Context: an optimization exercise on an open-source flow, tuned for small area. The choices shown serve that exercise and are no tape-out recipe. RTL that was checked went through simulation tests only; none was proved equivalent to the original. Not every run is shown, and edits may drop behaviour that the tests do not exercise. Function not checked in runs 2 and 3: the RTL went through the layout flow alone.

## constraint.sdc

```tcl
create_clock -name core_clock -period 5.0 [get_ports {clk}]
set_input_delay 1.0000 -clock core_clock [delete_from_list [all_inputs] [get_ports {clk}]]
set_output_delay 1.0000 -clock core_clock [all_outputs]
set_load 0.01 [all_outputs]
```

## config.mk

```make
export PLATFORM = sky130hd
export DESIGN_NAME = bdot256
export DESIGN_NICKNAME = bdot256
export VERILOG_FILES = /design/flow/design.v
export SDC_FILE = /design/flow/constraint.sdc
export NUM_CORES = 4
export LEC_CHECK = 0
export CAP_MARGIN = 20
export CORE_MARGIN = 2
export CORE_UTILIZATION = 45
export PLACE_DENSITY = 0.6
export SLEW_MARGIN = 20
```

## run.sh

```bash
#!/bin/bash
# synth_recipe.tcl (not shown) runs the flow's synth.tcl, then flattens the netlist and writes it again
# the make line also repeats each setting of config.mk as NAME=value (left out here)
make -C /OpenROAD-flow-scripts/flow DESIGN_CONFIG=/design/flow/config.mk WORK_HOME=/design/flow/orfs CLKGATE_MAP_FILE= SYNTH_SCRIPT=/design/flow/synth_recipe.tcl finish
```

## design.v

```verilog
module shiftReg # ( 
  DATA_WIDTH = 16,
  MAX_FANOUT = 256
) (
  clk,
  rst,
  ena,
  in_data,
  out_data
);
  input   wire                       clk;
  input   wire                       rst;
  input   wire                       ena;
  input   wire   [DATA_WIDTH-1:0]    in_data;
  output         [DATA_WIDTH-1:0]    out_data;
  reg [DATA_WIDTH-1:0] out_data;
  always @(posedge clk) begin
    if(rst) begin
      out_data <= 0;
    end else if(ena) begin
      out_data <= in_data;
    end 
  end
endmodule
module nBit_mLength_shiftRegister #(
  DATA_WIDTH = 16,
  DELAY_LENGTH = 1,
  MAX_FANOUT = 256
) (
  clk,
  rst,
  ena,
  data_in,
  data_out
);
  input   wire                        clk;
  input   wire                        rst;
  input   wire                        ena;
  input   wire    [DATA_WIDTH-1:0]    data_in;
  output  wire    [DATA_WIDTH-1:0]    data_out;
  wire [DATA_WIDTH-1:0] shift_mem [0:DELAY_LENGTH+1];
  generate
    if(DELAY_LENGTH <= 0) begin
      assign data_out = data_in;
    end else begin
      assign data_out     = shift_mem[DELAY_LENGTH];
      assign shift_mem[0] = data_in;
    end
  endgenerate
  genvar i;
  generate
    for (i=0; i<DELAY_LENGTH; i=i+1) begin
      shiftReg # ( DATA_WIDTH, MAX_FANOUT ) PIPELINE_REG (
        .clk        (clk),
        .rst        (rst),
        .ena        (ena),
        .in_data    (shift_mem[i]),
        .out_data   (shift_mem[i+1])
      );
    end
  endgenerate
endmodule	
module bdot256 # ( 
		   DATA_WIDTH = 1,
		   ACCU_WIDTH = 32,
		   VECTOR_LENGTH = 256,
		   MULT_LATENCY = 3,
		   INPUT_DELAY = 1,
		   TREE_DELAY= 1,
		   OUT_DELAY = 1,
		   ROW_NUM = 1
		   )
   (
    clk,
    rst,
    ena,
    acc_reg,
    a_in,
    b_in,
    result
    );
   localparam TOTAL_DELAY = (MULT_LATENCY + 1) + TREE_DELAY*2 + INPUT_DELAY;
   input wire clk;
   input wire rst;
   input wire ena;
   input wire [31:0] acc_reg;
   input wire [DATA_WIDTH*VECTOR_LENGTH-1:0] a_in;
   input wire [DATA_WIDTH*VECTOR_LENGTH-1:0] b_in;
   output wire [31:0] 			     result;
   wire [DATA_WIDTH*VECTOR_LENGTH-1:0] 	     a_w;
   wire [DATA_WIDTH*VECTOR_LENGTH-1:0] 	     b_w;
   nBit_mLength_shiftRegister # (DATA_WIDTH*VECTOR_LENGTH, INPUT_DELAY) A_W_Q (clk, rst, ena, a_in, a_w);
   nBit_mLength_shiftRegister # (DATA_WIDTH*VECTOR_LENGTH, INPUT_DELAY) B_W_Q (clk, rst, ena, b_in, b_w);
   wire [31:0] 				     dot_res;
   wire [31:0] 				     acc_reg_q;
   wire [31:0] 				     res_q;
   nBit_mLength_shiftRegister #(32, TOTAL_DELAY + OUT_DELAY) acc_reg1 (clk, rst, ena, acc_reg, acc_reg_q);
   wire [(16*6)-1:0] 			     bdot16_dout; 
   genvar 				     i;
   generate 
      for(i=0; i<16; i=i+1) begin : bdot16_cluster
	 bdot16 bdot16_inst (
			     .clk  (clk),
			     .rst  (rst),
			     .ena  (ena),
			     .din0 (a_w[(i*16)+15 : (i*16)]),
			     .din1 (b_w[(i*16)+15 : (i*16)]),
			     .dout (bdot16_dout[(i*6)+5 : (i*6)])
			     );
      end
   endgenerate
   wire [(8*7)-1:0] res8;  
   wire [(8*7)-1:0] res8_q; 
   genvar 	    j;
   generate
      for(j=0; j<8; j=j+1) begin : reduce16to8
	 assign res8[(j*7)+6 : (j*7)] = 
					{ bdot16_dout [(j*6)+5],  
					  bdot16_dout [(j*6)+5: (j*6)] } + 
					{ bdot16_dout [(j*6)+(8*6)+5],  
					  bdot16_dout [(j*6)+(8*6)+5: (j*6)+(8*6)] }; 
      end
   endgenerate
   nBit_mLength_shiftRegister #(8*7, 1) RES8_PIPE (clk, rst, ena, res8, res8_q);
   wire [(4*8)-1:0] res4;  
   wire [(4*8)-1:0] res4_q; 
   genvar 	    k;
   generate
      for(k=0; k<4; k=k+1) begin : reduce8to4
	 assign res4[(k*8)+7 : (k*8)] = 
					{ res8_q [(k*7)+6],  
					  res8_q [(k*7)+6: (k*7)] } + 
					{ res8_q [(k*7)+(4*7)+6],  
					  res8_q [(k*7)+(4*7)+6: (k*7)+(4*7)] };  
      end
   endgenerate
   nBit_mLength_shiftRegister # (4*8, 1)    RES4_PIPE (clk, rst, ena, res4, res4_q);
   wire [(2*9)-1:0] res2;  
   wire [(2*9)-1:0] res2_q; 
   assign res2[8:0]  = { res4_q[7] ,res4_q[7:0]   } +
                       { res4_q[15],res4_q[15:8]  } ;
   assign res2[17:9] = { res4_q[23],res4_q[23:16] } +
                       { res4_q[31],res4_q[31:24] } ;
   nBit_mLength_shiftRegister # (2*9, 1)   RES2_PIPE (clk, rst, ena, res2, res2_q);
   wire [9:0] 	    dot256_res;
   assign dot256_res =  { res2_q[8] , res2_q[8:0]  } +
			{ res2_q[17], res2_q[17:9] } ;
   nBit_mLength_shiftRegister # (32, 3 - INPUT_DELAY)   DOT_PIPE (clk, rst, ena, {{22{dot256_res[9]}}, dot256_res}, dot_res);
   nBit_mLength_shiftRegister # ( 32, OUT_DELAY ) RES_Q (clk, rst, ena, dot_res, res_q);
   assign result = res_q + acc_reg_q;
endmodule
module bdot16 (
	       clk,
	       rst,
	       ena,
	       din0,
	       din1,
	       dout
	       );
   input wire          clk;
   input wire          rst;
   input wire          ena;
   input wire [15:0]   din0;
   input wire [15:0]   din1;
   output wire [5:0]   dout;  
   wire [15:0] 	       xnor_res;
   wire [3:0] 	       lt0_out, lt1_out, lt2_out, lt3_out;
   wire [3:0] 	       lt0_out_q, lt1_out_q, lt2_out_q, lt3_out_q;
   nBit_mLength_shiftRegister #(16, 1) XNOR_RES_Q  (clk, rst, ena, din0 ~^ din1, xnor_res);
   bcnt4 bcnt4_0 (xnor_res[3:0],   lt0_out);
   bcnt4 bcnt4_1 (xnor_res[7:4],   lt1_out);
   bcnt4 bcnt4_2 (xnor_res[11:8],  lt2_out);
   bcnt4 bcnt4_3 (xnor_res[15:12], lt3_out);
   nBit_mLength_shiftRegister #(4, 1) BCNT4_0 (clk, rst, ena, lt0_out, lt0_out_q);
   nBit_mLength_shiftRegister #(4, 1) BCNT4_1 (clk, rst, ena, lt1_out, lt1_out_q);
   nBit_mLength_shiftRegister #(4, 1) BCNT4_2 (clk, rst, ena, lt2_out, lt2_out_q);
   nBit_mLength_shiftRegister #(4, 1) BCNT4_3 (clk, rst, ena, lt3_out, lt3_out_q);
   assign dout =   { {2{lt0_out_q[3]}}, lt0_out_q } + 
                   { {2{lt1_out_q[3]}}, lt1_out_q } + 
                   { {2{lt2_out_q[3]}}, lt2_out_q } + 
                   { {2{lt3_out_q[3]}}, lt3_out_q } ; 
endmodule
module bcnt4 (
	      input [3:0]  din,
	      output [3:0] dout  
	      );
   assign dout = 
		 (din[3:0]==4'b0000) ? 4'b1100 :  
		 (din[3:0]==4'b0001) ? 4'b1110 :  
		 (din[3:0]==4'b0010) ? 4'b1110 :  
		 (din[3:0]==4'b0011) ? 4'b0000 :  
		 (din[3:0]==4'b0100) ? 4'b1110 :  
		 (din[3:0]==4'b0101) ? 4'b0000 :  
		 (din[3:0]==4'b0110) ? 4'b0000 :  
		 (din[3:0]==4'b0111) ? 4'b0010 :  
		 (din[3:0]==4'b1000) ? 4'b1110 :  
		 (din[3:0]==4'b1001) ? 4'b0000 :  
		 (din[3:0]==4'b1010) ? 4'b0000 :  
		 (din[3:0]==4'b1011) ? 4'b0010 :  
		 (din[3:0]==4'b1100) ? 4'b0000 :  
		 (din[3:0]==4'b1101) ? 4'b0010 :  
		 (din[3:0]==4'b1110) ? 4'b0010 :  
                 4'b0100 ;  
endmodule
```

**Run 1: placed cells, one colour a class**

Bar = 100 µm. Fill, decap, tap and diode cells in grey.
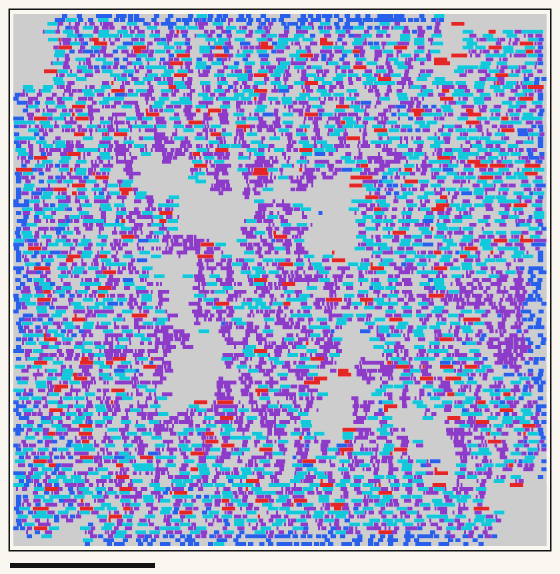
- red: clock drivers and dummy loads (cells 270; share of their area 7.1%)
- cyan: flip-flops (cells 1,335; share of their area 37%)
- blue: other buffers and delay cells (cells 637; share of their area 9.2%)
- purple: all other logic (cells 4,559; share of their area 46%)

**Run 1: signal wires on met2**

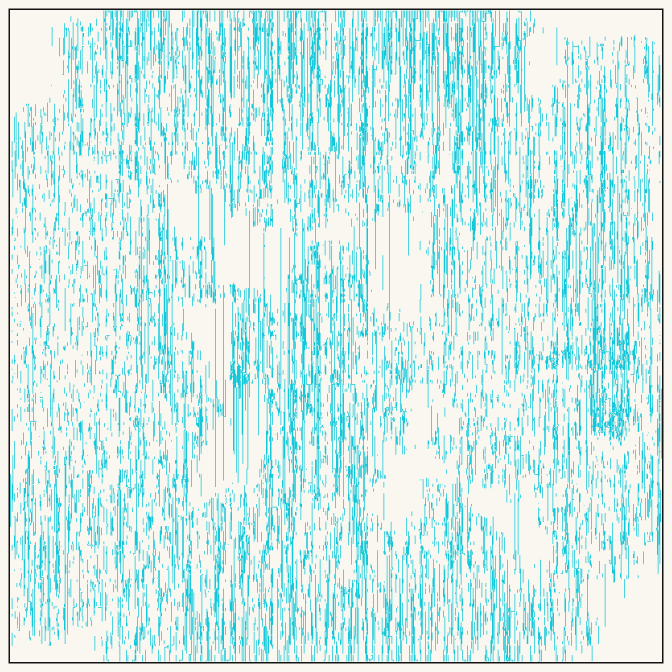
- wire length on this layer: 64.6 mm
- nets with wire on the layer: 5,990
- share of all routed wire: 47%
- main direction: vertical
- longest straight run: 148 µm

**Run 1: wiring by layer**

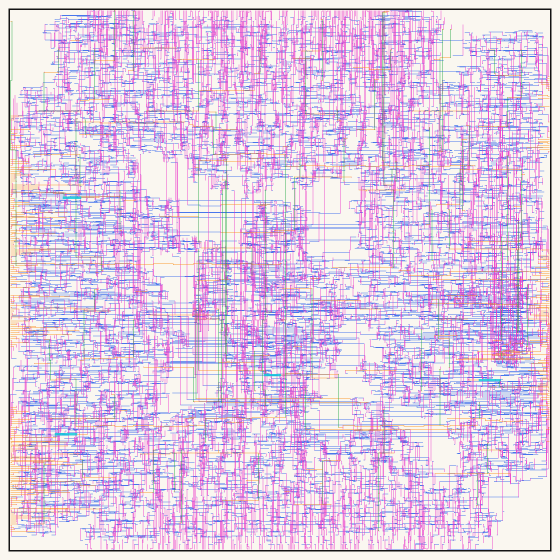
- cyan: met5 (wire length 48.8 µm)
- magenta: met2 (wire length 64.6 mm)
- orange: met3 (wire length 6,450 µm)
- blue: met1 (wire length 62.6 mm)
- green: met4 (wire length 3,800 µm)

==> results.txt, run 1 <==
max frequency=roughly 210 MHz; Largest cell class=multi-input gates; outcome=complete, no violations; initial core utilization=0.4527; Async SR Flop Fraction=0; final hold vios=0; count of max-cap constraint violations=0; worst path arrival time=approximately 3.7 ns; worst skew pair latency=~0.76 ns; signal buffers share of area=0.08935; unrepaired setup endpoints after global routing=false; fin cells=between 8,000 and 9,000; drt total wl=between 100 and 150 mm; Pre-antenna DRT Iters=5; clk root buf=clkbuf_16; Most Crowded Layer GR=met2; Slew HR=0.3684; core footprint=between 100,000 and 150,000 µm²; Setup Fix Bufs, Post-CTS=0; RR Endpoint=RES8_PIPE.genblk2[0].PIPELINE_REG.out_data[41]$_SDFFE_PP0P_; area of the multi-input gates=approximately 32,000 µm²; Final Hold Slack=~0.48 ns; CTS resizes=0; io pins=579; commonest cells after routing, fill and taps aside=nor2_1, dfxtp_1, mux2i_1; PnR worst setup slack=about 0.32 ns; CP Class=reg2out; mapped cell area=between 60,000 and 70,000 µm²; slowest cell on the critical path=clkdlybuf4s50_1; skew final=between 0.03 and 0.04 ns; Hold-fix buffers, CTS=0; fraction of area in multi-input gates=0.4378; FF+latch area=between 20,000 and 30,000 µm²; Critical Path End=result[19]; most frequent cell on the critical path=inv_1; initial antenna violation count=9; global-route wire length before repair=220.3 mm; final setup violation count=0; CTS Buf Count=~150; worst setup path start=RES_Q.genblk2[0].PIPELINE_REG.out_data[1]$_SDFFE_PP0P_; type of the worst min-delay path=reg2reg; Hold Path Depth=2; drt drc=0; crit end category=primary output; Clock Pin Slew Worst Setup and Hold Paths=roughly 0.06 ns; DIE AREA=between 100,000 and 150,000 µm²; row count=135; clock buffer depth=3; fill count=about 12,000; Tap Cells=1,781; Syn Inst Count=between 6,000 and 7,000; post-synthesis sequential area ratio=0.4369; nonclk buf count=637; CLK BUF=218; Multi-In Gates=4,346; ANT nets after route=0; synth unique cells=66; Buf/Inv on CP=3; crit path time final=about 4.7 ns; area share of the largest cell type after synthesis=0.4369; placed cells=approximately 8,300; inverters=between 200 and 250; final instance area=73,740 µm²; CP Launch Type=flop; Die X=between 300 and 400 µm; DR iter-0 viols=a little under 2,000; grt met1 use=0.2470; Layout Area Growth over Synthesis=20.54%; R2R depth=11; critical path, cell by cell=ha_1 > inv_1 > fa_1 > inv_1 > a21oi_1 > o221ai_2 > o2111ai_1 > a22o_1 > o21ai_0 > xor2_1 > clkdlybuf4s50_1; Via Count=42,289; Critical Path Stages=11
[run 1: cells by family after synthesis]
kind of cell | synth area share
AND/OR/NAND/NOR | 0.1214
buffers and inverters | 0.03532
AO/OA/AOI/OAI | 0.05001
adder cells (fa/ha/maj) | 0.09049
flip-flops | 0.4369
multiplexers | 0.1810
XOR/XNOR | 0.08490
[run 1: routing by layer]
| layer | vias to the layer above | part of all wire |
|---|---|---|
| met2 | 622 | 0.47 |
| met3 | 216 | 0.047 |
| li1 | 21936 | - |
| met1 | 19507 | 0.46 |
| met4 | 8 | 0.028 |
| met5 | - | 0.00035 |
[run 1: synth_stat cells, types with 67 or more instances]
library cell	instances
a211oi_1	150
a21oi_1	88
buf_2	110
clkbuf_1	208
dfxtp_1	1335
fa_1	112
ha_1	212
inv_1	213
mux2i_1	1106
nand2_1	67
nor2_1	1473
nor3_1	159
xnor2_1	533
**Run 1: cell area per tile**

37 x 37 tiles, from dark blue (low) to red (high), 0 to 100% covered.
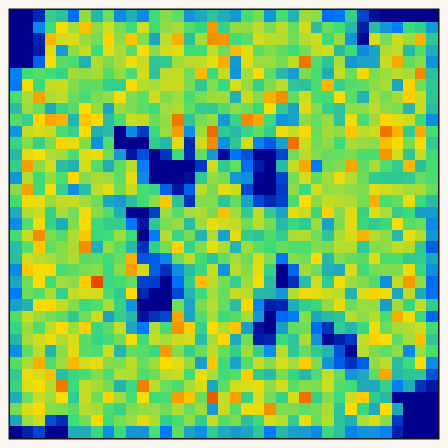

--- run 2 (changed files replaced; the others as in run 1) ---
==> design.v <==
module shiftReg # ( 
  parameter DATA_WIDTH = 16,
  parameter MAX_FANOUT = 256
) (
  clk,
  rst,
  ena,
  in_data,
  out_data
);
  input   wire                       clk;
  input   wire                       rst;
  input   wire                       ena;
  input   wire   [DATA_WIDTH-1:0]    in_data;
  output         [DATA_WIDTH-1:0]    out_data;
  reg [DATA_WIDTH-1:0] out_data;
  always @(posedge clk) begin
    if(rst) begin
      out_data <= 0;
    end else if(ena) begin
      out_data <= in_data;
    end 
  end
endmodule
module nBit_mLength_shiftRegister #(
  parameter DATA_WIDTH = 16,
  parameter DELAY_LENGTH = 1,
  parameter MAX_FANOUT = 256
) (
  clk,
  rst,
  ena,
  data_in,
  data_out
);
  input   wire                        clk;
  input   wire                        rst;
  input   wire                        ena;
  input   wire    [DATA_WIDTH-1:0]    data_in;
  output  wire    [DATA_WIDTH-1:0]    data_out;
  wire [DATA_WIDTH-1:0] shift_mem [0:DELAY_LENGTH+1];
  generate
    if(DELAY_LENGTH <= 0) begin
      assign data_out = data_in;
    end else begin
      assign data_out     = shift_mem[DELAY_LENGTH];
      assign shift_mem[0] = data_in;
    end
  endgenerate
  genvar i;
  generate
    for (i=0; i<DELAY_LENGTH; i=i+1) begin
      shiftReg # ( DATA_WIDTH, MAX_FANOUT ) PIPELINE_REG (
        .clk        (clk),
        .rst        (rst),
        .ena        (ena),
        .in_data    (shift_mem[i]),
        .out_data   (shift_mem[i+1])
      );
    end
  endgenerate
endmodule	
module bdot256 #(
  parameter DATA_WIDTH = 1,
  parameter ACCU_WIDTH = 32,
  parameter VECTOR_LENGTH = 256,
  parameter MULT_LATENCY = 3,
  parameter INPUT_DELAY = 1,
  parameter TREE_DELAY = 1,
  parameter OUT_DELAY = 1,
  parameter ROW_NUM = 1
) (
  input  wire         clk,
  input  wire         rst,
  input  wire         ena,
  input  wire [31:0]  acc_reg,
  input  wire [255:0] a_in,
  input  wire [255:0] b_in,
  output wire [31:0]  result
);
  wire en = ena & ~rst;
  wire [255:0] x = a_in ~^ b_in;
  wire fs0 = x[0] ^ x[100] ^ x[101];
  wire fc0 = (x[0] & x[100]) | (x[0] & x[101]) | (x[100] & x[101]);
  wire fs1 = x[102] ^ x[103] ^ x[104];
  wire fc1 = (x[102] & x[103]) | (x[102] & x[104]) | (x[103] & x[104]);
  wire fs2 = x[105] ^ x[106] ^ x[107];
  wire fc2 = (x[105] & x[106]) | (x[105] & x[107]) | (x[106] & x[107]);
  wire fs3 = x[108] ^ x[109] ^ x[10];
  wire fc3 = (x[108] & x[109]) | (x[108] & x[10]) | (x[109] & x[10]);
  wire fs4 = x[110] ^ x[111] ^ x[112];
  wire fc4 = (x[110] & x[111]) | (x[110] & x[112]) | (x[111] & x[112]);
  wire fs5 = x[113] ^ x[114] ^ x[115];
  wire fc5 = (x[113] & x[114]) | (x[113] & x[115]) | (x[114] & x[115]);
  wire fs6 = x[116] ^ x[117] ^ x[118];
  wire fc6 = (x[116] & x[117]) | (x[116] & x[118]) | (x[117] & x[118]);
  wire fs7 = x[119] ^ x[11] ^ x[120];
  wire fc7 = (x[119] & x[11]) | (x[119] & x[120]) | (x[11] & x[120]);
  wire fs8 = x[121] ^ x[122] ^ x[123];
  wire fc8 = (x[121] & x[122]) | (x[121] & x[123]) | (x[122] & x[123]);
  wire fs9 = x[124] ^ x[125] ^ x[126];
  wire fc9 = (x[124] & x[125]) | (x[124] & x[126]) | (x[125] & x[126]);
  wire fs10 = x[127] ^ x[128] ^ x[129];
  wire fc10 = (x[127] & x[128]) | (x[127] & x[129]) | (x[128] & x[129]);
  wire fs11 = x[12] ^ x[130] ^ x[131];
  wire fc11 = (x[12] & x[130]) | (x[12] & x[131]) | (x[130] & x[131]);
  wire fs12 = x[132] ^ x[133] ^ x[134];
  wire fc12 = (x[132] & x[133]) | (x[132] & x[134]) | (x[133] & x[134]);
  wire fs13 = x[135] ^ x[136] ^ x[137];
  wire fc13 = (x[135] & x[136]) | (x[135] & x[137]) | (x[136] & x[137]);
  wire fs14 = x[138] ^ x[139] ^ x[13];
  wire fc14 = (x[138] & x[139]) | (x[138] & x[13]) | (x[139] & x[13]);
  wire fs15 = x[140] ^ x[141] ^ x[142];
  wire fc15 = (x[140] & x[141]) | (x[140] & x[142]) | (x[141] & x[142]);
  wire fs16 = x[143] ^ x[144] ^ x[145];
  wire fc16 = (x[143] & x[144]) | (x[143] & x[145]) | (x[144] & x[145]);
  wire fs17 = x[146] ^ x[147] ^ x[148];
  wire fc17 = (x[146] & x[147]) | (x[146] & x[148]) | (x[147] & x[148]);
  wire fs18 = x[149] ^ x[14] ^ x[150];
  wire fc18 = (x[149] & x[14]) | (x[149] & x[150]) | (x[14] & x[150]);
  wire fs19 = x[151] ^ x[152] ^ x[153];
  wire fc19 = (x[151] & x[152]) | (x[151] & x[153]) | (x[152] & x[153]);
  wire fs20 = x[154] ^ x[155] ^ x[156];
  wire fc20 = (x[154] & x[155]) | (x[154] & x[156]) | (x[155] & x[156]);
  wire fs21 = x[157] ^ x[158] ^ x[159];
  wire fc21 = (x[157] & x[158]) | (x[157] & x[159]) | (x[158] & x[159]);
  wire fs22 = x[15] ^ x[160] ^ x[161];
  wire fc22 = (x[15] & x[160]) | (x[15] & x[161]) | (x[160] & x[161]);
  wire fs23 = x[162] ^ x[163] ^ x[164];
  wire fc23 = (x[162] & x[163]) | (x[162] & x[164]) | (x[163] & x[164]);
  wire fs24 = x[165] ^ x[166] ^ x[167];
  wire fc24 = (x[165] & x[166]) | (x[165] & x[167]) | (x[166] & x[167]);
  wire fs25 = x[168] ^ x[169] ^ x[16];
  wire fc25 = (x[168] & x[169]) | (x[168] & x[16]) | (x[169] & x[16]);
  wire fs26 = x[170] ^ x[171] ^ x[172];
  wire fc26 = (x[170] & x[171]) | (x[170] & x[172]) | (x[171] & x[172]);
  wire fs27 = x[173] ^ x[174] ^ x[175];
  wire fc27 = (x[173] & x[174]) | (x[173] & x[175]) | (x[174] & x[175]);
  wire fs28 = x[176] ^ x[177] ^ x[178];
  wire fc28 = (x[176] & x[177]) | (x[176] & x[178]) | (x[177] & x[178]);
  wire fs29 = x[179] ^ x[17] ^ x[180];
  wire fc29 = (x[179] & x[17]) | (x[179] & x[180]) | (x[17] & x[180]);
  wire fs30 = x[181] ^ x[182] ^ x[183];
  wire fc30 = (x[181] & x[182]) | (x[181] & x[183]) | (x[182] & x[183]);
  wire fs31 = x[184] ^ x[185] ^ x[186];
  wire fc31 = (x[184] & x[185]) | (x[184] & x[186]) | (x[185] & x[186]);
  wire fs32 = x[187] ^ x[188] ^ x[189];
  wire fc32 = (x[187] & x[188]) | (x[187] & x[189]) | (x[188] & x[189]);
  wire fs33 = x[18] ^ x[190] ^ x[191];
  wire fc33 = (x[18] & x[190]) | (x[18] & x[191]) | (x[190] & x[191]);
  wire fs34 = x[192] ^ x[193] ^ x[194];
  wire fc34 = (x[192] & x[193]) | (x[192] & x[194]) | (x[193] & x[194]);
  wire fs35 = x[195] ^ x[196] ^ x[197];
  wire fc35 = (x[195] & x[196]) | (x[195] & x[197]) | (x[196] & x[197]);
  wire fs36 = x[198] ^ x[199] ^ x[19];
  wire fc36 = (x[198] & x[199]) | (x[198] & x[19]) | (x[199] & x[19]);
  wire fs37 = x[1] ^ x[200] ^ x[201];
  wire fc37 = (x[1] & x[200]) | (x[1] & x[201]) | (x[200] & x[201]);
  wire fs38 = x[202] ^ x[203] ^ x[204];
  wire fc38 = (x[202] & x[203]) | (x[202] & x[204]) | (x[203] & x[204]);
  wire fs39 = x[205] ^ x[206] ^ x[207];
  wire fc39 = (x[205] & x[206]) | (x[205] & x[207]) | (x[206] & x[207]);
  wire fs40 = x[208] ^ x[209] ^ x[20];
  wire fc40 = (x[208] & x[209]) | (x[208] & x[20]) | (x[209] & x[20]);
  wire fs41 = x[210] ^ x[211] ^ x[212];
  wire fc41 = (x[210] & x[211]) | (x[210] & x[212]) | (x[211] & x[212]);
  wire fs42 = x[213] ^ x[214] ^ x[215];
  wire fc42 = (x[213] & x[214]) | (x[213] & x[215]) | (x[214] & x[215]);
  wire fs43 = x[216] ^ x[217] ^ x[218];
  wire fc43 = (x[216] & x[217]) | (x[216] & x[218]) | (x[217] & x[218]);
  wire fs44 = x[219] ^ x[21] ^ x[220];
  wire fc44 = (x[219] & x[21]) | (x[219] & x[220]) | (x[21] & x[220]);
  wire fs45 = x[221] ^ x[222] ^ x[223];
  wire fc45 = (x[221] & x[222]) | (x[221] & x[223]) | (x[222] & x[223]);
  wire fs46 = x[224] ^ x[225] ^ x[226];
  wire fc46 = (x[224] & x[225]) | (x[224] & x[226]) | (x[225] & x[226]);
  wire fs47 = x[227] ^ x[228] ^ x[229];
  wire fc47 = (x[227] & x[228]) | (x[227] & x[229]) | (x[228] & x[229]);
  wire fs48 = x[22] ^ x[230] ^ x[231];
  wire fc48 = (x[22] & x[230]) | (x[22] & x[231]) | (x[230] & x[231]);
  wire fs49 = x[232] ^ x[233] ^ x[234];
  wire fc49 = (x[232] & x[233]) | (x[232] & x[234]) | (x[233] & x[234]);
  wire fs50 = x[235] ^ x[236] ^ x[237];
  wire fc50 = (x[235] & x[236]) | (x[235] & x[237]) | (x[236] & x[237]);
  wire fs51 = x[238] ^ x[239] ^ x[23];
  wire fc51 = (x[238] & x[239]) | (x[238] & x[23]) | (x[239] & x[23]);
  wire fs52 = x[240] ^ x[241] ^ x[242];
  wire fc52 = (x[240] & x[241]) | (x[240] & x[242]) | (x[241] & x[242]);
  wire fs53 = x[243] ^ x[244] ^ x[245];
  wire fc53 = (x[243] & x[244]) | (x[243] & x[245]) | (x[244] & x[245]);
  wire fs54 = x[246] ^ x[247] ^ x[248];
  wire fc54 = (x[246] & x[247]) | (x[246] & x[248]) | (x[247] & x[248]);
  wire fs55 = x[249] ^ x[24] ^ x[250];
  wire fc55 = (x[249] & x[24]) | (x[249] & x[250]) | (x[24] & x[250]);
  wire fs56 = x[251] ^ x[252] ^ x[253];
  wire fc56 = (x[251] & x[252]) | (x[251] & x[253]) | (x[252] & x[253]);
  wire fs57 = x[254] ^ x[255] ^ x[25];
  wire fc57 = (x[254] & x[255]) | (x[254] & x[25]) | (x[255] & x[25]);
  wire fs58 = x[26] ^ x[27] ^ x[28];
  wire fc58 = (x[26] & x[27]) | (x[26] & x[28]) | (x[27] & x[28]);
  wire fs59 = x[29] ^ x[2] ^ x[30];
  wire fc59 = (x[29] & x[2]) | (x[29] & x[30]) | (x[2] & x[30]);
  wire fs60 = x[31] ^ x[32] ^ x[33];
  wire fc60 = (x[31] & x[32]) | (x[31] & x[33]) | (x[32] & x[33]);
  wire fs61 = x[34] ^ x[35] ^ x[36];
  wire fc61 = (x[34] & x[35]) | (x[34] & x[36]) | (x[35] & x[36]);
  wire fs62 = x[37] ^ x[38] ^ x[39];
  wire fc62 = (x[37] & x[38]) | (x[37] & x[39]) | (x[38] & x[39]);
  wire fs63 = x[3] ^ x[40] ^ x[41];
  wire fc63 = (x[3] & x[40]) | (x[3] & x[41]) | (x[40] & x[41]);
  wire fs64 = x[42] ^ x[43] ^ x[44];
  wire fc64 = (x[42] & x[43]) | (x[42] & x[44]) | (x[43] & x[44]);
  wire fs65 = x[45] ^ x[46] ^ x[47];
  wire fc65 = (x[45] & x[46]) | (x[45] & x[47]) | (x[46] & x[47]);
  wire fs66 = x[48] ^ x[49] ^ x[4];
  wire fc66 = (x[48] & x[49]) | (x[48] & x[4]) | (x[49] & x[4]);
  wire fs67 = x[50] ^ x[51] ^ x[52];
  wire fc67 = (x[50] & x[51]) | (x[50] & x[52]) | (x[51] & x[52]);
  wire fs68 = x[53] ^ x[54] ^ x[55];
  wire fc68 = (x[53] & x[54]) | (x[53] & x[55]) | (x[54] & x[55]);
  wire fs69 = x[56] ^ x[57] ^ x[58];
  wire fc69 = (x[56] & x[57]) | (x[56] & x[58]) | (x[57] & x[58]);
  wire fs70 = x[59] ^ x[5] ^ x[60];
  wire fc70 = (x[59] & x[5]) | (x[59] & x[60]) | (x[5] & x[60]);
  wire fs71 = x[61] ^ x[62] ^ x[63];
  wire fc71 = (x[61] & x[62]) | (x[61] & x[63]) | (x[62] & x[63]);
  wire fs72 = x[64] ^ x[65] ^ x[66];
  wire fc72 = (x[64] & x[65]) | (x[64] & x[66]) | (x[65] & x[66]);
  wire fs73 = x[67] ^ x[68] ^ x[69];
  wire fc73 = (x[67] & x[68]) | (x[67] & x[69]) | (x[68] & x[69]);
  wire fs74 = x[6] ^ x[70] ^ x[71];
  wire fc74 = (x[6] & x[70]) | (x[6] & x[71]) | (x[70] & x[71]);
  wire fs75 = x[72] ^ x[73] ^ x[74];
  wire fc75 = (x[72] & x[73]) | (x[72] & x[74]) | (x[73] & x[74]);
  wire fs76 = x[75] ^ x[76] ^ x[77];
  wire fc76 = (x[75] & x[76]) | (x[75] & x[77]) | (x[76] & x[77]);
  wire fs77 = x[78] ^ x[79] ^ x[7];
  wire fc77 = (x[78] & x[79]) | (x[78] & x[7]) | (x[79] & x[7]);
  wire fs78 = x[80] ^ x[81] ^ x[82];
  wire fc78 = (x[80] & x[81]) | (x[80] & x[82]) | (x[81] & x[82]);
  wire fs79 = x[83] ^ x[84] ^ x[85];
  wire fc79 = (x[83] & x[84]) | (x[83] & x[85]) | (x[84] & x[85]);
  wire fs80 = x[86] ^ x[87] ^ x[88];
  wire fc80 = (x[86] & x[87]) | (x[86] & x[88]) | (x[87] & x[88]);
  wire fs81 = x[89] ^ x[8] ^ x[90];
  wire fc81 = (x[89] & x[8]) | (x[89] & x[90]) | (x[8] & x[90]);
  wire fs82 = x[91] ^ x[92] ^ x[93];
  wire fc82 = (x[91] & x[92]) | (x[91] & x[93]) | (x[92] & x[93]);
  wire fs83 = x[94] ^ x[95] ^ x[96];
  wire fc83 = (x[94] & x[95]) | (x[94] & x[96]) | (x[95] & x[96]);
  wire fs84 = x[97] ^ x[98] ^ x[99];
  wire fc84 = (x[97] & x[98]) | (x[97] & x[99]) | (x[98] & x[99]);
  wire fs85 = x[9] ^ fs0 ^ fs1;
  wire fc85 = (x[9] & fs0) | (x[9] & fs1) | (fs0 & fs1);
  wire fs86 = fs10 ^ fs11 ^ fs12;
  wire fc86 = (fs10 & fs11) | (fs10 & fs12) | (fs11 & fs12);
  wire fs87 = fs13 ^ fs14 ^ fs15;
  wire fc87 = (fs13 & fs14) | (fs13 & fs15) | (fs14 & fs15);
  wire fs88 = fs16 ^ fs17 ^ fs18;
  wire fc88 = (fs16 & fs17) | (fs16 & fs18) | (fs17 & fs18);
  wire fs89 = fs19 ^ fs2 ^ fs20;
  wire fc89 = (fs19 & fs2) | (fs19 & fs20) | (fs2 & fs20);
  wire fs90 = fs21 ^ fs22 ^ fs23;
  wire fc90 = (fs21 & fs22) | (fs21 & fs23) | (fs22 & fs23);
  wire fs91 = fs24 ^ fs25 ^ fs26;
  wire fc91 = (fs24 & fs25) | (fs24 & fs26) | (fs25 & fs26);
  wire fs92 = fs27 ^ fs28 ^ fs29;
  wire fc92 = (fs27 & fs28) | (fs27 & fs29) | (fs28 & fs29);
  wire fs93 = fs3 ^ fs30 ^ fs31;
  wire fc93 = (fs3 & fs30) | (fs3 & fs31) | (fs30 & fs31);
  wire fs94 = fs32 ^ fs33 ^ fs34;
  wire fc94 = (fs32 & fs33) | (fs32 & fs34) | (fs33 & fs34);
  wire fs95 = fs35 ^ fs36 ^ fs37;
  wire fc95 = (fs35 & fs36) | (fs35 & fs37) | (fs36 & fs37);
  wire fs96 = fs38 ^ fs39 ^ fs4;
  wire fc96 = (fs38 & fs39) | (fs38 & fs4) | (fs39 & fs4);
  wire fs97 = fs40 ^ fs41 ^ fs42;
  wire fc97 = (fs40 & fs41) | (fs40 & fs42) | (fs41 & fs42);
  wire fs98 = fs43 ^ fs44 ^ fs45;
  wire fc98 = (fs43 & fs44) | (fs43 & fs45) | (fs44 & fs45);
  wire fs99 = fs46 ^ fs47 ^ fs48;
  wire fc99 = (fs46 & fs47) | (fs46 & fs48) | (fs47 & fs48);
  wire fs100 = fs49 ^ fs5 ^ fs50;
  wire fc100 = (fs49 & fs5) | (fs49 & fs50) | (fs5 & fs50);
  wire fs101 = fs51 ^ fs52 ^ fs53;
  wire fc101 = (fs51 & fs52) | (fs51 & fs53) | (fs52 & fs53);
  wire fs102 = fs54 ^ fs55 ^ fs56;
  wire fc102 = (fs54 & fs55) | (fs54 & fs56) | (fs55 & fs56);
  wire fs103 = fs57 ^ fs58 ^ fs59;
  wire fc103 = (fs57 & fs58) | (fs57 & fs59) | (fs58 & fs59);
  wire fs104 = fs6 ^ fs60 ^ fs61;
  wire fc104 = (fs6 & fs60) | (fs6 & fs61) | (fs60 & fs61);
  wire fs105 = fs62 ^ fs63 ^ fs64;
  wire fc105 = (fs62 & fs63) | (fs62 & fs64) | (fs63 & fs64);
  wire fs106 = fs65 ^ fs66 ^ fs67;
  wire fc106 = (fs65 & fs66) | (fs65 & fs67) | (fs66 & fs67);
  wire fs107 = fs68 ^ fs69 ^ fs7;
  wire fc107 = (fs68 & fs69) | (fs68 & fs7) | (fs69 & fs7);
  wire fs108 = fs70 ^ fs71 ^ fs72;
  wire fc108 = (fs70 & fs71) | (fs70 & fs72) | (fs71 & fs72);
  wire fs109 = fs73 ^ fs74 ^ fs75;
  wire fc109 = (fs73 & fs74) | (fs73 & fs75) | (fs74 & fs75);
  wire fs110 = fs76 ^ fs77 ^ fs78;
  wire fc110 = (fs76 & fs77) | (fs76 & fs78) | (fs77 & fs78);
  wire fs111 = fs79 ^ fs8 ^ fs80;
  wire fc111 = (fs79 & fs8) | (fs79 & fs80) | (fs8 & fs80);
  wire fs112 = fs81 ^ fs82 ^ fs83;
  wire fc112 = (fs81 & fs82) | (fs81 & fs83) | (fs82 & fs83);
  wire fs113 = fs84 ^ fs9 ^ fs100;
  wire fc113 = (fs84 & fs9) | (fs84 & fs100) | (fs9 & fs100);
  wire fs114 = fs101 ^ fs102 ^ fs103;
  wire fc114 = (fs101 & fs102) | (fs101 & fs103) | (fs102 & fs103);
  wire fs115 = fs104 ^ fs105 ^ fs106;
  wire fc115 = (fs104 & fs105) | (fs104 & fs106) | (fs105 & fs106);
  wire fs116 = fs107 ^ fs108 ^ fs109;
  wire fc116 = (fs107 & fs108) | (fs107 & fs109) | (fs108 & fs109);
  wire fs117 = fs110 ^ fs111 ^ fs112;
  wire fc117 = (fs110 & fs111) | (fs110 & fs112) | (fs111 & fs112);
  wire fs118 = fs85 ^ fs86 ^ fs87;
  wire fc118 = (fs85 & fs86) | (fs85 & fs87) | (fs86 & fs87);
  wire fs119 = fs88 ^ fs89 ^ fs90;
  wire fc119 = (fs88 & fs89) | (fs88 & fs90) | (fs89 & fs90);
  wire fs120 = fs91 ^ fs92 ^ fs93;
  wire fc120 = (fs91 & fs92) | (fs91 & fs93) | (fs92 & fs93);
  wire fs121 = fs94 ^ fs95 ^ fs96;
  wire fc121 = (fs94 & fs95) | (fs94 & fs96) | (fs95 & fs96);
  wire fs122 = fs97 ^ fs98 ^ fs99;
  wire fc122 = (fs97 & fs98) | (fs97 & fs99) | (fs98 & fs99);
  wire fs123 = fs113 ^ fs114 ^ fs115;
  wire fc123 = (fs113 & fs114) | (fs113 & fs115) | (fs114 & fs115);
  wire fs124 = fs116 ^ fs117 ^ fs118;
  wire fc124 = (fs116 & fs117) | (fs116 & fs118) | (fs117 & fs118);
  wire fs125 = fs119 ^ fs120 ^ fs121;
  wire fc125 = (fs119 & fs120) | (fs119 & fs121) | (fs120 & fs121);
  wire fs126 = fs122 ^ fs123 ^ fs124;
  wire fc126 = (fs122 & fs123) | (fs122 & fs124) | (fs123 & fs124);
  wire fs127 = fc0 ^ fc1 ^ fc10;
  wire fc127 = (fc0 & fc1) | (fc0 & fc10) | (fc1 & fc10);
  wire fs128 = fc11 ^ fc12 ^ fc13;
  wire fc128 = (fc11 & fc12) | (fc11 & fc13) | (fc12 & fc13);
  wire fs129 = fc14 ^ fc15 ^ fc16;
  wire fc129 = (fc14 & fc15) | (fc14 & fc16) | (fc15 & fc16);
  wire fs130 = fc17 ^ fc18 ^ fc19;
  wire fc130 = (fc17 & fc18) | (fc17 & fc19) | (fc18 & fc19);
  wire fs131 = fc2 ^ fc20 ^ fc21;
  wire fc131 = (fc2 & fc20) | (fc2 & fc21) | (fc20 & fc21);
  wire fs132 = fc22 ^ fc23 ^ fc24;
  wire fc132 = (fc22 & fc23) | (fc22 & fc24) | (fc23 & fc24);
  wire fs133 = fc25 ^ fc26 ^ fc27;
  wire fc133 = (fc25 & fc26) | (fc25 & fc27) | (fc26 & fc27);
  wire fs134 = fc28 ^ fc29 ^ fc3;
  wire fc134 = (fc28 & fc29) | (fc28 & fc3) | (fc29 & fc3);
  wire fs135 = fc30 ^ fc31 ^ fc32;
  wire fc135 = (fc30 & fc31) | (fc30 & fc32) | (fc31 & fc32);
  wire fs136 = fc33 ^ fc34 ^ fc35;
  wire fc136 = (fc33 & fc34) | (fc33 & fc35) | (fc34 & fc35);
  wire fs137 = fc36 ^ fc37 ^ fc38;
  wire fc137 = (fc36 & fc37) | (fc36 & fc38) | (fc37 & fc38);
  wire fs138 = fc39 ^ fc4 ^ fc40;
  wire fc138 = (fc39 & fc4) | (fc39 & fc40) | (fc4 & fc40);
  wire fs139 = fc41 ^ fc42 ^ fc43;
  wire fc139 = (fc41 & fc42) | (fc41 & fc43) | (fc42 & fc43);
  wire fs140 = fc44 ^ fc45 ^ fc46;
  wire fc140 = (fc44 & fc45) | (fc44 & fc46) | (fc45 & fc46);
  wire fs141 = fc47 ^ fc48 ^ fc49;
  wire fc141 = (fc47 & fc48) | (fc47 & fc49) | (fc48 & fc49);
  wire fs142 = fc5 ^ fc50 ^ fc51;
  wire fc142 = (fc5 & fc50) | (fc5 & fc51) | (fc50 & fc51);
  wire fs143 = fc52 ^ fc53 ^ fc54;
  wire fc143 = (fc52 & fc53) | (fc52 & fc54) | (fc53 & fc54);
  wire fs144 = fc55 ^ fc56 ^ fc57;
  wire fc144 = (fc55 & fc56) | (fc55 & fc57) | (fc56 & fc57);
  wire fs145 = fc58 ^ fc59 ^ fc6;
  wire fc145 = (fc58 & fc59) | (fc58 & fc6) | (fc59 & fc6);
  wire fs146 = fc60 ^ fc61 ^ fc62;
  wire fc146 = (fc60 & fc61) | (fc60 & fc62) | (fc61 & fc62);
  wire fs147 = fc63 ^ fc64 ^ fc65;
  wire fc147 = (fc63 & fc64) | (fc63 & fc65) | (fc64 & fc65);
  wire fs148 = fc66 ^ fc67 ^ fc68;
  wire fc148 = (fc66 & fc67) | (fc66 & fc68) | (fc67 & fc68);
  wire fs149 = fc69 ^ fc7 ^ fc70;
  wire fc149 = (fc69 & fc7) | (fc69 & fc70) | (fc7 & fc70);
  wire fs150 = fc71 ^ fc72 ^ fc73;
  wire fc150 = (fc71 & fc72) | (fc71 & fc73) | (fc72 & fc73);
  wire fs151 = fc74 ^ fc75 ^ fc76;
  wire fc151 = (fc74 & fc75) | (fc74 & fc76) | (fc75 & fc76);
  wire fs152 = fc77 ^ fc78 ^ fc79;
  wire fc152 = (fc77 & fc78) | (fc77 & fc79) | (fc78 & fc79);
  wire fs153 = fc8 ^ fc80 ^ fc81;
  wire fc153 = (fc8 & fc80) | (fc8 & fc81) | (fc80 & fc81);
  wire fs154 = fc82 ^ fc83 ^ fc84;
  wire fc154 = (fc82 & fc83) | (fc82 & fc84) | (fc83 & fc84);
  wire fs155 = fc9 ^ fc100 ^ fc101;
  wire fc155 = (fc9 & fc100) | (fc9 & fc101) | (fc100 & fc101);
  wire fs156 = fc102 ^ fc103 ^ fc104;
  wire fc156 = (fc102 & fc103) | (fc102 & fc104) | (fc103 & fc104);
  wire fs157 = fc105 ^ fc106 ^ fc107;
  wire fc157 = (fc105 & fc106) | (fc105 & fc107) | (fc106 & fc107);
  wire fs158 = fc108 ^ fc109 ^ fc110;
  wire fc158 = (fc108 & fc109) | (fc108 & fc110) | (fc109 & fc110);
  wire fs159 = fc111 ^ fc112 ^ fc85;
  wire fc159 = (fc111 & fc112) | (fc111 & fc85) | (fc112 & fc85);
  wire fs160 = fc86 ^ fc87 ^ fc88;
  wire fc160 = (fc86 & fc87) | (fc86 & fc88) | (fc87 & fc88);
  wire fs161 = fc89 ^ fc90 ^ fc91;
  wire fc161 = (fc89 & fc90) | (fc89 & fc91) | (fc90 & fc91);
  wire fs162 = fc92 ^ fc93 ^ fc94;
  wire fc162 = (fc92 & fc93) | (fc92 & fc94) | (fc93 & fc94);
  wire fs163 = fc95 ^ fc96 ^ fc97;
  wire fc163 = (fc95 & fc96) | (fc95 & fc97) | (fc96 & fc97);
  wire fs164 = fc98 ^ fc99 ^ fs127;
  wire fc164 = (fc98 & fc99) | (fc98 & fs127) | (fc99 & fs127);
  wire fs165 = fs128 ^ fs129 ^ fs130;
  wire fc165 = (fs128 & fs129) | (fs128 & fs130) | (fs129 & fs130);
  wire fs166 = fs131 ^ fs132 ^ fs133;
  wire fc166 = (fs131 & fs132) | (fs131 & fs133) | (fs132 & fs133);
  wire fs167 = fs134 ^ fs135 ^ fs136;
  wire fc167 = (fs134 & fs135) | (fs134 & fs136) | (fs135 & fs136);
  wire fs168 = fs137 ^ fs138 ^ fs139;
  wire fc168 = (fs137 & fs138) | (fs137 & fs139) | (fs138 & fs139);
  wire fs169 = fs140 ^ fs141 ^ fs142;
  wire fc169 = (fs140 & fs141) | (fs140 & fs142) | (fs141 & fs142);
  wire fs170 = fs143 ^ fs144 ^ fs145;
  wire fc170 = (fs143 & fs144) | (fs143 & fs145) | (fs144 & fs145);
  wire fs171 = fs146 ^ fs147 ^ fs148;
  wire fc171 = (fs146 & fs147) | (fs146 & fs148) | (fs147 & fs148);
  wire fs172 = fs149 ^ fs150 ^ fs151;
  wire fc172 = (fs149 & fs150) | (fs149 & fs151) | (fs150 & fs151);
  wire fs173 = fs152 ^ fs153 ^ fs154;
  wire fc173 = (fs152 & fs153) | (fs152 & fs154) | (fs153 & fs154);
  wire fs174 = fc113 ^ fc114 ^ fc115;
  wire fc174 = (fc113 & fc114) | (fc113 & fc115) | (fc114 & fc115);
  wire fs175 = fc116 ^ fc117 ^ fc118;
  wire fc175 = (fc116 & fc117) | (fc116 & fc118) | (fc117 & fc118);
  wire fs176 = fc119 ^ fc120 ^ fc121;
  wire fc176 = (fc119 & fc120) | (fc119 & fc121) | (fc120 & fc121);
  wire fs177 = fc122 ^ fs155 ^ fs156;
  wire fc177 = (fc122 & fs155) | (fc122 & fs156) | (fs155 & fs156);
  wire fs178 = fs157 ^ fs158 ^ fs159;
  wire fc178 = (fs157 & fs158) | (fs157 & fs159) | (fs158 & fs159);
  wire fs179 = fs160 ^ fs161 ^ fs162;
  wire fc179 = (fs160 & fs161) | (fs160 & fs162) | (fs161 & fs162);
  wire fs180 = fs163 ^ fs164 ^ fs165;
  wire fc180 = (fs163 & fs164) | (fs163 & fs165) | (fs164 & fs165);
  wire fs181 = fs166 ^ fs167 ^ fs168;
  wire fc181 = (fs166 & fs167) | (fs166 & fs168) | (fs167 & fs168);
  wire fs182 = fs169 ^ fs170 ^ fs171;
  wire fc182 = (fs169 & fs170) | (fs169 & fs171) | (fs170 & fs171);
  wire fs183 = fs172 ^ fs173 ^ fc123;
  wire fc183 = (fs172 & fs173) | (fs172 & fc123) | (fs173 & fc123);
  wire fs184 = fc124 ^ fc125 ^ fs174;
  wire fc184 = (fc124 & fc125) | (fc124 & fs174) | (fc125 & fs174);
  wire fs185 = fs175 ^ fs176 ^ fs177;
  wire fc185 = (fs175 & fs176) | (fs175 & fs177) | (fs176 & fs177);
  wire fs186 = fs178 ^ fs179 ^ fs180;
  wire fc186 = (fs178 & fs179) | (fs178 & fs180) | (fs179 & fs180);
  wire fs187 = fc127 ^ fc128 ^ fc129;
  wire fc187 = (fc127 & fc128) | (fc127 & fc129) | (fc128 & fc129);
  wire fs188 = fc130 ^ fc131 ^ fc132;
  wire fc188 = (fc130 & fc131) | (fc130 & fc132) | (fc131 & fc132);
  wire fs189 = fc133 ^ fc134 ^ fc135;
  wire fc189 = (fc133 & fc134) | (fc133 & fc135) | (fc134 & fc135);
  wire fs190 = fc136 ^ fc137 ^ fc138;
  wire fc190 = (fc136 & fc137) | (fc136 & fc138) | (fc137 & fc138);
  wire fs191 = fc139 ^ fc140 ^ fc141;
  wire fc191 = (fc139 & fc140) | (fc139 & fc141) | (fc140 & fc141);
  wire fs192 = fc142 ^ fc143 ^ fc144;
  wire fc192 = (fc142 & fc143) | (fc142 & fc144) | (fc143 & fc144);
  wire fs193 = fc145 ^ fc146 ^ fc147;
  wire fc193 = (fc145 & fc146) | (fc145 & fc147) | (fc146 & fc147);
  wire fs194 = fc148 ^ fc149 ^ fc150;
  wire fc194 = (fc148 & fc149) | (fc148 & fc150) | (fc149 & fc150);
  wire fs195 = fc151 ^ fc152 ^ fc153;
  wire fc195 = (fc151 & fc152) | (fc151 & fc153) | (fc152 & fc153);
  wire fs196 = fc154 ^ fc155 ^ fc156;
  wire fc196 = (fc154 & fc155) | (fc154 & fc156) | (fc155 & fc156);
  wire fs197 = fc157 ^ fc158 ^ fc159;
  wire fc197 = (fc157 & fc158) | (fc157 & fc159) | (fc158 & fc159);
  wire fs198 = fc160 ^ fc161 ^ fc162;
  wire fc198 = (fc160 & fc161) | (fc160 & fc162) | (fc161 & fc162);
  wire fs199 = fc163 ^ fc164 ^ fc165;
  wire fc199 = (fc163 & fc164) | (fc163 & fc165) | (fc164 & fc165);
  wire fs200 = fc166 ^ fc167 ^ fc168;
  wire fc200 = (fc166 & fc167) | (fc166 & fc168) | (fc167 & fc168);
  wire fs201 = fc169 ^ fc170 ^ fc171;
  wire fc201 = (fc169 & fc170) | (fc169 & fc171) | (fc170 & fc171);
  wire fs202 = fc172 ^ fc173 ^ fs187;
  wire fc202 = (fc172 & fc173) | (fc172 & fs187) | (fc173 & fs187);
  wire fs203 = fs188 ^ fs189 ^ fs190;
  wire fc203 = (fs188 & fs189) | (fs188 & fs190) | (fs189 & fs190);
  wire fs204 = fs191 ^ fs192 ^ fs193;
  wire fc204 = (fs191 & fs192) | (fs191 & fs193) | (fs192 & fs193);
  wire fs205 = fs194 ^ fs195 ^ fc174;
  wire fc205 = (fs194 & fs195) | (fs194 & fc174) | (fs195 & fc174);
  wire fs206 = fc175 ^ fc176 ^ fc177;
  wire fc206 = (fc175 & fc176) | (fc175 & fc177) | (fc176 & fc177);
  wire fs207 = fc178 ^ fc179 ^ fc180;
  wire fc207 = (fc178 & fc179) | (fc178 & fc180) | (fc179 & fc180);
  wire fs208 = fc181 ^ fc182 ^ fs196;
  wire fc208 = (fc181 & fc182) | (fc181 & fs196) | (fc182 & fs196);
  wire fs209 = fs197 ^ fs198 ^ fs199;
  wire fc209 = (fs197 & fs198) | (fs197 & fs199) | (fs198 & fs199);
  wire fs210 = fs200 ^ fs201 ^ fs202;
  wire fc210 = (fs200 & fs201) | (fs200 & fs202) | (fs201 & fs202);
  wire fs211 = fc187 ^ fc188 ^ fc189;
  wire fc211 = (fc187 & fc188) | (fc187 & fc189) | (fc188 & fc189);
  wire fs212 = fc190 ^ fc191 ^ fc192;
  wire fc212 = (fc190 & fc191) | (fc190 & fc192) | (fc191 & fc192);
  wire fs213 = fc193 ^ fc194 ^ fc195;
  wire fc213 = (fc193 & fc194) | (fc193 & fc195) | (fc194 & fc195);
  wire fs214 = fc196 ^ fc197 ^ fc198;
  wire fc214 = (fc196 & fc197) | (fc196 & fc198) | (fc197 & fc198);
  wire fs215 = fc199 ^ fc200 ^ fc201;
  wire fc215 = (fc199 & fc200) | (fc199 & fc201) | (fc200 & fc201);
  wire fs216 = fc202 ^ fc203 ^ fc204;
  wire fc216 = (fc202 & fc203) | (fc202 & fc204) | (fc203 & fc204);
  wire fs217 = fs211 ^ fs212 ^ fs213;
  wire fc217 = (fs211 & fs212) | (fs211 & fs213) | (fs212 & fs213);
  wire fs218 = fc205 ^ fc206 ^ fc207;
  wire fc218 = (fc205 & fc206) | (fc205 & fc207) | (fc206 & fc207);
  wire fs219 = fc208 ^ fc209 ^ fc210;
  wire fc219 = (fc208 & fc209) | (fc208 & fc210) | (fc209 & fc210);
  wire fs220 = fs214 ^ fs215 ^ fs216;
  wire fc220 = (fs214 & fs215) | (fs214 & fs216) | (fs215 & fs216);
  wire fs221 = fc211 ^ fc212 ^ fc213;
  wire fc221 = (fc211 & fc212) | (fc211 & fc213) | (fc212 & fc213);
  wire fs222 = fc214 ^ fc215 ^ fc216;
  wire fc222 = (fc214 & fc215) | (fc214 & fc216) | (fc215 & fc216);
  reg [32:0] pa;
  always @(posedge clk) if (en) pa <= {fc222, fc221, fs222, fc220, fc219, fc218, fs221, fc217, fs220, fs219, fs218, fs217, fs210, fs209, fs208, fs207, fs206, fs205, fc186, fc185, fc184, fc183, fs204, fs203, fs186, fs185, fs184, fs183, fc126, fs182, fs181, fs126, fs125};
  wire [31:0] r1 = acc_reg - 32'd256 + ({31'd0, pa[0]} << 1) + ({31'd0, pa[1]} << 1) + ({31'd0, pa[2]} << 2) + ({31'd0, pa[3]} << 2) + ({31'd0, pa[4]} << 2) + ({31'd0, pa[5]} << 2) + ({31'd0, pa[6]} << 2) + ({31'd0, pa[7]} << 2) + ({31'd0, pa[8]} << 2) + ({31'd0, pa[9]} << 3) + ({31'd0, pa[10]} << 3) + ({31'd0, pa[11]} << 3) + ({31'd0, pa[12]} << 3) + ({31'd0, pa[13]} << 3) + ({31'd0, pa[14]} << 3) + ({31'd0, pa[15]} << 3) + ({31'd0, pa[16]} << 3) + ({31'd0, pa[17]} << 3) + ({31'd0, pa[18]} << 3) + ({31'd0, pa[19]} << 3) + ({31'd0, pa[20]} << 3) + ({31'd0, pa[21]} << 4) + ({31'd0, pa[22]} << 4) + ({31'd0, pa[23]} << 4) + ({31'd0, pa[24]} << 4) + ({31'd0, pa[25]} << 5) + ({31'd0, pa[26]} << 5) + ({31'd0, pa[27]} << 5) + ({31'd0, pa[28]} << 5) + ({31'd0, pa[29]} << 5) + ({31'd0, pa[30]} << 5) + ({31'd0, pa[31]} << 6) + ({31'd0, pa[32]} << 6);
  reg [31:0] d1, d2, d3, d4, d5, d6, d7, d8;
  always @(posedge clk) if (en) begin
    d1 <= r1; d2 <= d1; d3 <= d2; d4 <= d3;
    d5 <= d4; d6 <= d5; d7 <= d6; d8 <= d7;
  end
  assign result = d8;
endmodule
**Run 2: cell area per tile**

22 x 22 tiles, from dark blue (low) to red (high), 0 to 100% covered.
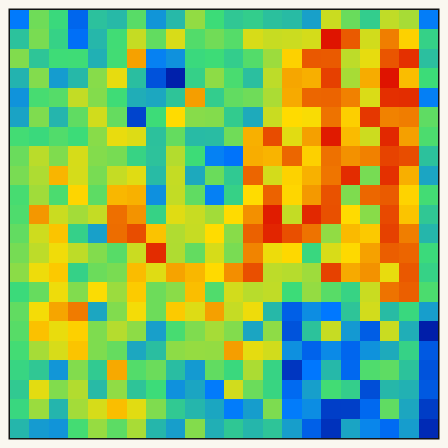
- fullest tile: 98%
- tiles over 75% full: 25%
- emptiest ninth of the die: bottom right

**Run 2: signal wires on met2**

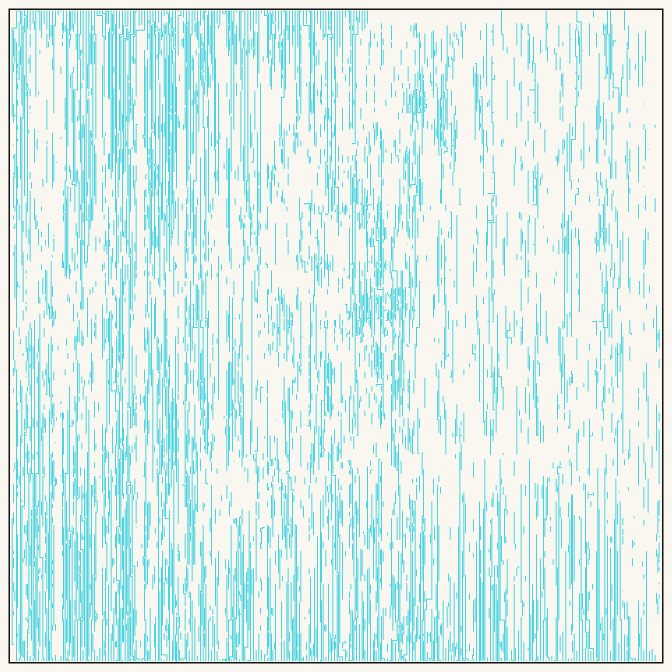
drt total wl: 58.35 mm
met2 Usage GRT: 0.4389
Via Count: 12,447

**Run 2: placed cells, one colour a class**

Bar = 50 µm. Fill, decap, tap and diode cells in grey.
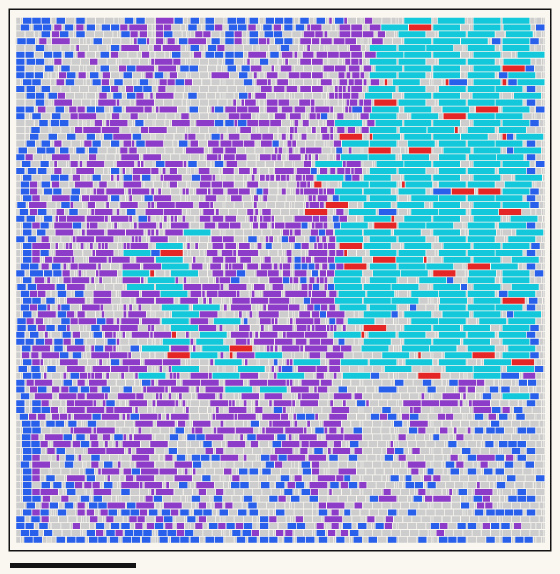
- red: clock drivers and dummy loads (cells 43; share of their area 2.7%)
- cyan: flip-flops (cells 289; share of their area 32%)
- purple: all other logic (cells 1,114; share of their area 42%)
- blue: other buffers and delay cells (cells 626; share of their area 23%)

==> run 2 against run 1 <==
  * Worst setup slack worse by 0.25 ns
  * Fmax down 5.0%
  * First-iteration DRC count down 70%
  * Core utilization up 8.7 points
  * Via count down 71%
  * Die area down 67%
  * Largest cell class unchanged
==> results.txt, run 2 <==
fill count=3,405 (-72%); DR iter-0 viols=580 (-70%); CP Launch Type=primary input; synth unique cells=54 (-18%); clock buffer depth=3 (unchanged); crit end category=flop; CP Class=in2reg; row count=77 (-43%); Clock Pin Slew Worst Setup and Hold Paths=0.06 ns (about the same); post-synthesis compound-gate area fraction=0.02859 (-0.02142); CTS resizes=28 (+28); Most Crowded Layer GR=met2; RR Endpoint=d1[25]$_DFFE_PP_; io pins=579 (unchanged); fraction of area in multi-input gates=0.3758 (-0.06208); FF+latch area=8678 µm² (-68%); post-synthesis xor/xnor area fraction=0.1263 (+0.04138); Critical Path Stages=16 (+5); mux cell area share after synthesis=0.001061 (-0.1799); Synth Area in Simple Gates=0.02197 (-0.09944); Hold-fix buffers, CTS=0 (unchanged); critical path, cell by cell=buf_8 > inv_8 > fa_1 > fa_1 > fa_1 > inv_1 > fa_1 > fa_1 > ha_4 > a21o_1 > a21oi_2 > a31oi_4 > o2111a_1 > nor3_4 > o21bai_1 > xor2_1; drt drc=0 (unchanged); area of the multi-input gates=10,490 µm² (-67%); fin cells=2,676 (-69%); final setup violation count=0 (unchanged); worst path arrival time=5.18 ns (+1.50 ns); outcome=complete, no violations; global-route wire length before repair=85.91 mm (-61%); Synth top cells by count=edfxtp_1, inv_1, fa_1, xor2_1, ha_1; Final Hold Slack=0.4074 ns (-0.06832 ns); mapped cell area=20,040 µm² (-67%); CTS Buf Count=27 (-82%); R2R depth=15 (+4); combinational family with the most area after synthesis=adder cells; most frequent cell on the critical path=fa_1; initial antenna violation count=17 (+8); core footprint=44,120 µm² (-67%); Buf/Inv on CP=3 (unchanged); type of the worst min-delay path=reg2reg; Tap Cells=592 (-67%); grt met1 use=0.3531 (+0.1060); nonclk buf count=626 (-1.7%); DIE AREA=46,250 µm² (-67%); unrepaired setup endpoints after global routing=true; CLK BUF=33 (-85%); skew final=0.02552 ns (-0.005717 ns); placed cells=2,619 (-68%); post-synthesis adder-cell area fraction=0.3352 (+0.2447); Async SR Flop Fraction=0 (unchanged); Hold Path Depth=0 (-2); Setup Fix Bufs, Post-CTS=0 (unchanged); worst skew pair latency=0.53 ns (-0.23 ns); signal buffers share of area=0.2224 (+0.1330)
-- run 2: cell count changes after synthesis, moves of 208 or more --
cell / delta
clkbuf_1: -208
dfxtp_1: -1335
edfxtp_1: +289
mux2i_1: -1105
nor2_1: -1453
xnor2_1: -437
-- run 2: per-layer routing --
layer | wire length (µm) | share of wire
met5 | 66 | 0.0011
met4 | 573 | 0.0098
met3 | 3500 | 0.060
met2 | 29050 | 0.50
met1 | 25160 | 0.43
-- run 2: logic make-up (layout without fill, tap and decap cells) --
| logic type | after synthesis | after routing |
|---|---|---|
| AND/OR/NAND/NOR | 80 | 80 |
| multiplexers | 2 | 2 |
| XOR/XNOR | 289 | 289 |
| AO/OA/AOI/OAI | 84 | 84 |
| other | 0 | 12 |
| flip-flops | 289 | 289 |
| adder cells (fa/ha/maj) | 387 | 387 |
| buffers and inverters | 280 | 941 |
-- run 2: per-stage QoR --
stage / instance area, µm² / setup TNS (ns) / setup slack [ns]
6_report: 27930 / 0 / 0.07527
5_1_grt: 27910 / -0.05761 / -0.05624
3_3_place_gp: 26980 / -16.72 / -0.8702
4_1_cts: 27810 / 0 / 0.0003944
3_5_place_dp: 26980 / -17.60 / -0.8842
2_1_floorplan: 20120 / -218.44 / -0.7547
**Run 2: routing congestion**

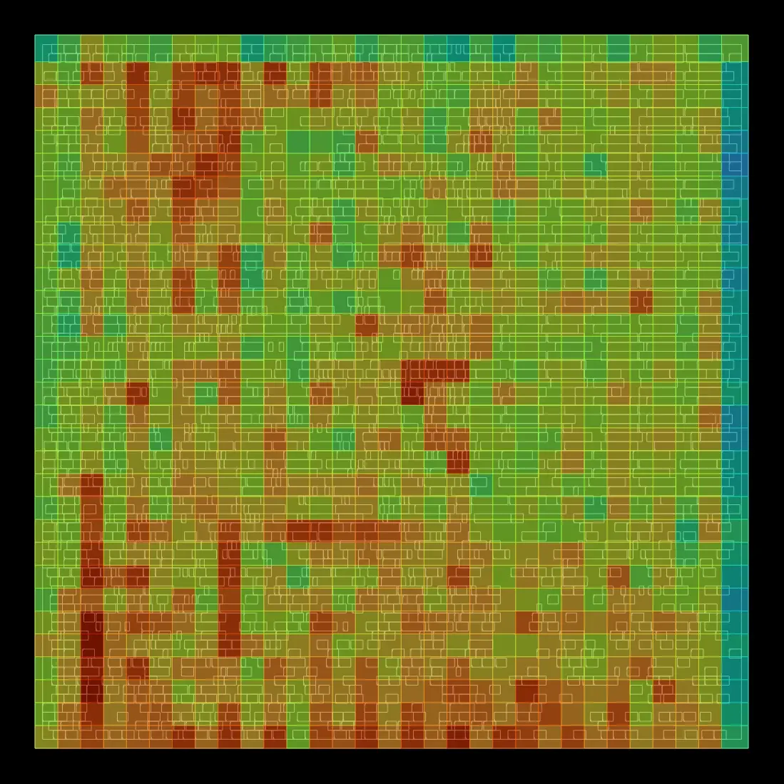

--- run 3 (diff from run 2) ---
--- a/design.v
+++ b/design.v
@@ -81,3 +81,3 @@
   wire en = ena & ~rst;
-  wire [255:0] x = a_in ~^ b_in;
+  wire [255:0] x = a_in ^ b_in;
   wire fs0 = x[0] ^ x[100] ^ x[101];
@@ -530,3 +530,53 @@
   always @(posedge clk) if (en) pa <= {fc222, fc221, fs222, fc220, fc219, fc218, fs221, fc217, fs220, fs219, fs218, fs217, fs210, fs209, fs208, fs207, fs206, fs205, fc186, fc185, fc184, fc183, fs204, fs203, fs186, fs185, fs184, fs183, fc126, fs182, fs181, fs126, fs125};
-  wire [31:0] r1 = acc_reg - 32'd256 + ({31'd0, pa[0]} << 1) + ({31'd0, pa[1]} << 1) + ({31'd0, pa[2]} << 2) + ({31'd0, pa[3]} << 2) + ({31'd0, pa[4]} << 2) + ({31'd0, pa[5]} << 2) + ({31'd0, pa[6]} << 2) + ({31'd0, pa[7]} << 2) + ({31'd0, pa[8]} << 2) + ({31'd0, pa[9]} << 3) + ({31'd0, pa[10]} << 3) + ({31'd0, pa[11]} << 3) + ({31'd0, pa[12]} << 3) + ({31'd0, pa[13]} << 3) + ({31'd0, pa[14]} << 3) + ({31'd0, pa[15]} << 3) + ({31'd0, pa[16]} << 3) + ({31'd0, pa[17]} << 3) + ({31'd0, pa[18]} << 3) + ({31'd0, pa[19]} << 3) + ({31'd0, pa[20]} << 3) + ({31'd0, pa[21]} << 4) + ({31'd0, pa[22]} << 4) + ({31'd0, pa[23]} << 4) + ({31'd0, pa[24]} << 4) + ({31'd0, pa[25]} << 5) + ({31'd0, pa[26]} << 5) + ({31'd0, pa[27]} << 5) + ({31'd0, pa[28]} << 5) + ({31'd0, pa[29]} << 5) + ({31'd0, pa[30]} << 5) + ({31'd0, pa[31]} << 6) + ({31'd0, pa[32]} << 6);
+  wire fs223 = pa[2] ^ pa[3] ^ pa[4];
+  wire fc223 = (pa[2] & pa[3]) | (pa[2] & pa[4]) | (pa[3] & pa[4]);
+  wire fs224 = pa[5] ^ pa[6] ^ pa[7];
+  wire fc224 = (pa[5] & pa[6]) | (pa[5] & pa[7]) | (pa[6] & pa[7]);
+  wire fs225 = pa[9] ^ pa[10] ^ pa[11];
+  wire fc225 = (pa[9] & pa[10]) | (pa[9] & pa[11]) | (pa[10] & pa[11]);
+  wire fs226 = pa[12] ^ pa[13] ^ pa[14];
+  wire fc226 = (pa[12] & pa[13]) | (pa[12] & pa[14]) | (pa[13] & pa[14]);
+  wire fs227 = pa[15] ^ pa[16] ^ pa[17];
+  wire fc227 = (pa[15] & pa[16]) | (pa[15] & pa[17]) | (pa[16] & pa[17]);
+  wire fs228 = pa[18] ^ pa[19] ^ pa[20];
+  wire fc228 = (pa[18] & pa[19]) | (pa[18] & pa[20]) | (pa[19] & pa[20]);
+  wire fs229 = pa[21] ^ pa[22] ^ pa[23];
+  wire fc229 = (pa[21] & pa[22]) | (pa[21] & pa[23]) | (pa[22] & pa[23]);
+  wire fs230 = pa[25] ^ pa[26] ^ pa[27];
+  wire fc230 = (pa[25] & pa[26]) | (pa[25] & pa[27]) | (pa[26] & pa[27]);
+  wire fs231 = pa[28] ^ pa[29] ^ pa[30];
+  wire fc231 = (pa[28] & pa[29]) | (pa[28] & pa[30]) | (pa[29] & pa[30]);
+  wire fs232 = fs223 ^ fs224 ^ pa[8];
+  wire fc232 = (fs223 & fs224) | (fs223 & pa[8]) | (fs224 & pa[8]);
+  wire fs233 = fc223 ^ fc224 ^ fs225;
+  wire fc233 = (fc223 & fc224) | (fc223 & fs225) | (fc224 & fs225);
+  wire fs234 = fs226 ^ fs227 ^ fs228;
+  wire fc234 = (fs226 & fs227) | (fs226 & fs228) | (fs227 & fs228);
+  wire fs235 = fc225 ^ fc226 ^ fc227;
+  wire fc235 = (fc225 & fc226) | (fc225 & fc227) | (fc226 & fc227);
+  wire fs236 = fc228 ^ fs229 ^ pa[24];
+  wire fc236 = (fc228 & fs229) | (fc228 & pa[24]) | (fs229 & pa[24]);
+  wire fs237 = fc229 ^ fs230 ^ fs231;
+  wire fc237 = (fc229 & fs230) | (fc229 & fs231) | (fs230 & fs231);
+  wire fs238 = fc230 ^ fc231 ^ pa[31];
+  wire fc238 = (fc230 & fc231) | (fc230 & pa[31]) | (fc231 & pa[31]);
+  wire fs239 = fc232 ^ fs233 ^ fs234;
+  wire fc239 = (fc232 & fs233) | (fc232 & fs234) | (fs233 & fs234);
+  wire fs240 = fc233 ^ fc234 ^ fs235;
+  wire fc240 = (fc233 & fc234) | (fc233 & fs235) | (fc234 & fs235);
+  wire fs241 = fc235 ^ fc236 ^ fs237;
+  wire fc241 = (fc235 & fc236) | (fc235 & fs237) | (fc236 & fs237);
+  wire fs242 = fc237 ^ fs238 ^ pa[32];
+  wire fc242 = (fc237 & fs238) | (fc237 & pa[32]) | (fs238 & pa[32]);
+  wire fs243 = fc239 ^ fs240 ^ fs236;
+  wire fc243 = (fc239 & fs240) | (fc239 & fs236) | (fs240 & fs236);
+  wire fs244 = fc243 ^ fc240 ^ fs241;
+  wire fc244 = (fc243 & fc240) | (fc243 & fs241) | (fc240 & fs241);
+  wire fs245 = fc244 ^ fc241 ^ fs242;
+  wire fc245 = (fc244 & fc241) | (fc244 & fs242) | (fc241 & fs242);
+  wire fs246 = fc245 ^ fc242 ^ fc238;
+  wire fc246 = (fc245 & fc242) | (fc245 & fc238) | (fc242 & fc238);
+  wire [7:0] qa = {fc246, fs246, fs245, fs244, fs243, fs239, fs232, pa[0]};
+  wire [7:0] qb = {1'b0, 1'b0, 1'b0, 1'b0, 1'b0, 1'b0, 1'b0, pa[1]};
+  wire [31:0] r1 = acc_reg + 32'd256 - {qa, 1'b0} - {qb, 1'b0};
   reg [31:0] d1, d2, d3, d4, d5, d6, d7, d8;
==> flow/run.sh (new file) <==
#!/bin/bash
# Standard ORFS layout (standard.sh) with two changes:
#  - Yosys's generic `synth` pass runs with -noabc, so its internal ABC pre-mapping does not
#    scramble the polarity of the full-adder logic before extract_fa (fewer inverters);
#  - the port buffers that buffer_ports inserts on every input and output are buf_1.
set -euo pipefail
bash standard.sh "SYNTH_ARGS=-noabc" "BUFFER_PORTS_ARGS=-buffer_cell sky130_fd_sc_hd__buf_1" finish > standard.log 2>&1
==> standard.sh (new file) <==
#!/bin/bash
# synth_recipe.tcl (not shown) runs the flow's synth.tcl, then flattens the netlist and writes it again
# the make line also repeats each setting of config.mk as NAME=value (left out here)
make -C /OpenROAD-flow-scripts/flow DESIGN_CONFIG=/design/flow/config.mk WORK_HOME=/design/flow/orfs CLKGATE_MAP_FILE= SYNTH_SCRIPT=/design/flow/synth_recipe.tcl "${@:-finish}"
removed: run.sh
**Run 3: routing congestion**

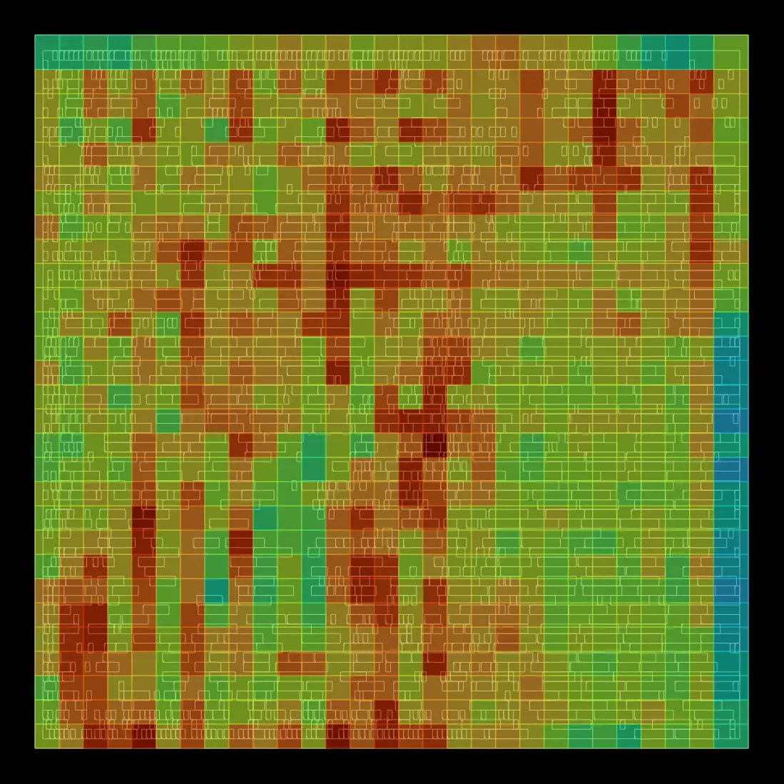
WL/cell: 25.04 µm
met2 Usage GRT: 0.4273

**Run 3: cell area per tile**

20 x 20 tiles, from dark blue (low) to red (high), 0 to 100% covered.
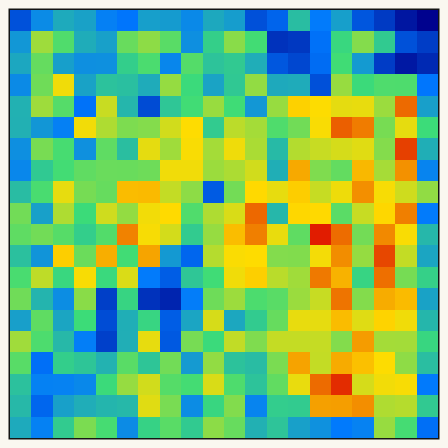
- mean over tiles: 53%
- fullest tile: 97%
- nearly empty tiles: 0.30%
- tiles over 75% full: 12%

==> run 3 against run 2 <==
  * Die area decreased by 11%
  * The layout now fails its checks (setup timing)
  * Via count shrank 9.5%
  * Global-route usage increased by 1.9 points
  * Flip-flop and latch count did not move
  * Clock skew rose by 0.0017 ns
  * First-iteration DRC count increased by 28%
  * Core utilization decreased by 5.7 points
  * Largest cell class unchanged
  * Critical path depth grew 5
  * Register-to-register slack worse by 1.1 ns
==> results.txt, run 3 <==
drt drc=0 (unchanged); Critical Path Stages=21 (+5); hpwl dp=50.60 mm; setup TNS=-16.29 ns (-16.29 ns); Pre-antenna DRT Iters=4; Place WS=-1.231 ns (-0.3471 ns); syn_nets=1,924; unrepaired setup endpoints after global routing=true; Most Crowded Layer GR=met2; initial antenna violation count=55 (+38); CTS Buf Count=29 (+7.4%); PnR worst setup slack=-0.9211 ns (-0.9964 ns); Async SR Flop Fraction=0 (unchanged); Hold Path Depth=0 (unchanged); DIE AREA=41,220 µm² (-11%); final hold vios=0; placer congestion estimate=~1; critical path, cell by cell=fa_2 > fa_1 > fa_1 > fa_2 > fa_2 > fa_2 > fa_1 > ha_2 > fa_1 > inv_2 > ha_4 > buf_6 > buf_6 > nand3_4 > a21oi_4 > buf_6 > a21oi_4 > a21oi_4 > a311oi_2 > o21ai_1 > xor2_1; worst path arrival time=6.19 ns (+1.01 ns); max frequency=168.9 MHz; mapped cell area=17,820 µm² (-11%); met3 Resource Use GR=0.09599; Layout Area Growth over Synthesis=25.36%; fill count=3,185 (-6.5%); Syn Inst Count=between 1,000 and 1,500; count of max-cap constraint violations=0; ys flop type=edfxtp_1; CP Launch Type=flop; Setup Fix Bufs, Post-CTS=11 (+11); RR Endpoint=d1[30]$_DFFE_PP_; die extent in y=about 200 µm; layout check fault list=setup timing; global-route wire length before repair=78.50 mm (-8.6%); type of the worst min-delay path=reg2reg; fin nets=approximately 2,600; drt total wl=57.25 mm (-1.9%); Hold-fix buffers, CTS=0 (unchanged); GRT Util Overall=0.2759; Buf/Inv on CP=4 (+1); CTS resizes=39 (+39%); Post-DP Area=21,000 µm² (-22%); Clock Pin Slew Worst Setup and Hold Paths=0.06 ns (about the same); Via Count=11,264 (-9.5%); Final Max Slew Viols=0; max FFs per register=33; Final Hold Slack=0.4063 ns (-0.001070 ns); placed cells=2,208 (-16%); CTS tree=built; final setup violation count=24 (+24); clock buffer depth=3 (unchanged); global route total overflow=0; Synth top cells by count=edfxtp_1, xor2_1, fa_1, inv_1, ha_1; FF-to-FF setup slack=-0.92 ns; synth unique cells=41 (-24%); CP Class=reg2reg; crit path time final=~5.9 ns; Max FO, Critical Path=5; grt met1 use=0.3559 (+0.002842); largest net degree at the start of global routing=85; R2R depth=21 (+6); worst skew pair latency=0.54 ns (about the same); area share of the largest cell type after synthesis=0.4869; DR iter-0 viols=743 (+28%); skew final=0.02726 ns (+0.001746 ns); outcome=complete, but fails checks; Req. time, crit path=between 5 and 6 ns; io pins=579 (unchanged); worst reg2reg startpoint=pa[11]$_DFFE_PP_; fin cells=2,286 (-15%); vias per inst=around 5; crit end category=flop
**Run 3: placed cells, one colour a class**

Bar = 50 µm. Fill, decap, tap and diode cells in grey.
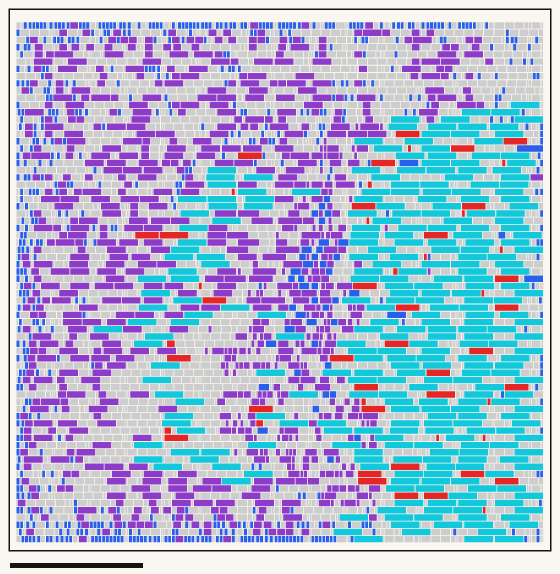
core footprint: 38,830 µm²
sequential cell area share: 0.3884
final instance area: 22,340 µm²
final core occ: 0.5754
row count: 72

==> run 3: logic make-up after synthesis <==
group / count (synthesis) / share of synthesized area
AND/OR/NAND/NOR: 66 / 0.01664
AO/OA/AOI/OAI: 90 / 0.03243
multiplexers: 1 / 0.0006318
adder cells (fa/ha/maj): 293 / 0.3106
flip-flops: 289 / 0.4869
buffers and inverters: 62 / 0.01376
XOR/XNOR: 283 / 0.1391
==> run 3: area by class of cell <==
type | instances | area [µm²] | share of cell area
clock buffer | 35 | 748.2 | 0.03349
clock inverter | 17 | 185.2 | 0.008288
timing repair buffer | 623 | 2614 | 0.1170
tap | 518 | 648.1 | 0.02901
multi-input combinational | 733 | 9223 | 0.4128
sequential | 289 | 8678 | 0.3884
antenna | 18 | 45.04 | 0.002016
inverter | 53 | 201.4 | 0.009016
==> run 3: routing by layer <==
metal	wire [µm]	vias up
li1	-	5034
met5	202	-
met2	27150	499
met4	2114	38
met3	5402	114
met1	22380	5579
==> run 4: too many edits to list; what changed since run 3 <==
design.v: 588 -> 624 lines; modules unchanged: 2
  bdot256: edited, 526 -> 562 lines
--- a/config.mk
+++ b/config.mk
@@ -9,4 +9,5 @@
 export CORE_MARGIN = 2
 export CORE_UTILIZATION = 45
+export CTS_BUF_LIST = sky130_fd_sc_hd__clkbuf_4
 export PLACE_DENSITY = 0.6
 export SLEW_MARGIN = 20
==> run 4 against run 3 <==
  * Worst hold slack got worse by 0.034 ns
  * Fmax increased by 24%
  * Highest routed layer unchanged
  * Critical endpoint is now pa[2]$_DFFE_PP_
  * Critical path type is now in2reg
  * Global-route usage decreased by 1.9 points
  * Now clean on timing, DRC and antenna
  * Wire length decreased by 15%
==> results.txt, run 4 <==
type of the worst min-delay path=reg2reg; Pre-antenna DRT Iters=4 (unchanged); Req. time, crit path=5.39 ns (+0.12 ns); initial core utilization=0.4566; Synth Area in Simple Gates=0.02215 (+0.005517); max frequency=209.4 MHz (+24%); Post-DP Area=19,670 µm² (-6.3%); Clock Pin Slew Worst Setup and Hold Paths=0.06 ns (about the same); synth unique cells=45 (+9.8%); Layout Area Growth over Synthesis=22.68%; Via Count=10,173 (-9.7%); global route total overflow=0 (unchanged); Synth top cells by count=edfxtp_1, xnor2_1, fa_1, ha_1, nor2_1; skew final=0.04861 ns (+0.02135 ns); io pins=579 (unchanged); post-synthesis adder-cell area fraction=0.3112 (+0.0006391); CTS tree=built; final instance area=20,510 µm² (-8.2%); CP Launch Type=primary input; outcome=complete, no violations; clock buffer depth=3 (unchanged); CP Class=in2reg; area share of the largest cell type after synthesis=0.4958 (+0.008864); placed cells=2,013 (-8.8%); die extent in y=196.7 µm (-3.1%); post-synthesis xor/xnor area fraction=0.1498 (+0.01070); crit path time final=4.775 ns (-1.146 ns); drt drc=0 (unchanged); Async SR Flop Fraction=0 (unchanged); DIE AREA=38,710 µm² (-6.1%); drt total wl=48.72 mm (-15%); GRT Util Overall=0.2566 (-0.01937); mapped cell area=16,720 µm² (-6.2%); mux cell area share after synthesis=0.0005988 (-0.00003304); Final Max Slew Viols=0 (unchanged); count of max-cap constraint violations=0 (unchanged); vias per inst=4.778 (-3.0%); final setup violation count=0 (-100%); row count=70 (-2.8%); Setup Fix Bufs, Post-CTS=0 (-11); placer congestion estimate=0.9402 (-8.4%); worst skew pair latency=0.65 ns (+0.11 ns); fin nets=2,431 (-5.4%); CTS resizes=0 (-100%); Hold-fix buffers, CTS=0 (unchanged); crit end category=flop; Buf/Inv on CP=1 (-3); global-route wire length before repair=68.94 mm (-12%); Final Hold Slack=0.3725 ns (-0.03383 ns); EDFF count, synth=between 200 and 300; initial antenna violation count=16 (-71%); critical path, cell by cell=buf_1 > xnor2_1 > fa_1 > fa_1 > fa_1 > fa_1 > fa_1 > fa_1 > fa_1; worst path arrival time=5.16 ns (-1.03 ns); Syn Inst Count=950 (-12%); fin cells=2,129 (-6.9%); DR iter-0 viols=549 (-26%); CTS Buf Count=69 (+140%); PnR worst setup slack=0.2248 ns (+1.146 ns); core footprint=36,610 µm² (-5.7%); post-synthesis compound-gate area fraction=0.01662 (-0.01582); Place WS=-0.3783 ns (+0.8531 ns); final hold vios=0 (unchanged); FF+latch area=8288 µm² (-4.5%); Max FO, Critical Path=1 (-4); syn_nets=1,764 (-8.3%); setup TNS=0 ns (+16.29 ns); unrepaired setup endpoints after global routing=false; WL/cell=22.89 µm (-8.6%); combinational family with the most area after synthesis=adder cells; area of the multi-input gates=8372 µm² (-9.2%)
## run 4: path summary, 6_finish.rpt
path                                       start                to  slack [ns]  depth (start not counted)
worst min register to register  d1[20]$_DFFE_PP_  d2[20]$_DFFE_PP_        0.37                          0
worst max register to register  pa[12]$_DFFE_PP_  d1[25]$_DFFE_PP_        0.66                         11
worst min-delay path            d1[20]$_DFFE_PP_  d2[20]$_DFFE_PP_        0.37                          0
worst max-delay path                   a_in[122]   pa[2]$_DFFE_PP_        0.22                          9
## run 4: cell type report
type,count,share of cell area
clock inverter,16,0.005735
clock buffer,91,0.03331
multi-input combinational,660,0.4082
timing repair buffer,602,0.1176
tap,468,0.02855
inverter,8,0.001464
sequential,276,0.4041
antenna,8,0.0009761
## run 4: routing by layer
metal	vias to the layer above	share of wire	track usage
li1	4651	-	-
met5	-	0.00084	0
met1	5105	0.41	0.3419
met3	46	0.068	0.06160
met2	365	0.51	0.4311
met4	6	0.016	0.05653
**Run 4: signal wires on met2**

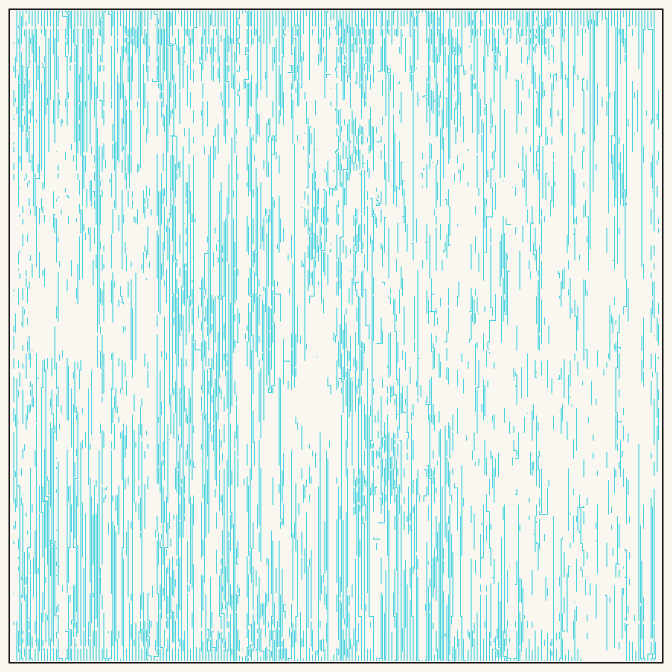
- share of all routed wire: 51%
- nets with wire on the layer: 2,146
- longest straight run: 80.9 µm
- wire length on this layer: 24.8 mm

**Run 4: routing congestion**

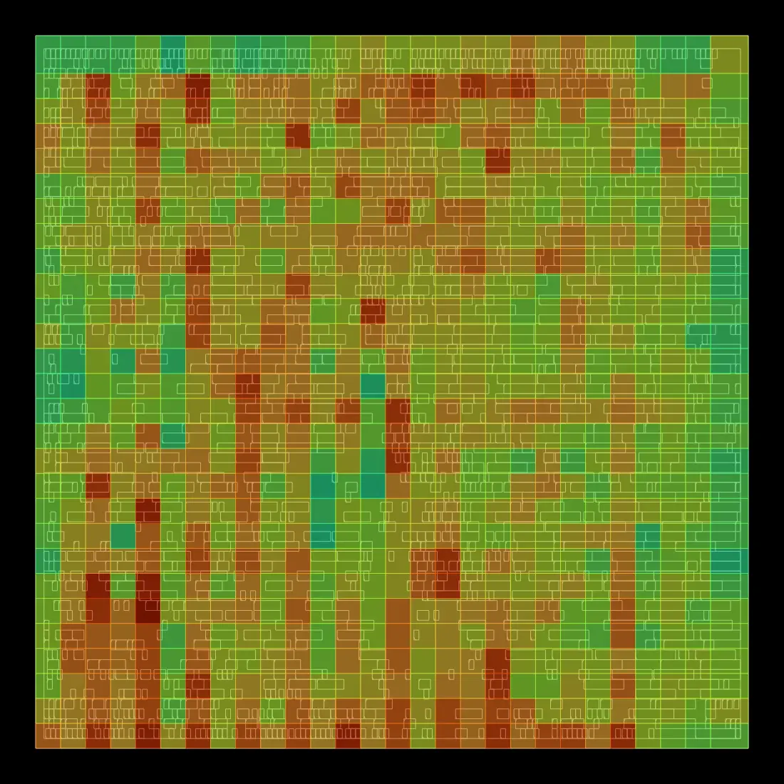
Most Crowded Layer GR: met2
final core occ: 0.5602
met3 Resource Use GR: 0.06160

**Run 4: cell area per tile**

20 x 20 tiles, from dark blue (low) to red (high), 0 to 100% covered.
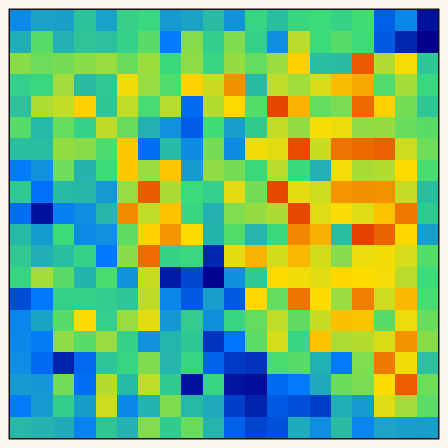
- densest ninth of the die: right middle
- nearly empty tiles: 0.50%
- mean over tiles: 51%
- tiles over 75% full: 14%
- fullest tile: 93%

--- run 5 (diff from run 4) ---
--- a/config.mk
+++ b/config.mk
@@ -10,3 +10,2 @@
 export CORE_UTILIZATION = 45
-export CTS_BUF_LIST = sky130_fd_sc_hd__clkbuf_4
 export PLACE_DENSITY = 0.6
**Run 5: signal wires on met2**

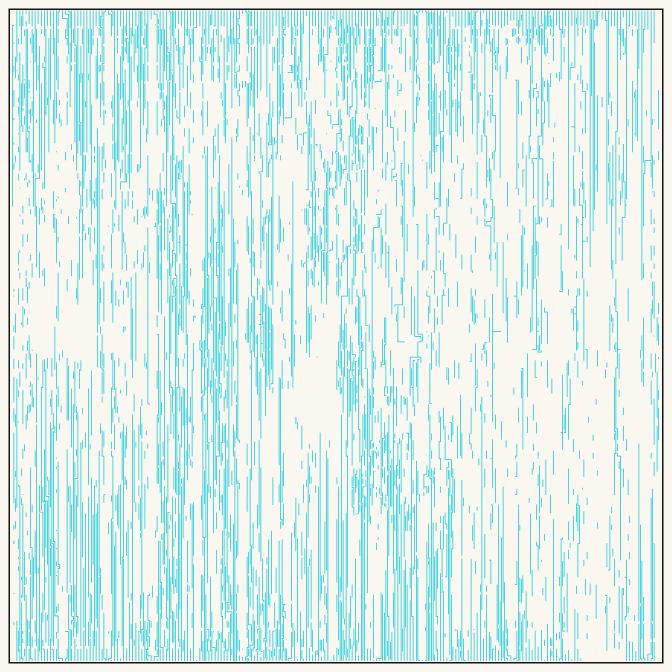
- wire length on this layer: 24.5 mm
- share of all routed wire: 51%
- main direction: vertical

**Run 5: cell area per tile**

20 x 20 tiles, from dark blue (low) to red (high), 0 to 100% covered.
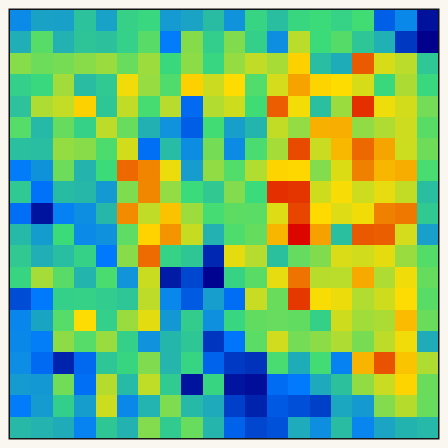
- tiles over 75% full: 12%
- nearly empty tiles: 0.50%
- fullest tile: 99%
- mean over tiles: 52%
- emptiest ninth of the die: bottom middle

==> run 5 against run 4 <==
  * Die area stayed put
  * Flip-flop and latch count unchanged
  * Fmax is 1.9% lower
  * Critical path type unchanged
  * Clock-buffer cell count down 59
  * Global-route usage is 0.41 points lower
  * Sequential share of layout area shrank 0.096 points
  * Highest routed layer unchanged
  * Worst hold slack gained 0.035 ns
==> results.txt, run 5 <==
DIE AREA=38,710 µm² (unchanged); post-synthesis adder-cell area fraction=0.3112 (unchanged); Hold-fix buffers, CTS=0 (unchanged); FF+latch area=8288 µm² (unchanged); unrepaired setup endpoints after global routing=false; layout cells sized above 1=0.04708; worst path arrival time=5.15 ns (about the same); post-synthesis sequential area ratio=0.4958; FF+latch count, synth=between 200 and 300; Hold Startpoint=d5[29]$_DFFE_PP_; mapped cell area=16,720 µm² (unchanged); syn_nets=1,764 (unchanged); global-route wire length before repair=68.21 mm (-1.1%); type of the worst min-delay path=reg2reg; Final Hold Slack=0.4075 ns (+0.03501 ns); worst setup path start=a_in[122]; Req. time, crit path=5.28 ns (-0.11 ns); Clock Pin Slew Worst Setup and Hold Paths=0.06 ns (about the same); final core occ=0.5615 (+0.001332); CTS Buf Count=26 (-62%); core footprint=36,610 µm² (unchanged); Post-DP Area=19,670 µm² (unchanged); Syn Inst Count=950 (unchanged); CTS resizes=0 (unchanged); Synth warnings=1; CP Launch Type=primary input; FF-to-FF setup slack=0.68 ns (+0.02 ns); worst reg2reg startpoint=pa[12]$_DFFE_PP_; placer congestion estimate=0.9402 (unchanged); Final Max Slew Viols=0 (unchanged); Hold Path Depth=0 (unchanged); area of the multi-input gates=8372 µm² (unchanged); skew final=0.02371 ns (-0.02490 ns); Pre-antenna DRT Iters=5 (+1); Hold EP=d6[29]$_DFFE_PP_; final hold vios=0 (unchanged); post-synthesis xor/xnor area fraction=0.1498 (unchanged); Critical Path End=pa[2]$_DFFE_PP_; post-synthesis compound-gate area fraction=0.01662 (unchanged); DR iter-0 viols=603 (+9.8%); Layout Area Growth over Synthesis=22.97%; R2R depth=11 (unchanged); Async SR Flop Fraction=0 (unchanged); Synth Area in Simple Gates=0.02215 (unchanged); outcome=complete, no violations; most numerous cell in the Yosys netlist=edfxtp_1; synth unique cells=45 (unchanged); drt drc=0 (unchanged); WL/cell=23.28 µm (+1.7%); crit path time final=4.870 ns (+0.09445 ns); Via Count=9,977 (-1.9%); Synth top cells by count=edfxtp_1, xnor2_1, fa_1, ha_1, nor2_1; clk root buf=clkbuf_16; drt total wl=48.21 mm (-1.1%); max frequency=205.4 MHz (-1.9%); count of max-cap constraint violations=0 (unchanged); io pins=579 (unchanged); crit end category=flop; mux cell area share after synthesis=0.0005988 (unchanged); commonest cells after routing, fill and taps aside=buf_1, edfxtp_1, xnor2_1; setup TNS=0 ns (unchanged); vias in the first global route=around 11,000; CTS tree=built; initial antenna violation count=17 (+1); final setup violation count=0 (unchanged); area share of the largest cell type after synthesis=0.4958 (unchanged); clock buffer depth=3 (unchanged); GRT Util Overall=0.2524 (-0.004117); Setup Fix Bufs, Post-CTS=0 (unchanged); RR Endpoint=d1[21]$_DFFE_PP_; CP Class=in2reg; worst skew pair latency=0.54 ns (-0.11 ns); Max FO, Critical Path=1 (unchanged); vias per inst=4.817 (+0.82%); global route total overflow=0 (unchanged); fin nets=2,388 (-1.8%); combinational family with the most area after synthesis=adder cells; initial core utilization=0.4566 (unchanged); EDFF count, synth=276 (unchanged); die extent in y=196.7 µm (unchanged)
**Run 5: placed cells, one colour a class**

Bar = 50 µm. Fill, decap, tap and diode cells in grey.
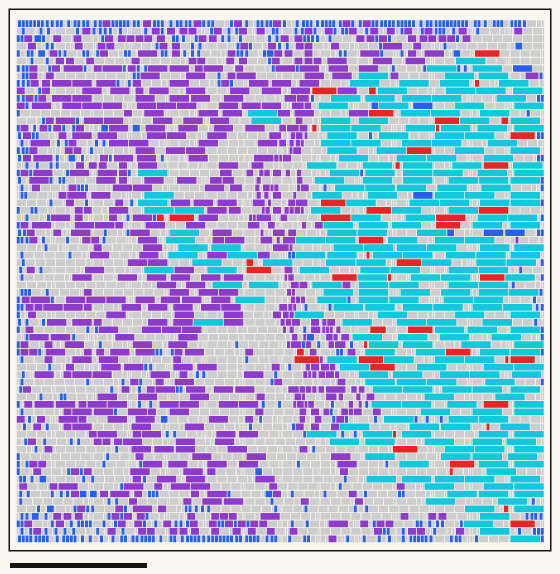
final instance area: 20,560 µm²
row count: 70

## run 5: final cells by class
cell class / instances / share of cell area
multi-input combinational: 660 / 0.4072
timing repair buffer: 602 / 0.1173
sequential: 276 / 0.4032
clock buffer: 32 / 0.03275
inverter: 8 / 0.001461
clock inverter: 15 / 0.008338
antenna: 10 / 0.001217
tap: 468 / 0.02848
## run 5: per-stage QoR
step	setup slack [ns]	std cells
3_3_place_gp	-0.3477	2013
6_report	0.1304	2071
5_1_grt	0.1062	2063
4_1_cts	0.1804	2060
3_5_place_dp	-0.3783	2013
2_1_floorplan	-0.5610	950
## run 5: critical path, cell delays in order
cell	delay, ns
buf_1	0.08
xnor2_1	0.49
fa_1	0.55
fa_1	0.60
fa_1	0.47
fa_1	0.46
fa_1	0.53
fa_1	0.55
fa_1	0.41
## run 5: layer usage
layer  GRT usage  part of all wire
met5           0           0.00083
met4     0.05402             0.018
met1      0.3455              0.39
met3     0.04723             0.078
met2      0.4251              0.51
--- run 6 (diff from run 5) ---
==> flow/run.sh (replaced) <==
#!/bin/bash
# Standard ORFS layout (standard.sh) with these changes:
#  - Yosys's generic synth pass runs with -noabc, so its internal ABC pre-mapping does not
#    scramble the polarity of the full-adder logic before extract_fa (fewer inverters);
#  - the port buffers that buffer_ports inserts on every input and output are buf_1;
#  - clock tree: clkbuf_8 buffers, sink clusters of up to 16 flip-flops, no dummy loads.
set -euo pipefail
bash standard.sh "SYNTH_ARGS=-noabc" \
  "BUFFER_PORTS_ARGS=-buffer_cell sky130_fd_sc_hd__buf_1" \
  "CTS_ARGS=-sink_clustering_enable -repair_clock_nets -dont_use_dummy_load -buf_list sky130_fd_sc_hd__clkbuf_8 -sink_clustering_size 16 -sink_clustering_max_diameter 100" \
  finish > standard.log 2>&1
**Run 6: signal wires on met2**

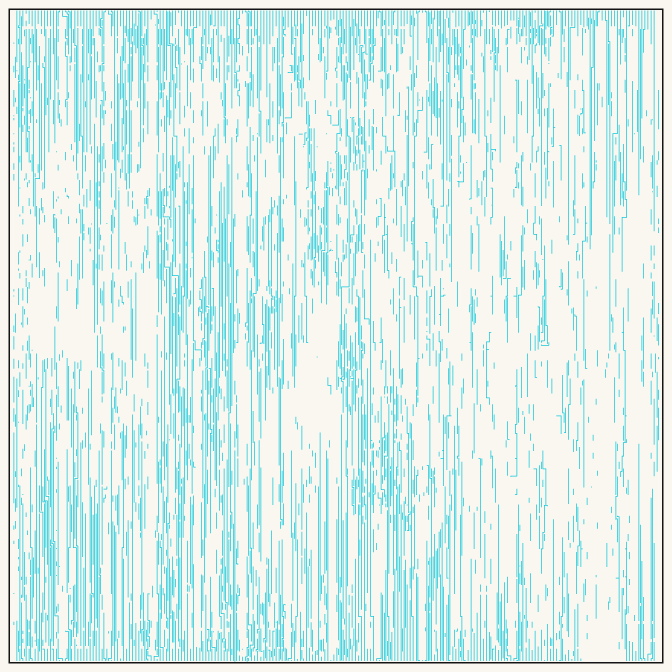
Via Count: 9,875
met2 Usage GRT: 0.4273
drt total wl: 48.01 mm

**Run 6: wiring by layer**

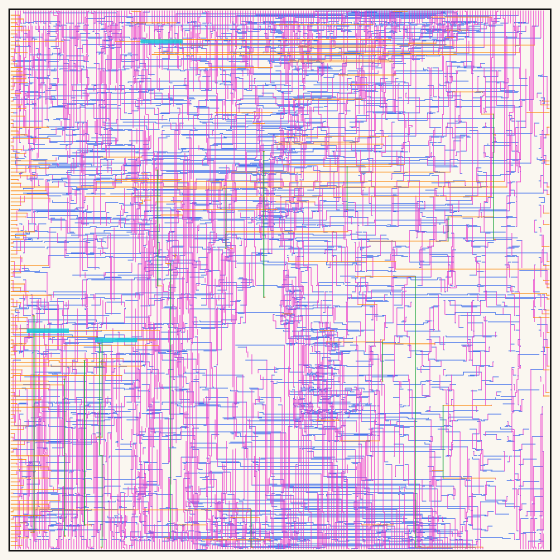
- magenta: met2 (wire length 24.5 mm)
- green: met4 (wire length 748 µm)
- orange: met3 (wire length 3,260 µm)
- blue: met1 (wire length 19,400 µm)
- cyan: met5 (wire length 41.4 µm)

**Run 6: routing congestion**

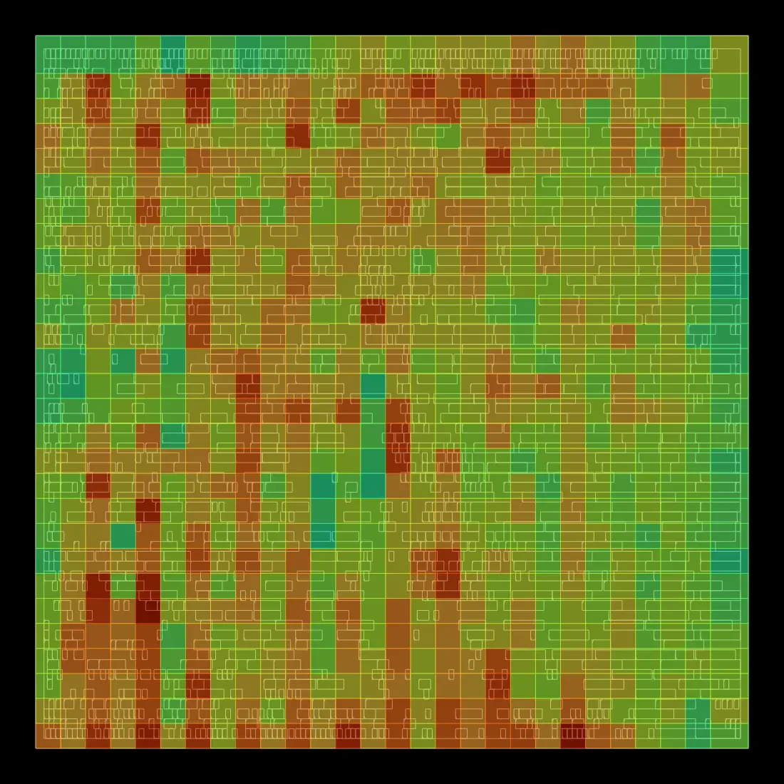
GRT Util Overall: 0.2509
final core occ: 0.5463

==> run 6 against run 5 <==
  * Still clean
  * Design area down 2.7%
  * Wire length decreased by 0.41%
  * Sequential share of layout area rose by 1.1 points
  * Register-to-register slack got worse by 0.03 ns
  * First-iteration DRC count increased by 4.3%
  * Clock skew rose by 0.027 ns
  * Global-route usage shrank 0.15 points
  * Die area unchanged
==> results.txt, run 6 <==
final instance area=20,000 µm² (-2.7%); clock buffer depth=3 (unchanged); initial core utilization=0.4566 (unchanged); EDFF count, synth=276 (unchanged); max frequency=205.4 MHz (about the same); routed wl met3=3.259 mm (-14%); post-synthesis compound-gate area fraction=0.01662 (unchanged); RR Endpoint=d1[25]$_DFFE_PP_; met3 Resource Use GR=0.04603 (-0.001198); fin nets=2,383 (-0.21%); post-synthesis xor/xnor area fraction=0.1498 (unchanged); layout cells sized above 1=0.03638 (-0.01071); Setup Fix Bufs, Post-CTS=0 (unchanged); Top Family by Delay on Critical Path=adder cells; global-route wire length before repair=67.76 mm (-0.65%); worst skew pair latency=0.53 ns (about the same); placer congestion estimate=0.9402 (unchanged); final setup violation count=0 (unchanged); row count=70 (unchanged); Final Max Slew Viols=0 (unchanged); combinational family with the most area after synthesis=adder cells; Buf/Inv on CP=1 (unchanged); R2R depth=11 (unchanged); skew final=0.05076 ns (+0.02705 ns); CTS resizes=0 (unchanged); CP Launch Type=primary input; crit path time final=4.870 ns (-0.00002900 ns); outcome=complete, no violations; Max FO, Critical Path=1 (unchanged); post-synthesis sequential area ratio=0.4958 (unchanged); Crit path largest cell delay=0.60 ns (about the same); worst path arrival time=5.15 ns (about the same); Post-DP Area=19,670 µm² (unchanged); WL/cell=23.49 µm (+0.90%); DIE AREA=38,710 µm² (unchanged); worst reg2reg startpoint=pa[12]$_DFFE_PP_; die extent in y=196.7 µm (unchanged); vias per inst=4.831 (+0.29%); critical path, cell by cell=buf_1 > xnor2_1 > fa_1 > fa_1 > fa_1 > fa_1 > fa_1 > fa_1 > fa_1; Synth warnings=1 (unchanged); CTS tree=built; Async SR Flop Fraction=0 (unchanged); Most Crowded Layer GR=met2; CTS Buf Count=21 (-19%); synth unique cells=45 (unchanged); Max Used Layer=met5; Hold Path Depth=0 (unchanged); slowest cell on the critical path=fa_1; FF-to-FF setup slack=0.65 ns (-0.03 ns); drt drc=0 (unchanged); io pins=579 (unchanged); Synth top cells by count=edfxtp_1, xnor2_1, fa_1, ha_1, nor2_1; CP Class=in2reg; Hold EP=d6[29]$_DFFE_PP_; most numerous cell in the Yosys netlist=edfxtp_1; FF+latch count, synth=276 (unchanged); commonest cells after routing, fill and taps aside=buf_1, edfxtp_1, xnor2_1; Layout Area Growth over Synthesis=19.63%; core footprint=36,610 µm² (unchanged)
[run 6: worst max-delay path by stage]
stage	start	to	slack (ns)	cells after the start
global route	a_in[62]	pa[2]$_DFFE_PP_	0.12	9
floorplan	ena	d1[0]$_DFFE_PP_	-0.56	1
CTS	a_in[62]	pa[2]$_DFFE_PP_	0.20	9
finish	a_in[122]	pa[2]$_DFFE_PP_	0.13	9
detailed placement	a_in[62]	pa[2]$_DFFE_PP_	-0.38	9
global placement	a_in[62]	pa[3]$_DFFE_PP_	-0.35	9
[run 6: layout make-up]
cell class                 count  area, µm²  share of cell area
multi-input combinational    660       8372              0.4186
sequential                   276       8288              0.4144
timing repair buffer         602       2412              0.1206
tap                          468      585.6             0.02928
clock buffer                  21      289.0             0.01445
inverter                       8      30.03            0.001502
antenna                        9      22.52            0.001126
[run 6: metrics by stage]
stage,setup slack [ns],hold WS [ns],std cells
floorplan,-0.5610,0.4003,950
global placement,-0.3477,0.4004,2013
detailed placement,-0.3783,0.4045,2013
CTS,0.1983,0.3995,2034
global route,0.1245,0.4057,2037
finish,0.1304,0.3890,2044
--- run 7 (diff from run 6) ---
--- a/config.mk
+++ b/config.mk
@@ -10,2 +10,3 @@
 export CORE_UTILIZATION = 45
+export GPL_TIMING_DRIVEN = 0
 export PLACE_DENSITY = 0.6
**Run 7: cell area per tile**

20 x 20 tiles, from dark blue (low) to red (high), 0 to 100% covered.
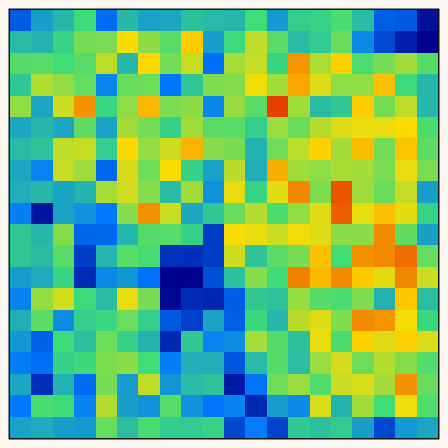
initial core utilization: 0.4566
final core occ: 0.5474

**Run 7: signal wires on met2**

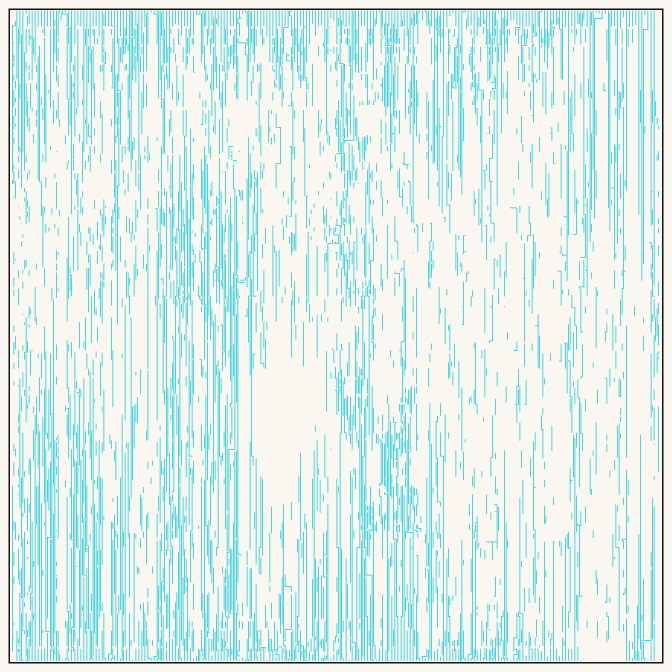
- main direction: vertical
- share of all routed wire: 50%
- longest straight run: 83.6 µm
- wire length on this layer: 23.4 mm
- nets with wire on the layer: 2,071

**Run 7: placed cells, one colour a class**

Bar = 50 µm. Fill, decap, tap and diode cells in grey.
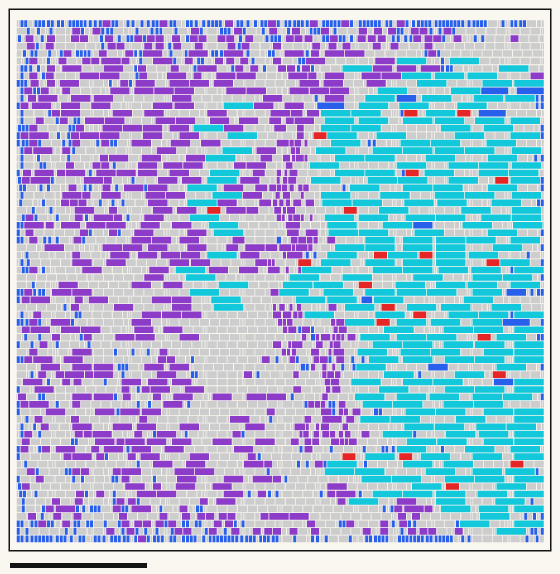
- cyan: flip-flops (cells 276; share of their area 43%)
- blue: other buffers and delay cells (cells 591; share of their area 13%)
- purple: all other logic (cells 668; share of their area 43%)
- red: cells driving clock nets (cells 21; share of their area 1.5%)

==> run 7 against run 6 <==
  * Still clean on timing, DRC and antenna
  * Non-clock buffer count is 11 lower
  * Design area rose by 0.21%
  * Area after synthesis did not move
  * Flip-flop and latch count unchanged
  * Wire length down 3.0%
  * Global-route usage decreased by 0.97 points
  * Fmax about the same
  * Clock skew increased by 0.049 ns
==> results.txt, run 7 <==
clock buffer depth=3 (unchanged); R2R depth=12 (+1); FF+latch count, synth=276 (unchanged); global-route wire length before repair=64.81 mm (-4.4%); GRT Util Overall=0.2413 (-0.009677); Hold Path Depth=0 (unchanged); FF-to-FF setup slack=0.69 ns (+0.04 ns); most numerous cell in the Yosys netlist=edfxtp_1; Via Count=9,735 (-1.4%); PnR worst setup slack=0.1307 ns (+0.0003250 ns); die extent in y=196.7 µm (unchanged); Synth warnings=1 (unchanged); CLK BUF=21 (unchanged); Setup Fix Bufs, Post-CTS=0 (unchanged); Layout Area Growth over Synthesis=19.88%; Buf/Inv on CP=1 (unchanged); worst reg2reg startpoint=pa[12]$_DFFE_PP_; routed wl met3=3.816 mm (+17%); inverters=8 (unchanged); core footprint=36,610 µm² (unchanged); area of the multi-input gates=8372 µm² (unchanged); placed cells=2,003 (-0.50%); Max FO, Critical Path=1 (unchanged); signal buffers share of area=0.1213 (+0.0006882); drt total wl=46.56 mm (-3.0%); worst skew pair latency=0.54 ns (about the same); crit path time final=4.869 ns (-0.0003250 ns); RR Endpoint=d1[22]$_DFFE_PP_; worst path arrival time=5.15 ns (about the same); met2 Usage GRT=0.3982 (-0.02905); Multi-In Gates=660 (unchanged); skew final=0.1001 ns (+0.04933 ns); CTS tree=built; io pins=579 (unchanged); CP Class=in2reg; DIE AREA=38,710 µm² (unchanged); fin nets=2,372 (-0.46%); Clock Network Area Fraction=0.01442 (-0.00002978); CTS Buf Count=21 (unchanged); Critical Path Stages=9 (unchanged); Largest cell class=multi-input gates; fraction of area in multi-input gates=0.4177 (-0.0008627); sequential cell area share=0.4136 (-0.0008540); drt drc=0 (unchanged); Final Hold Slack=0.3726 ns (-0.01641 ns); Place WS=-0.4218 ns (-0.04352 ns); H-tree Lvls=1; placer congestion estimate=0.9458 (+0.60%); CP Launch Type=primary input; slowest cell on the critical path=fa_1; CTS resizes=0 (unchanged); Max Used Layer=met5; row count=70 (unchanged); Final Max Slew Viols=0 (unchanged); final setup violation count=0 (unchanged); Crit path largest cell delay=0.63 ns (+0.03 ns); Async SR Flop Fraction=0 (unchanged); nonclk buf count=591 (-1.8%); synth unique cells=45 (unchanged); max frequency=205.4 MHz (about the same); outcome=complete, no violations; worst setup path start=a_in[75]; FF+latch area=8288 µm² (unchanged); Tap Cells=468 (unchanged); WL/cell=22.80 µm (-2.9%)
==> run 7: metrics by stage <==
step | utilization | cell area, µm²
CTS | 0.5462 | 20000
global route | 0.5470 | 20030
floorplan | - | 16720
detailed placement | 0.5383 | 19710
finish | 0.5474 | 20040
global placement | 0.5318 | 19470
==> run 7: worst register-to-register path, cell delays in order (launching register included) <==
cell and delay [ns]:
edfxtp_1 0.41, fa_1 0.53, fa_1 0.55, fa_1 0.41, ha_1 0.36, a21oi_1 0.16, o21ai_0 0.18, a211oi_2 0.44
buf_2 0.28, and2_1 0.14, buf_2 0.22, a31oi_1 0.13, xnor2_1 0.16
==> run 7: cell families (layout without fill, tap and decap cells) <==
logic type | after synthesis | after routing | synth area share
simple gates | 66 | 66 | 0.02215
fa+ha+maj | 267 | 267 | 0.3112
buf+inv | 14 | 620 | 0.003892
flops | 276 | 276 | 0.4958
other cells | 0 | 18 | 0
compound gates | 41 | 41 | 0.01661
mux | 1 | 1 | 0.0005988
xor+xnor | 285 | 285 | 0.1498
--- run 8 (diff from run 7) ---
==> flow/run.sh (replaced) <==
#!/bin/bash
# Standard ORFS layout (standard.sh) with these changes:
#  - Yosys's generic synth pass runs with -noabc, so its internal ABC pre-mapping does not
#    scramble the polarity of the full-adder logic before extract_fa (fewer inverters);
#  - the port buffers that buffer_ports inserts on every input and output are buf_1;
#  - clock tree: clkbuf_8 buffers, sink clusters of up to 18 flip-flops, no dummy loads.
set -euo pipefail
bash standard.sh "SYNTH_ARGS=-noabc" \
  "BUFFER_PORTS_ARGS=-buffer_cell sky130_fd_sc_hd__buf_1" \
  "CTS_ARGS=-sink_clustering_enable -repair_clock_nets -dont_use_dummy_load -buf_list sky130_fd_sc_hd__clkbuf_8 -sink_clustering_size 18 -sink_clustering_max_diameter 100" \
  finish > standard.log 2>&1
**Run 8: cell area per tile**

20 x 20 tiles, from dark blue (low) to red (high), 0 to 100% covered.
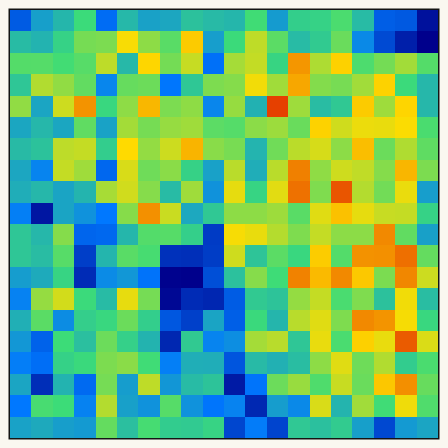
- fullest tile: 93%
- nearly empty tiles: 1.0%
- tiles over 75% full: 9.2%
- mean over tiles: 50%

**Run 8: wiring by layer**

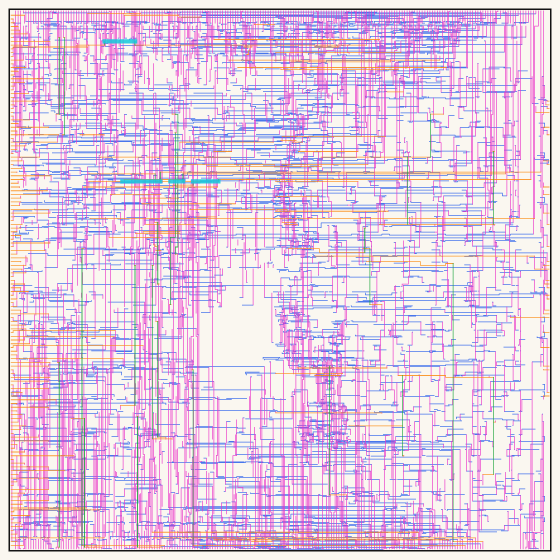
WL/cell: 22.94 µm
drt total wl: 46.75 mm
Via Count: 9,728

**Run 8: placed cells, one colour a class**

Bar = 50 µm. Fill, decap, tap and diode cells in grey.
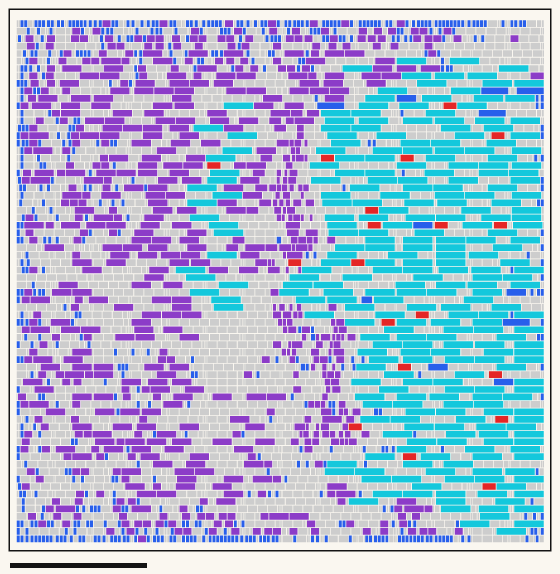
- blue: other buffers and delay cells (cells 591; share of their area 13%)
- purple: all other logic (cells 668; share of their area 43%)
- red: cells driving clock nets (cells 19; share of their area 1.3%)
- cyan: flip-flops (cells 276; share of their area 43%)

==> run 8 against run 7 <==
  * Core utilization is 0.089 points lower
  * First-iteration DRC count increased by 7.1%
  * Sequential share of layout area grew 0.067 points
==> results.txt, run 8 <==
outcome=complete, no violations; crit path time final=4.846 ns (-0.02303 ns); nonclk buf count=591 (unchanged); DIE AREA=38,710 µm² (unchanged); global route total overflow=0; placer congestion estimate=0.9458 (unchanged); setup TNS=0 ns; ys flop type=edfxtp_1; GRT Util Overall=0.2421 (+0.0008349); commonest cells after routing, fill and taps aside=buf_1, edfxtp_1, xnor2_1; worst setup path start=a_in[75]; CP Launch Type=primary input; FF-to-FF setup slack=0.71 ns (+0.02 ns); post-synthesis xor/xnor area fraction=0.1498 (unchanged); worst skew pair latency=0.53 ns (about the same); Setup Fix Bufs, Post-CTS=0 (unchanged); skew final=0.07863 ns (-0.02146 ns); fin nets=2,370 (-0.084%); ANT nets after route=0; sequential cell area share=0.4142 (+0.0006738); final setup violation count=0 (unchanged); layout cells sized above 1=0.02960; Clock Pin Slew Worst Setup and Hold Paths=roughly 0.10 ns; drt drc=0 (unchanged); Hold Startpoint=d3[13]$_DFFE_PP_; Slew @ Worst Pin=slightly above 0.8 ns; Slew HR=0.4446; count of max-cap constraint violations=0; DR iter-0 viols=531; R2R depth=12 (unchanged); CP Class=in2reg; biggest area consumer among synthesized cells=edfxtp_1; Top Family by Delay on Critical Path=adder cells; Final Max Slew Viols=0 (unchanged); Crit path largest cell delay=0.63 ns (about the same); initial antenna violation count=31; worst path arrival time=5.12 ns (-0.03 ns); die extent in y=196.7 µm (unchanged); Tap Cells=468 (unchanged); unrepaired setup endpoints after global routing=false; post-synthesis compound-gate area fraction=0.01662 (unchanged); Hold-fix buffers, CTS=0; fraction of area in multi-input gates=0.4184 (+0.0006807); most frequent cell on the critical path=fa_1; CTS Buf Count=19 (-9.5%); io pins=579 (unchanged); vias per inst=approximately 4.8; Hold Path Depth=0 (unchanged); Max FO, Critical Path=1 (unchanged); Critical Path End=pa[2]$_DFFE_PP_; core footprint=36,610 µm² (unchanged); CTS resizes=0 (unchanged); post-synthesis sequential area ratio=0.4958; Critical Path Stages=9 (unchanged); FF+latch count, synth=276 (unchanged); commonest non-fill, non-tap cell in the layout=buf_1; Synth top cells by count=edfxtp_1, xnor2_1, fa_1, ha_1, nor2_1; FF+latch area=8288 µm² (unchanged); vias in the first global route=between 10,000 and 15,000; largest net degree at the start of global routing=31; mux cell area share after synthesis=0.0005988 (unchanged); inverters=8 (unchanged); crit end category=flop; clock buffer depth=3 (unchanged); type of the worst min-delay path=reg2reg; final hold vios=0; combinational family with the most area after synthesis=adder cells; FFs & Latches=roughly 280; critical path, cell by cell=buf_1 > xnor2_1 > fa_1 > fa_1 > fa_1 > fa_1 > fa_1 > fa_1 > fa_1; signal buffers share of area=0.1215 (+0.0001977); CLK BUF=19 (-9.5%); Hold EP=d4[13]$_DFFE_PP_; EDFF count, synth=between 200 and 300; Mean Syn Cell Area=~18 µm²; Largest cell class=multi-input gates; Syn Inst Count=950; Req. time, crit path=5.27 ns; most numerous cell in the Yosys netlist=edfxtp_1; max frequency=206.3 MHz (+0.48%); row count=70 (unchanged); Clock Network Area Fraction=0.01307 (-0.001352); Die X=roughly 200 µm; area share of the largest cell type after synthesis=0.4958; fill count=3,108; fin crit share=0.9693; hpwl dp=~42 mm; Layout Area Growth over Synthesis=19.68%; CTS sink cnt=276; number of port buffers=575; synth top area cells=edfxtp_1, fa_1, xnor2_1, ha_1, xor2_1; area of the multi-input gates=8372 µm² (unchanged); initial core utilization=0.4566 (unchanged); post-synthesis adder-cell area fraction=0.3112 (unchanged); Final Hold Slack=0.3770 ns (+0.004452 ns); slowest cell on the critical path=fa_1; Buf/Inv on CP=1 (unchanged); Synth Area in Simple Gates=0.02215 (unchanged); synth unique cells=45 (unchanged); Async SR Flop Fraction=0 (unchanged); CTS tree=built; clk root buf=clkbuf_8; Multi-In Gates=660 (unchanged); worst reg2reg startpoint=pa[12]$_DFFE_PP_; RR Endpoint=d1[22]$_DFFE_PP_; H-tree Lvls=1 (unchanged); global-route wire length before repair=64.93 mm (+0.18%); Pre-antenna DRT Iters=4; Synth warnings=1 (unchanged)
[run 8: cell counts after synthesis]
No cell type changed its count.
[run 8: stage by stage]
step           instance area [µm²]  instances  worst slack (ns)  utilization
2_1_floorplan                16720        950           -0.5610            -
3_3_place_gp                 19470       1993            -1.921       0.5318
3_5_place_dp                 19710       2003           -0.4218       0.5383
4_1_cts                      19970       2022            0.1396       0.5454
5_1_grt                      20000       2034           0.04617       0.5462
6_report                     20010       2038            0.1538       0.5465
[run 8: routing by layer]
metal | share of wire | routed length [µm] | track usage | vias to the layer above
met3 | 0.078 | 3666 | 0.06194 | 56
met1 | 0.40 | 18490 | 0.3192 | 4852
met5 | 0.00081 | 38 | 0.01788 | -
li1 | - | - | - | 4470
met4 | 0.022 | 1015 | 0.06878 | 8
met2 | 0.50 | 23550 | 0.3986 | 342

## Gallery

Wiring by layer.
panel A
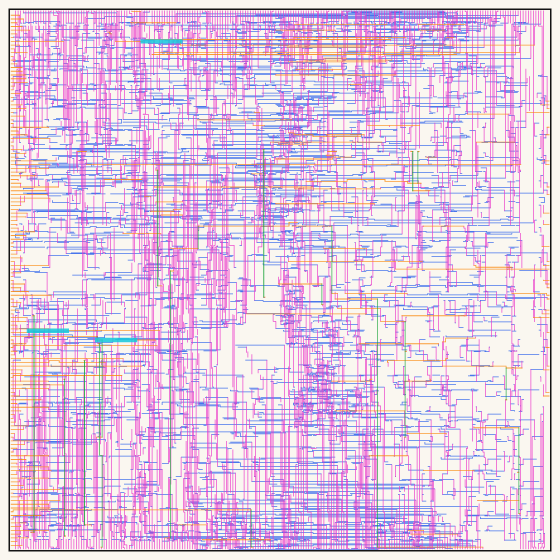
panel B
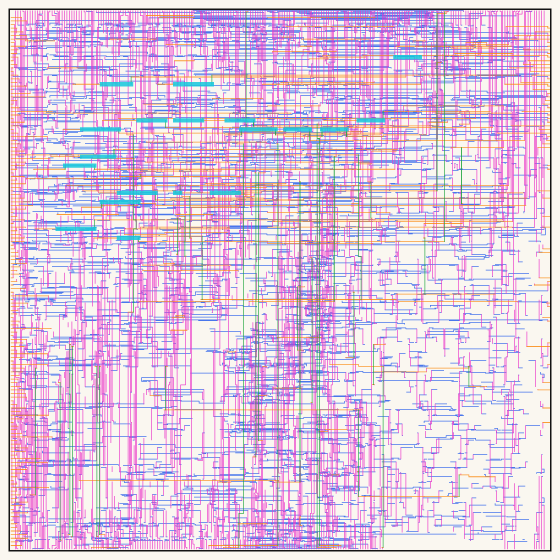
panel C
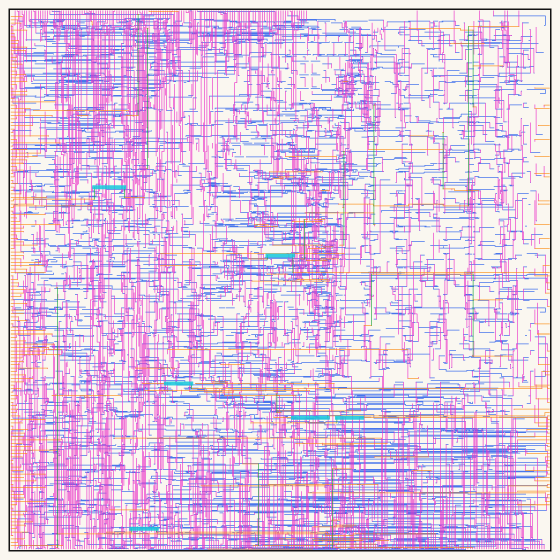
| picture | from |
|---|---|
| panel C | run 2 |
| panel B | run 3 |
| panel A | run 4 |

Key to panel C:
- green: met4 (wire length 573 µm)
- cyan: met5 (wire length 66.2 µm)
- orange: met3 (wire length 3,500 µm)
- blue: met1 (wire length 25.2 mm)
- magenta: met2 (wire length 29.1 mm)


==> layout pictures side by side <==
Routing congestion.
picture 1
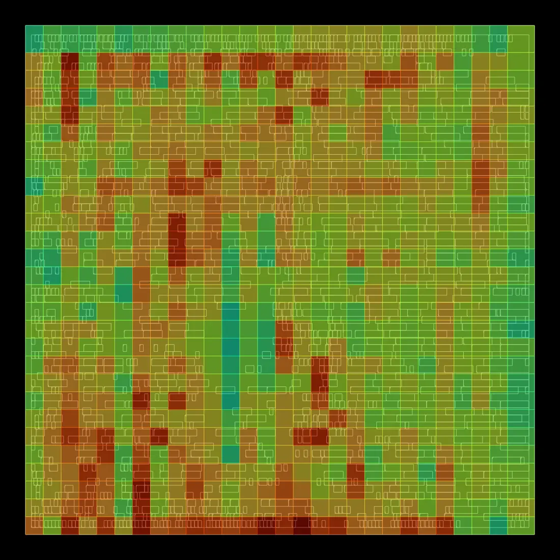
picture 2
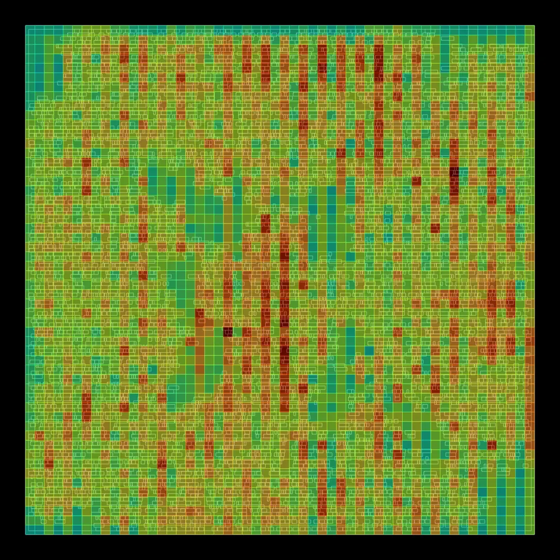
run 8: picture 1
run 1: picture 2

-- port drivers added, routing unchanged --
In the flow no input, the clock included, has a driving cell. The finished layouts below were timed again as built, in two steps. Step 1: set_driving_cell puts a clkbuf_16 on clk and a buf_2 on each other input, an assumption about the parent block. Step 2 times the ports against the registers' clock, not the clock port: input delays grow and output delays shrink by t, the midpoint of the rising clock arrivals with the driver on. Slacks: ideal / step 1 / step 2; pairs: ideal / step 1.
run	shift t [ns]	setup WS [ns]	cell pins on the clock port's net
run 1	0.825	0.323 / 0.245 / 1.070	1
run 2	0.562	0.075 / 0.067 / -0.495	1
run 3	0.564	-0.921 / -0.921 / -0.921	1
run 4	0.675	0.225 / 0.237 / -0.438	1
run 5	0.571	0.130 / 0.148 / -0.422	1
run 6	0.547	0.130 / 0.143 / -0.405	1
run 7	0.528	0.131 / 0.153 / -0.375	1
run 8	0.529	0.154 / 0.176 / -0.353	1
With both steps, setup timing fails in 6 of these runs, where it was met with ideal ports. For run 4, which loses most, drivers alone change the setup slack by +0.012 ns; drivers and shift together by -0.663 ns.
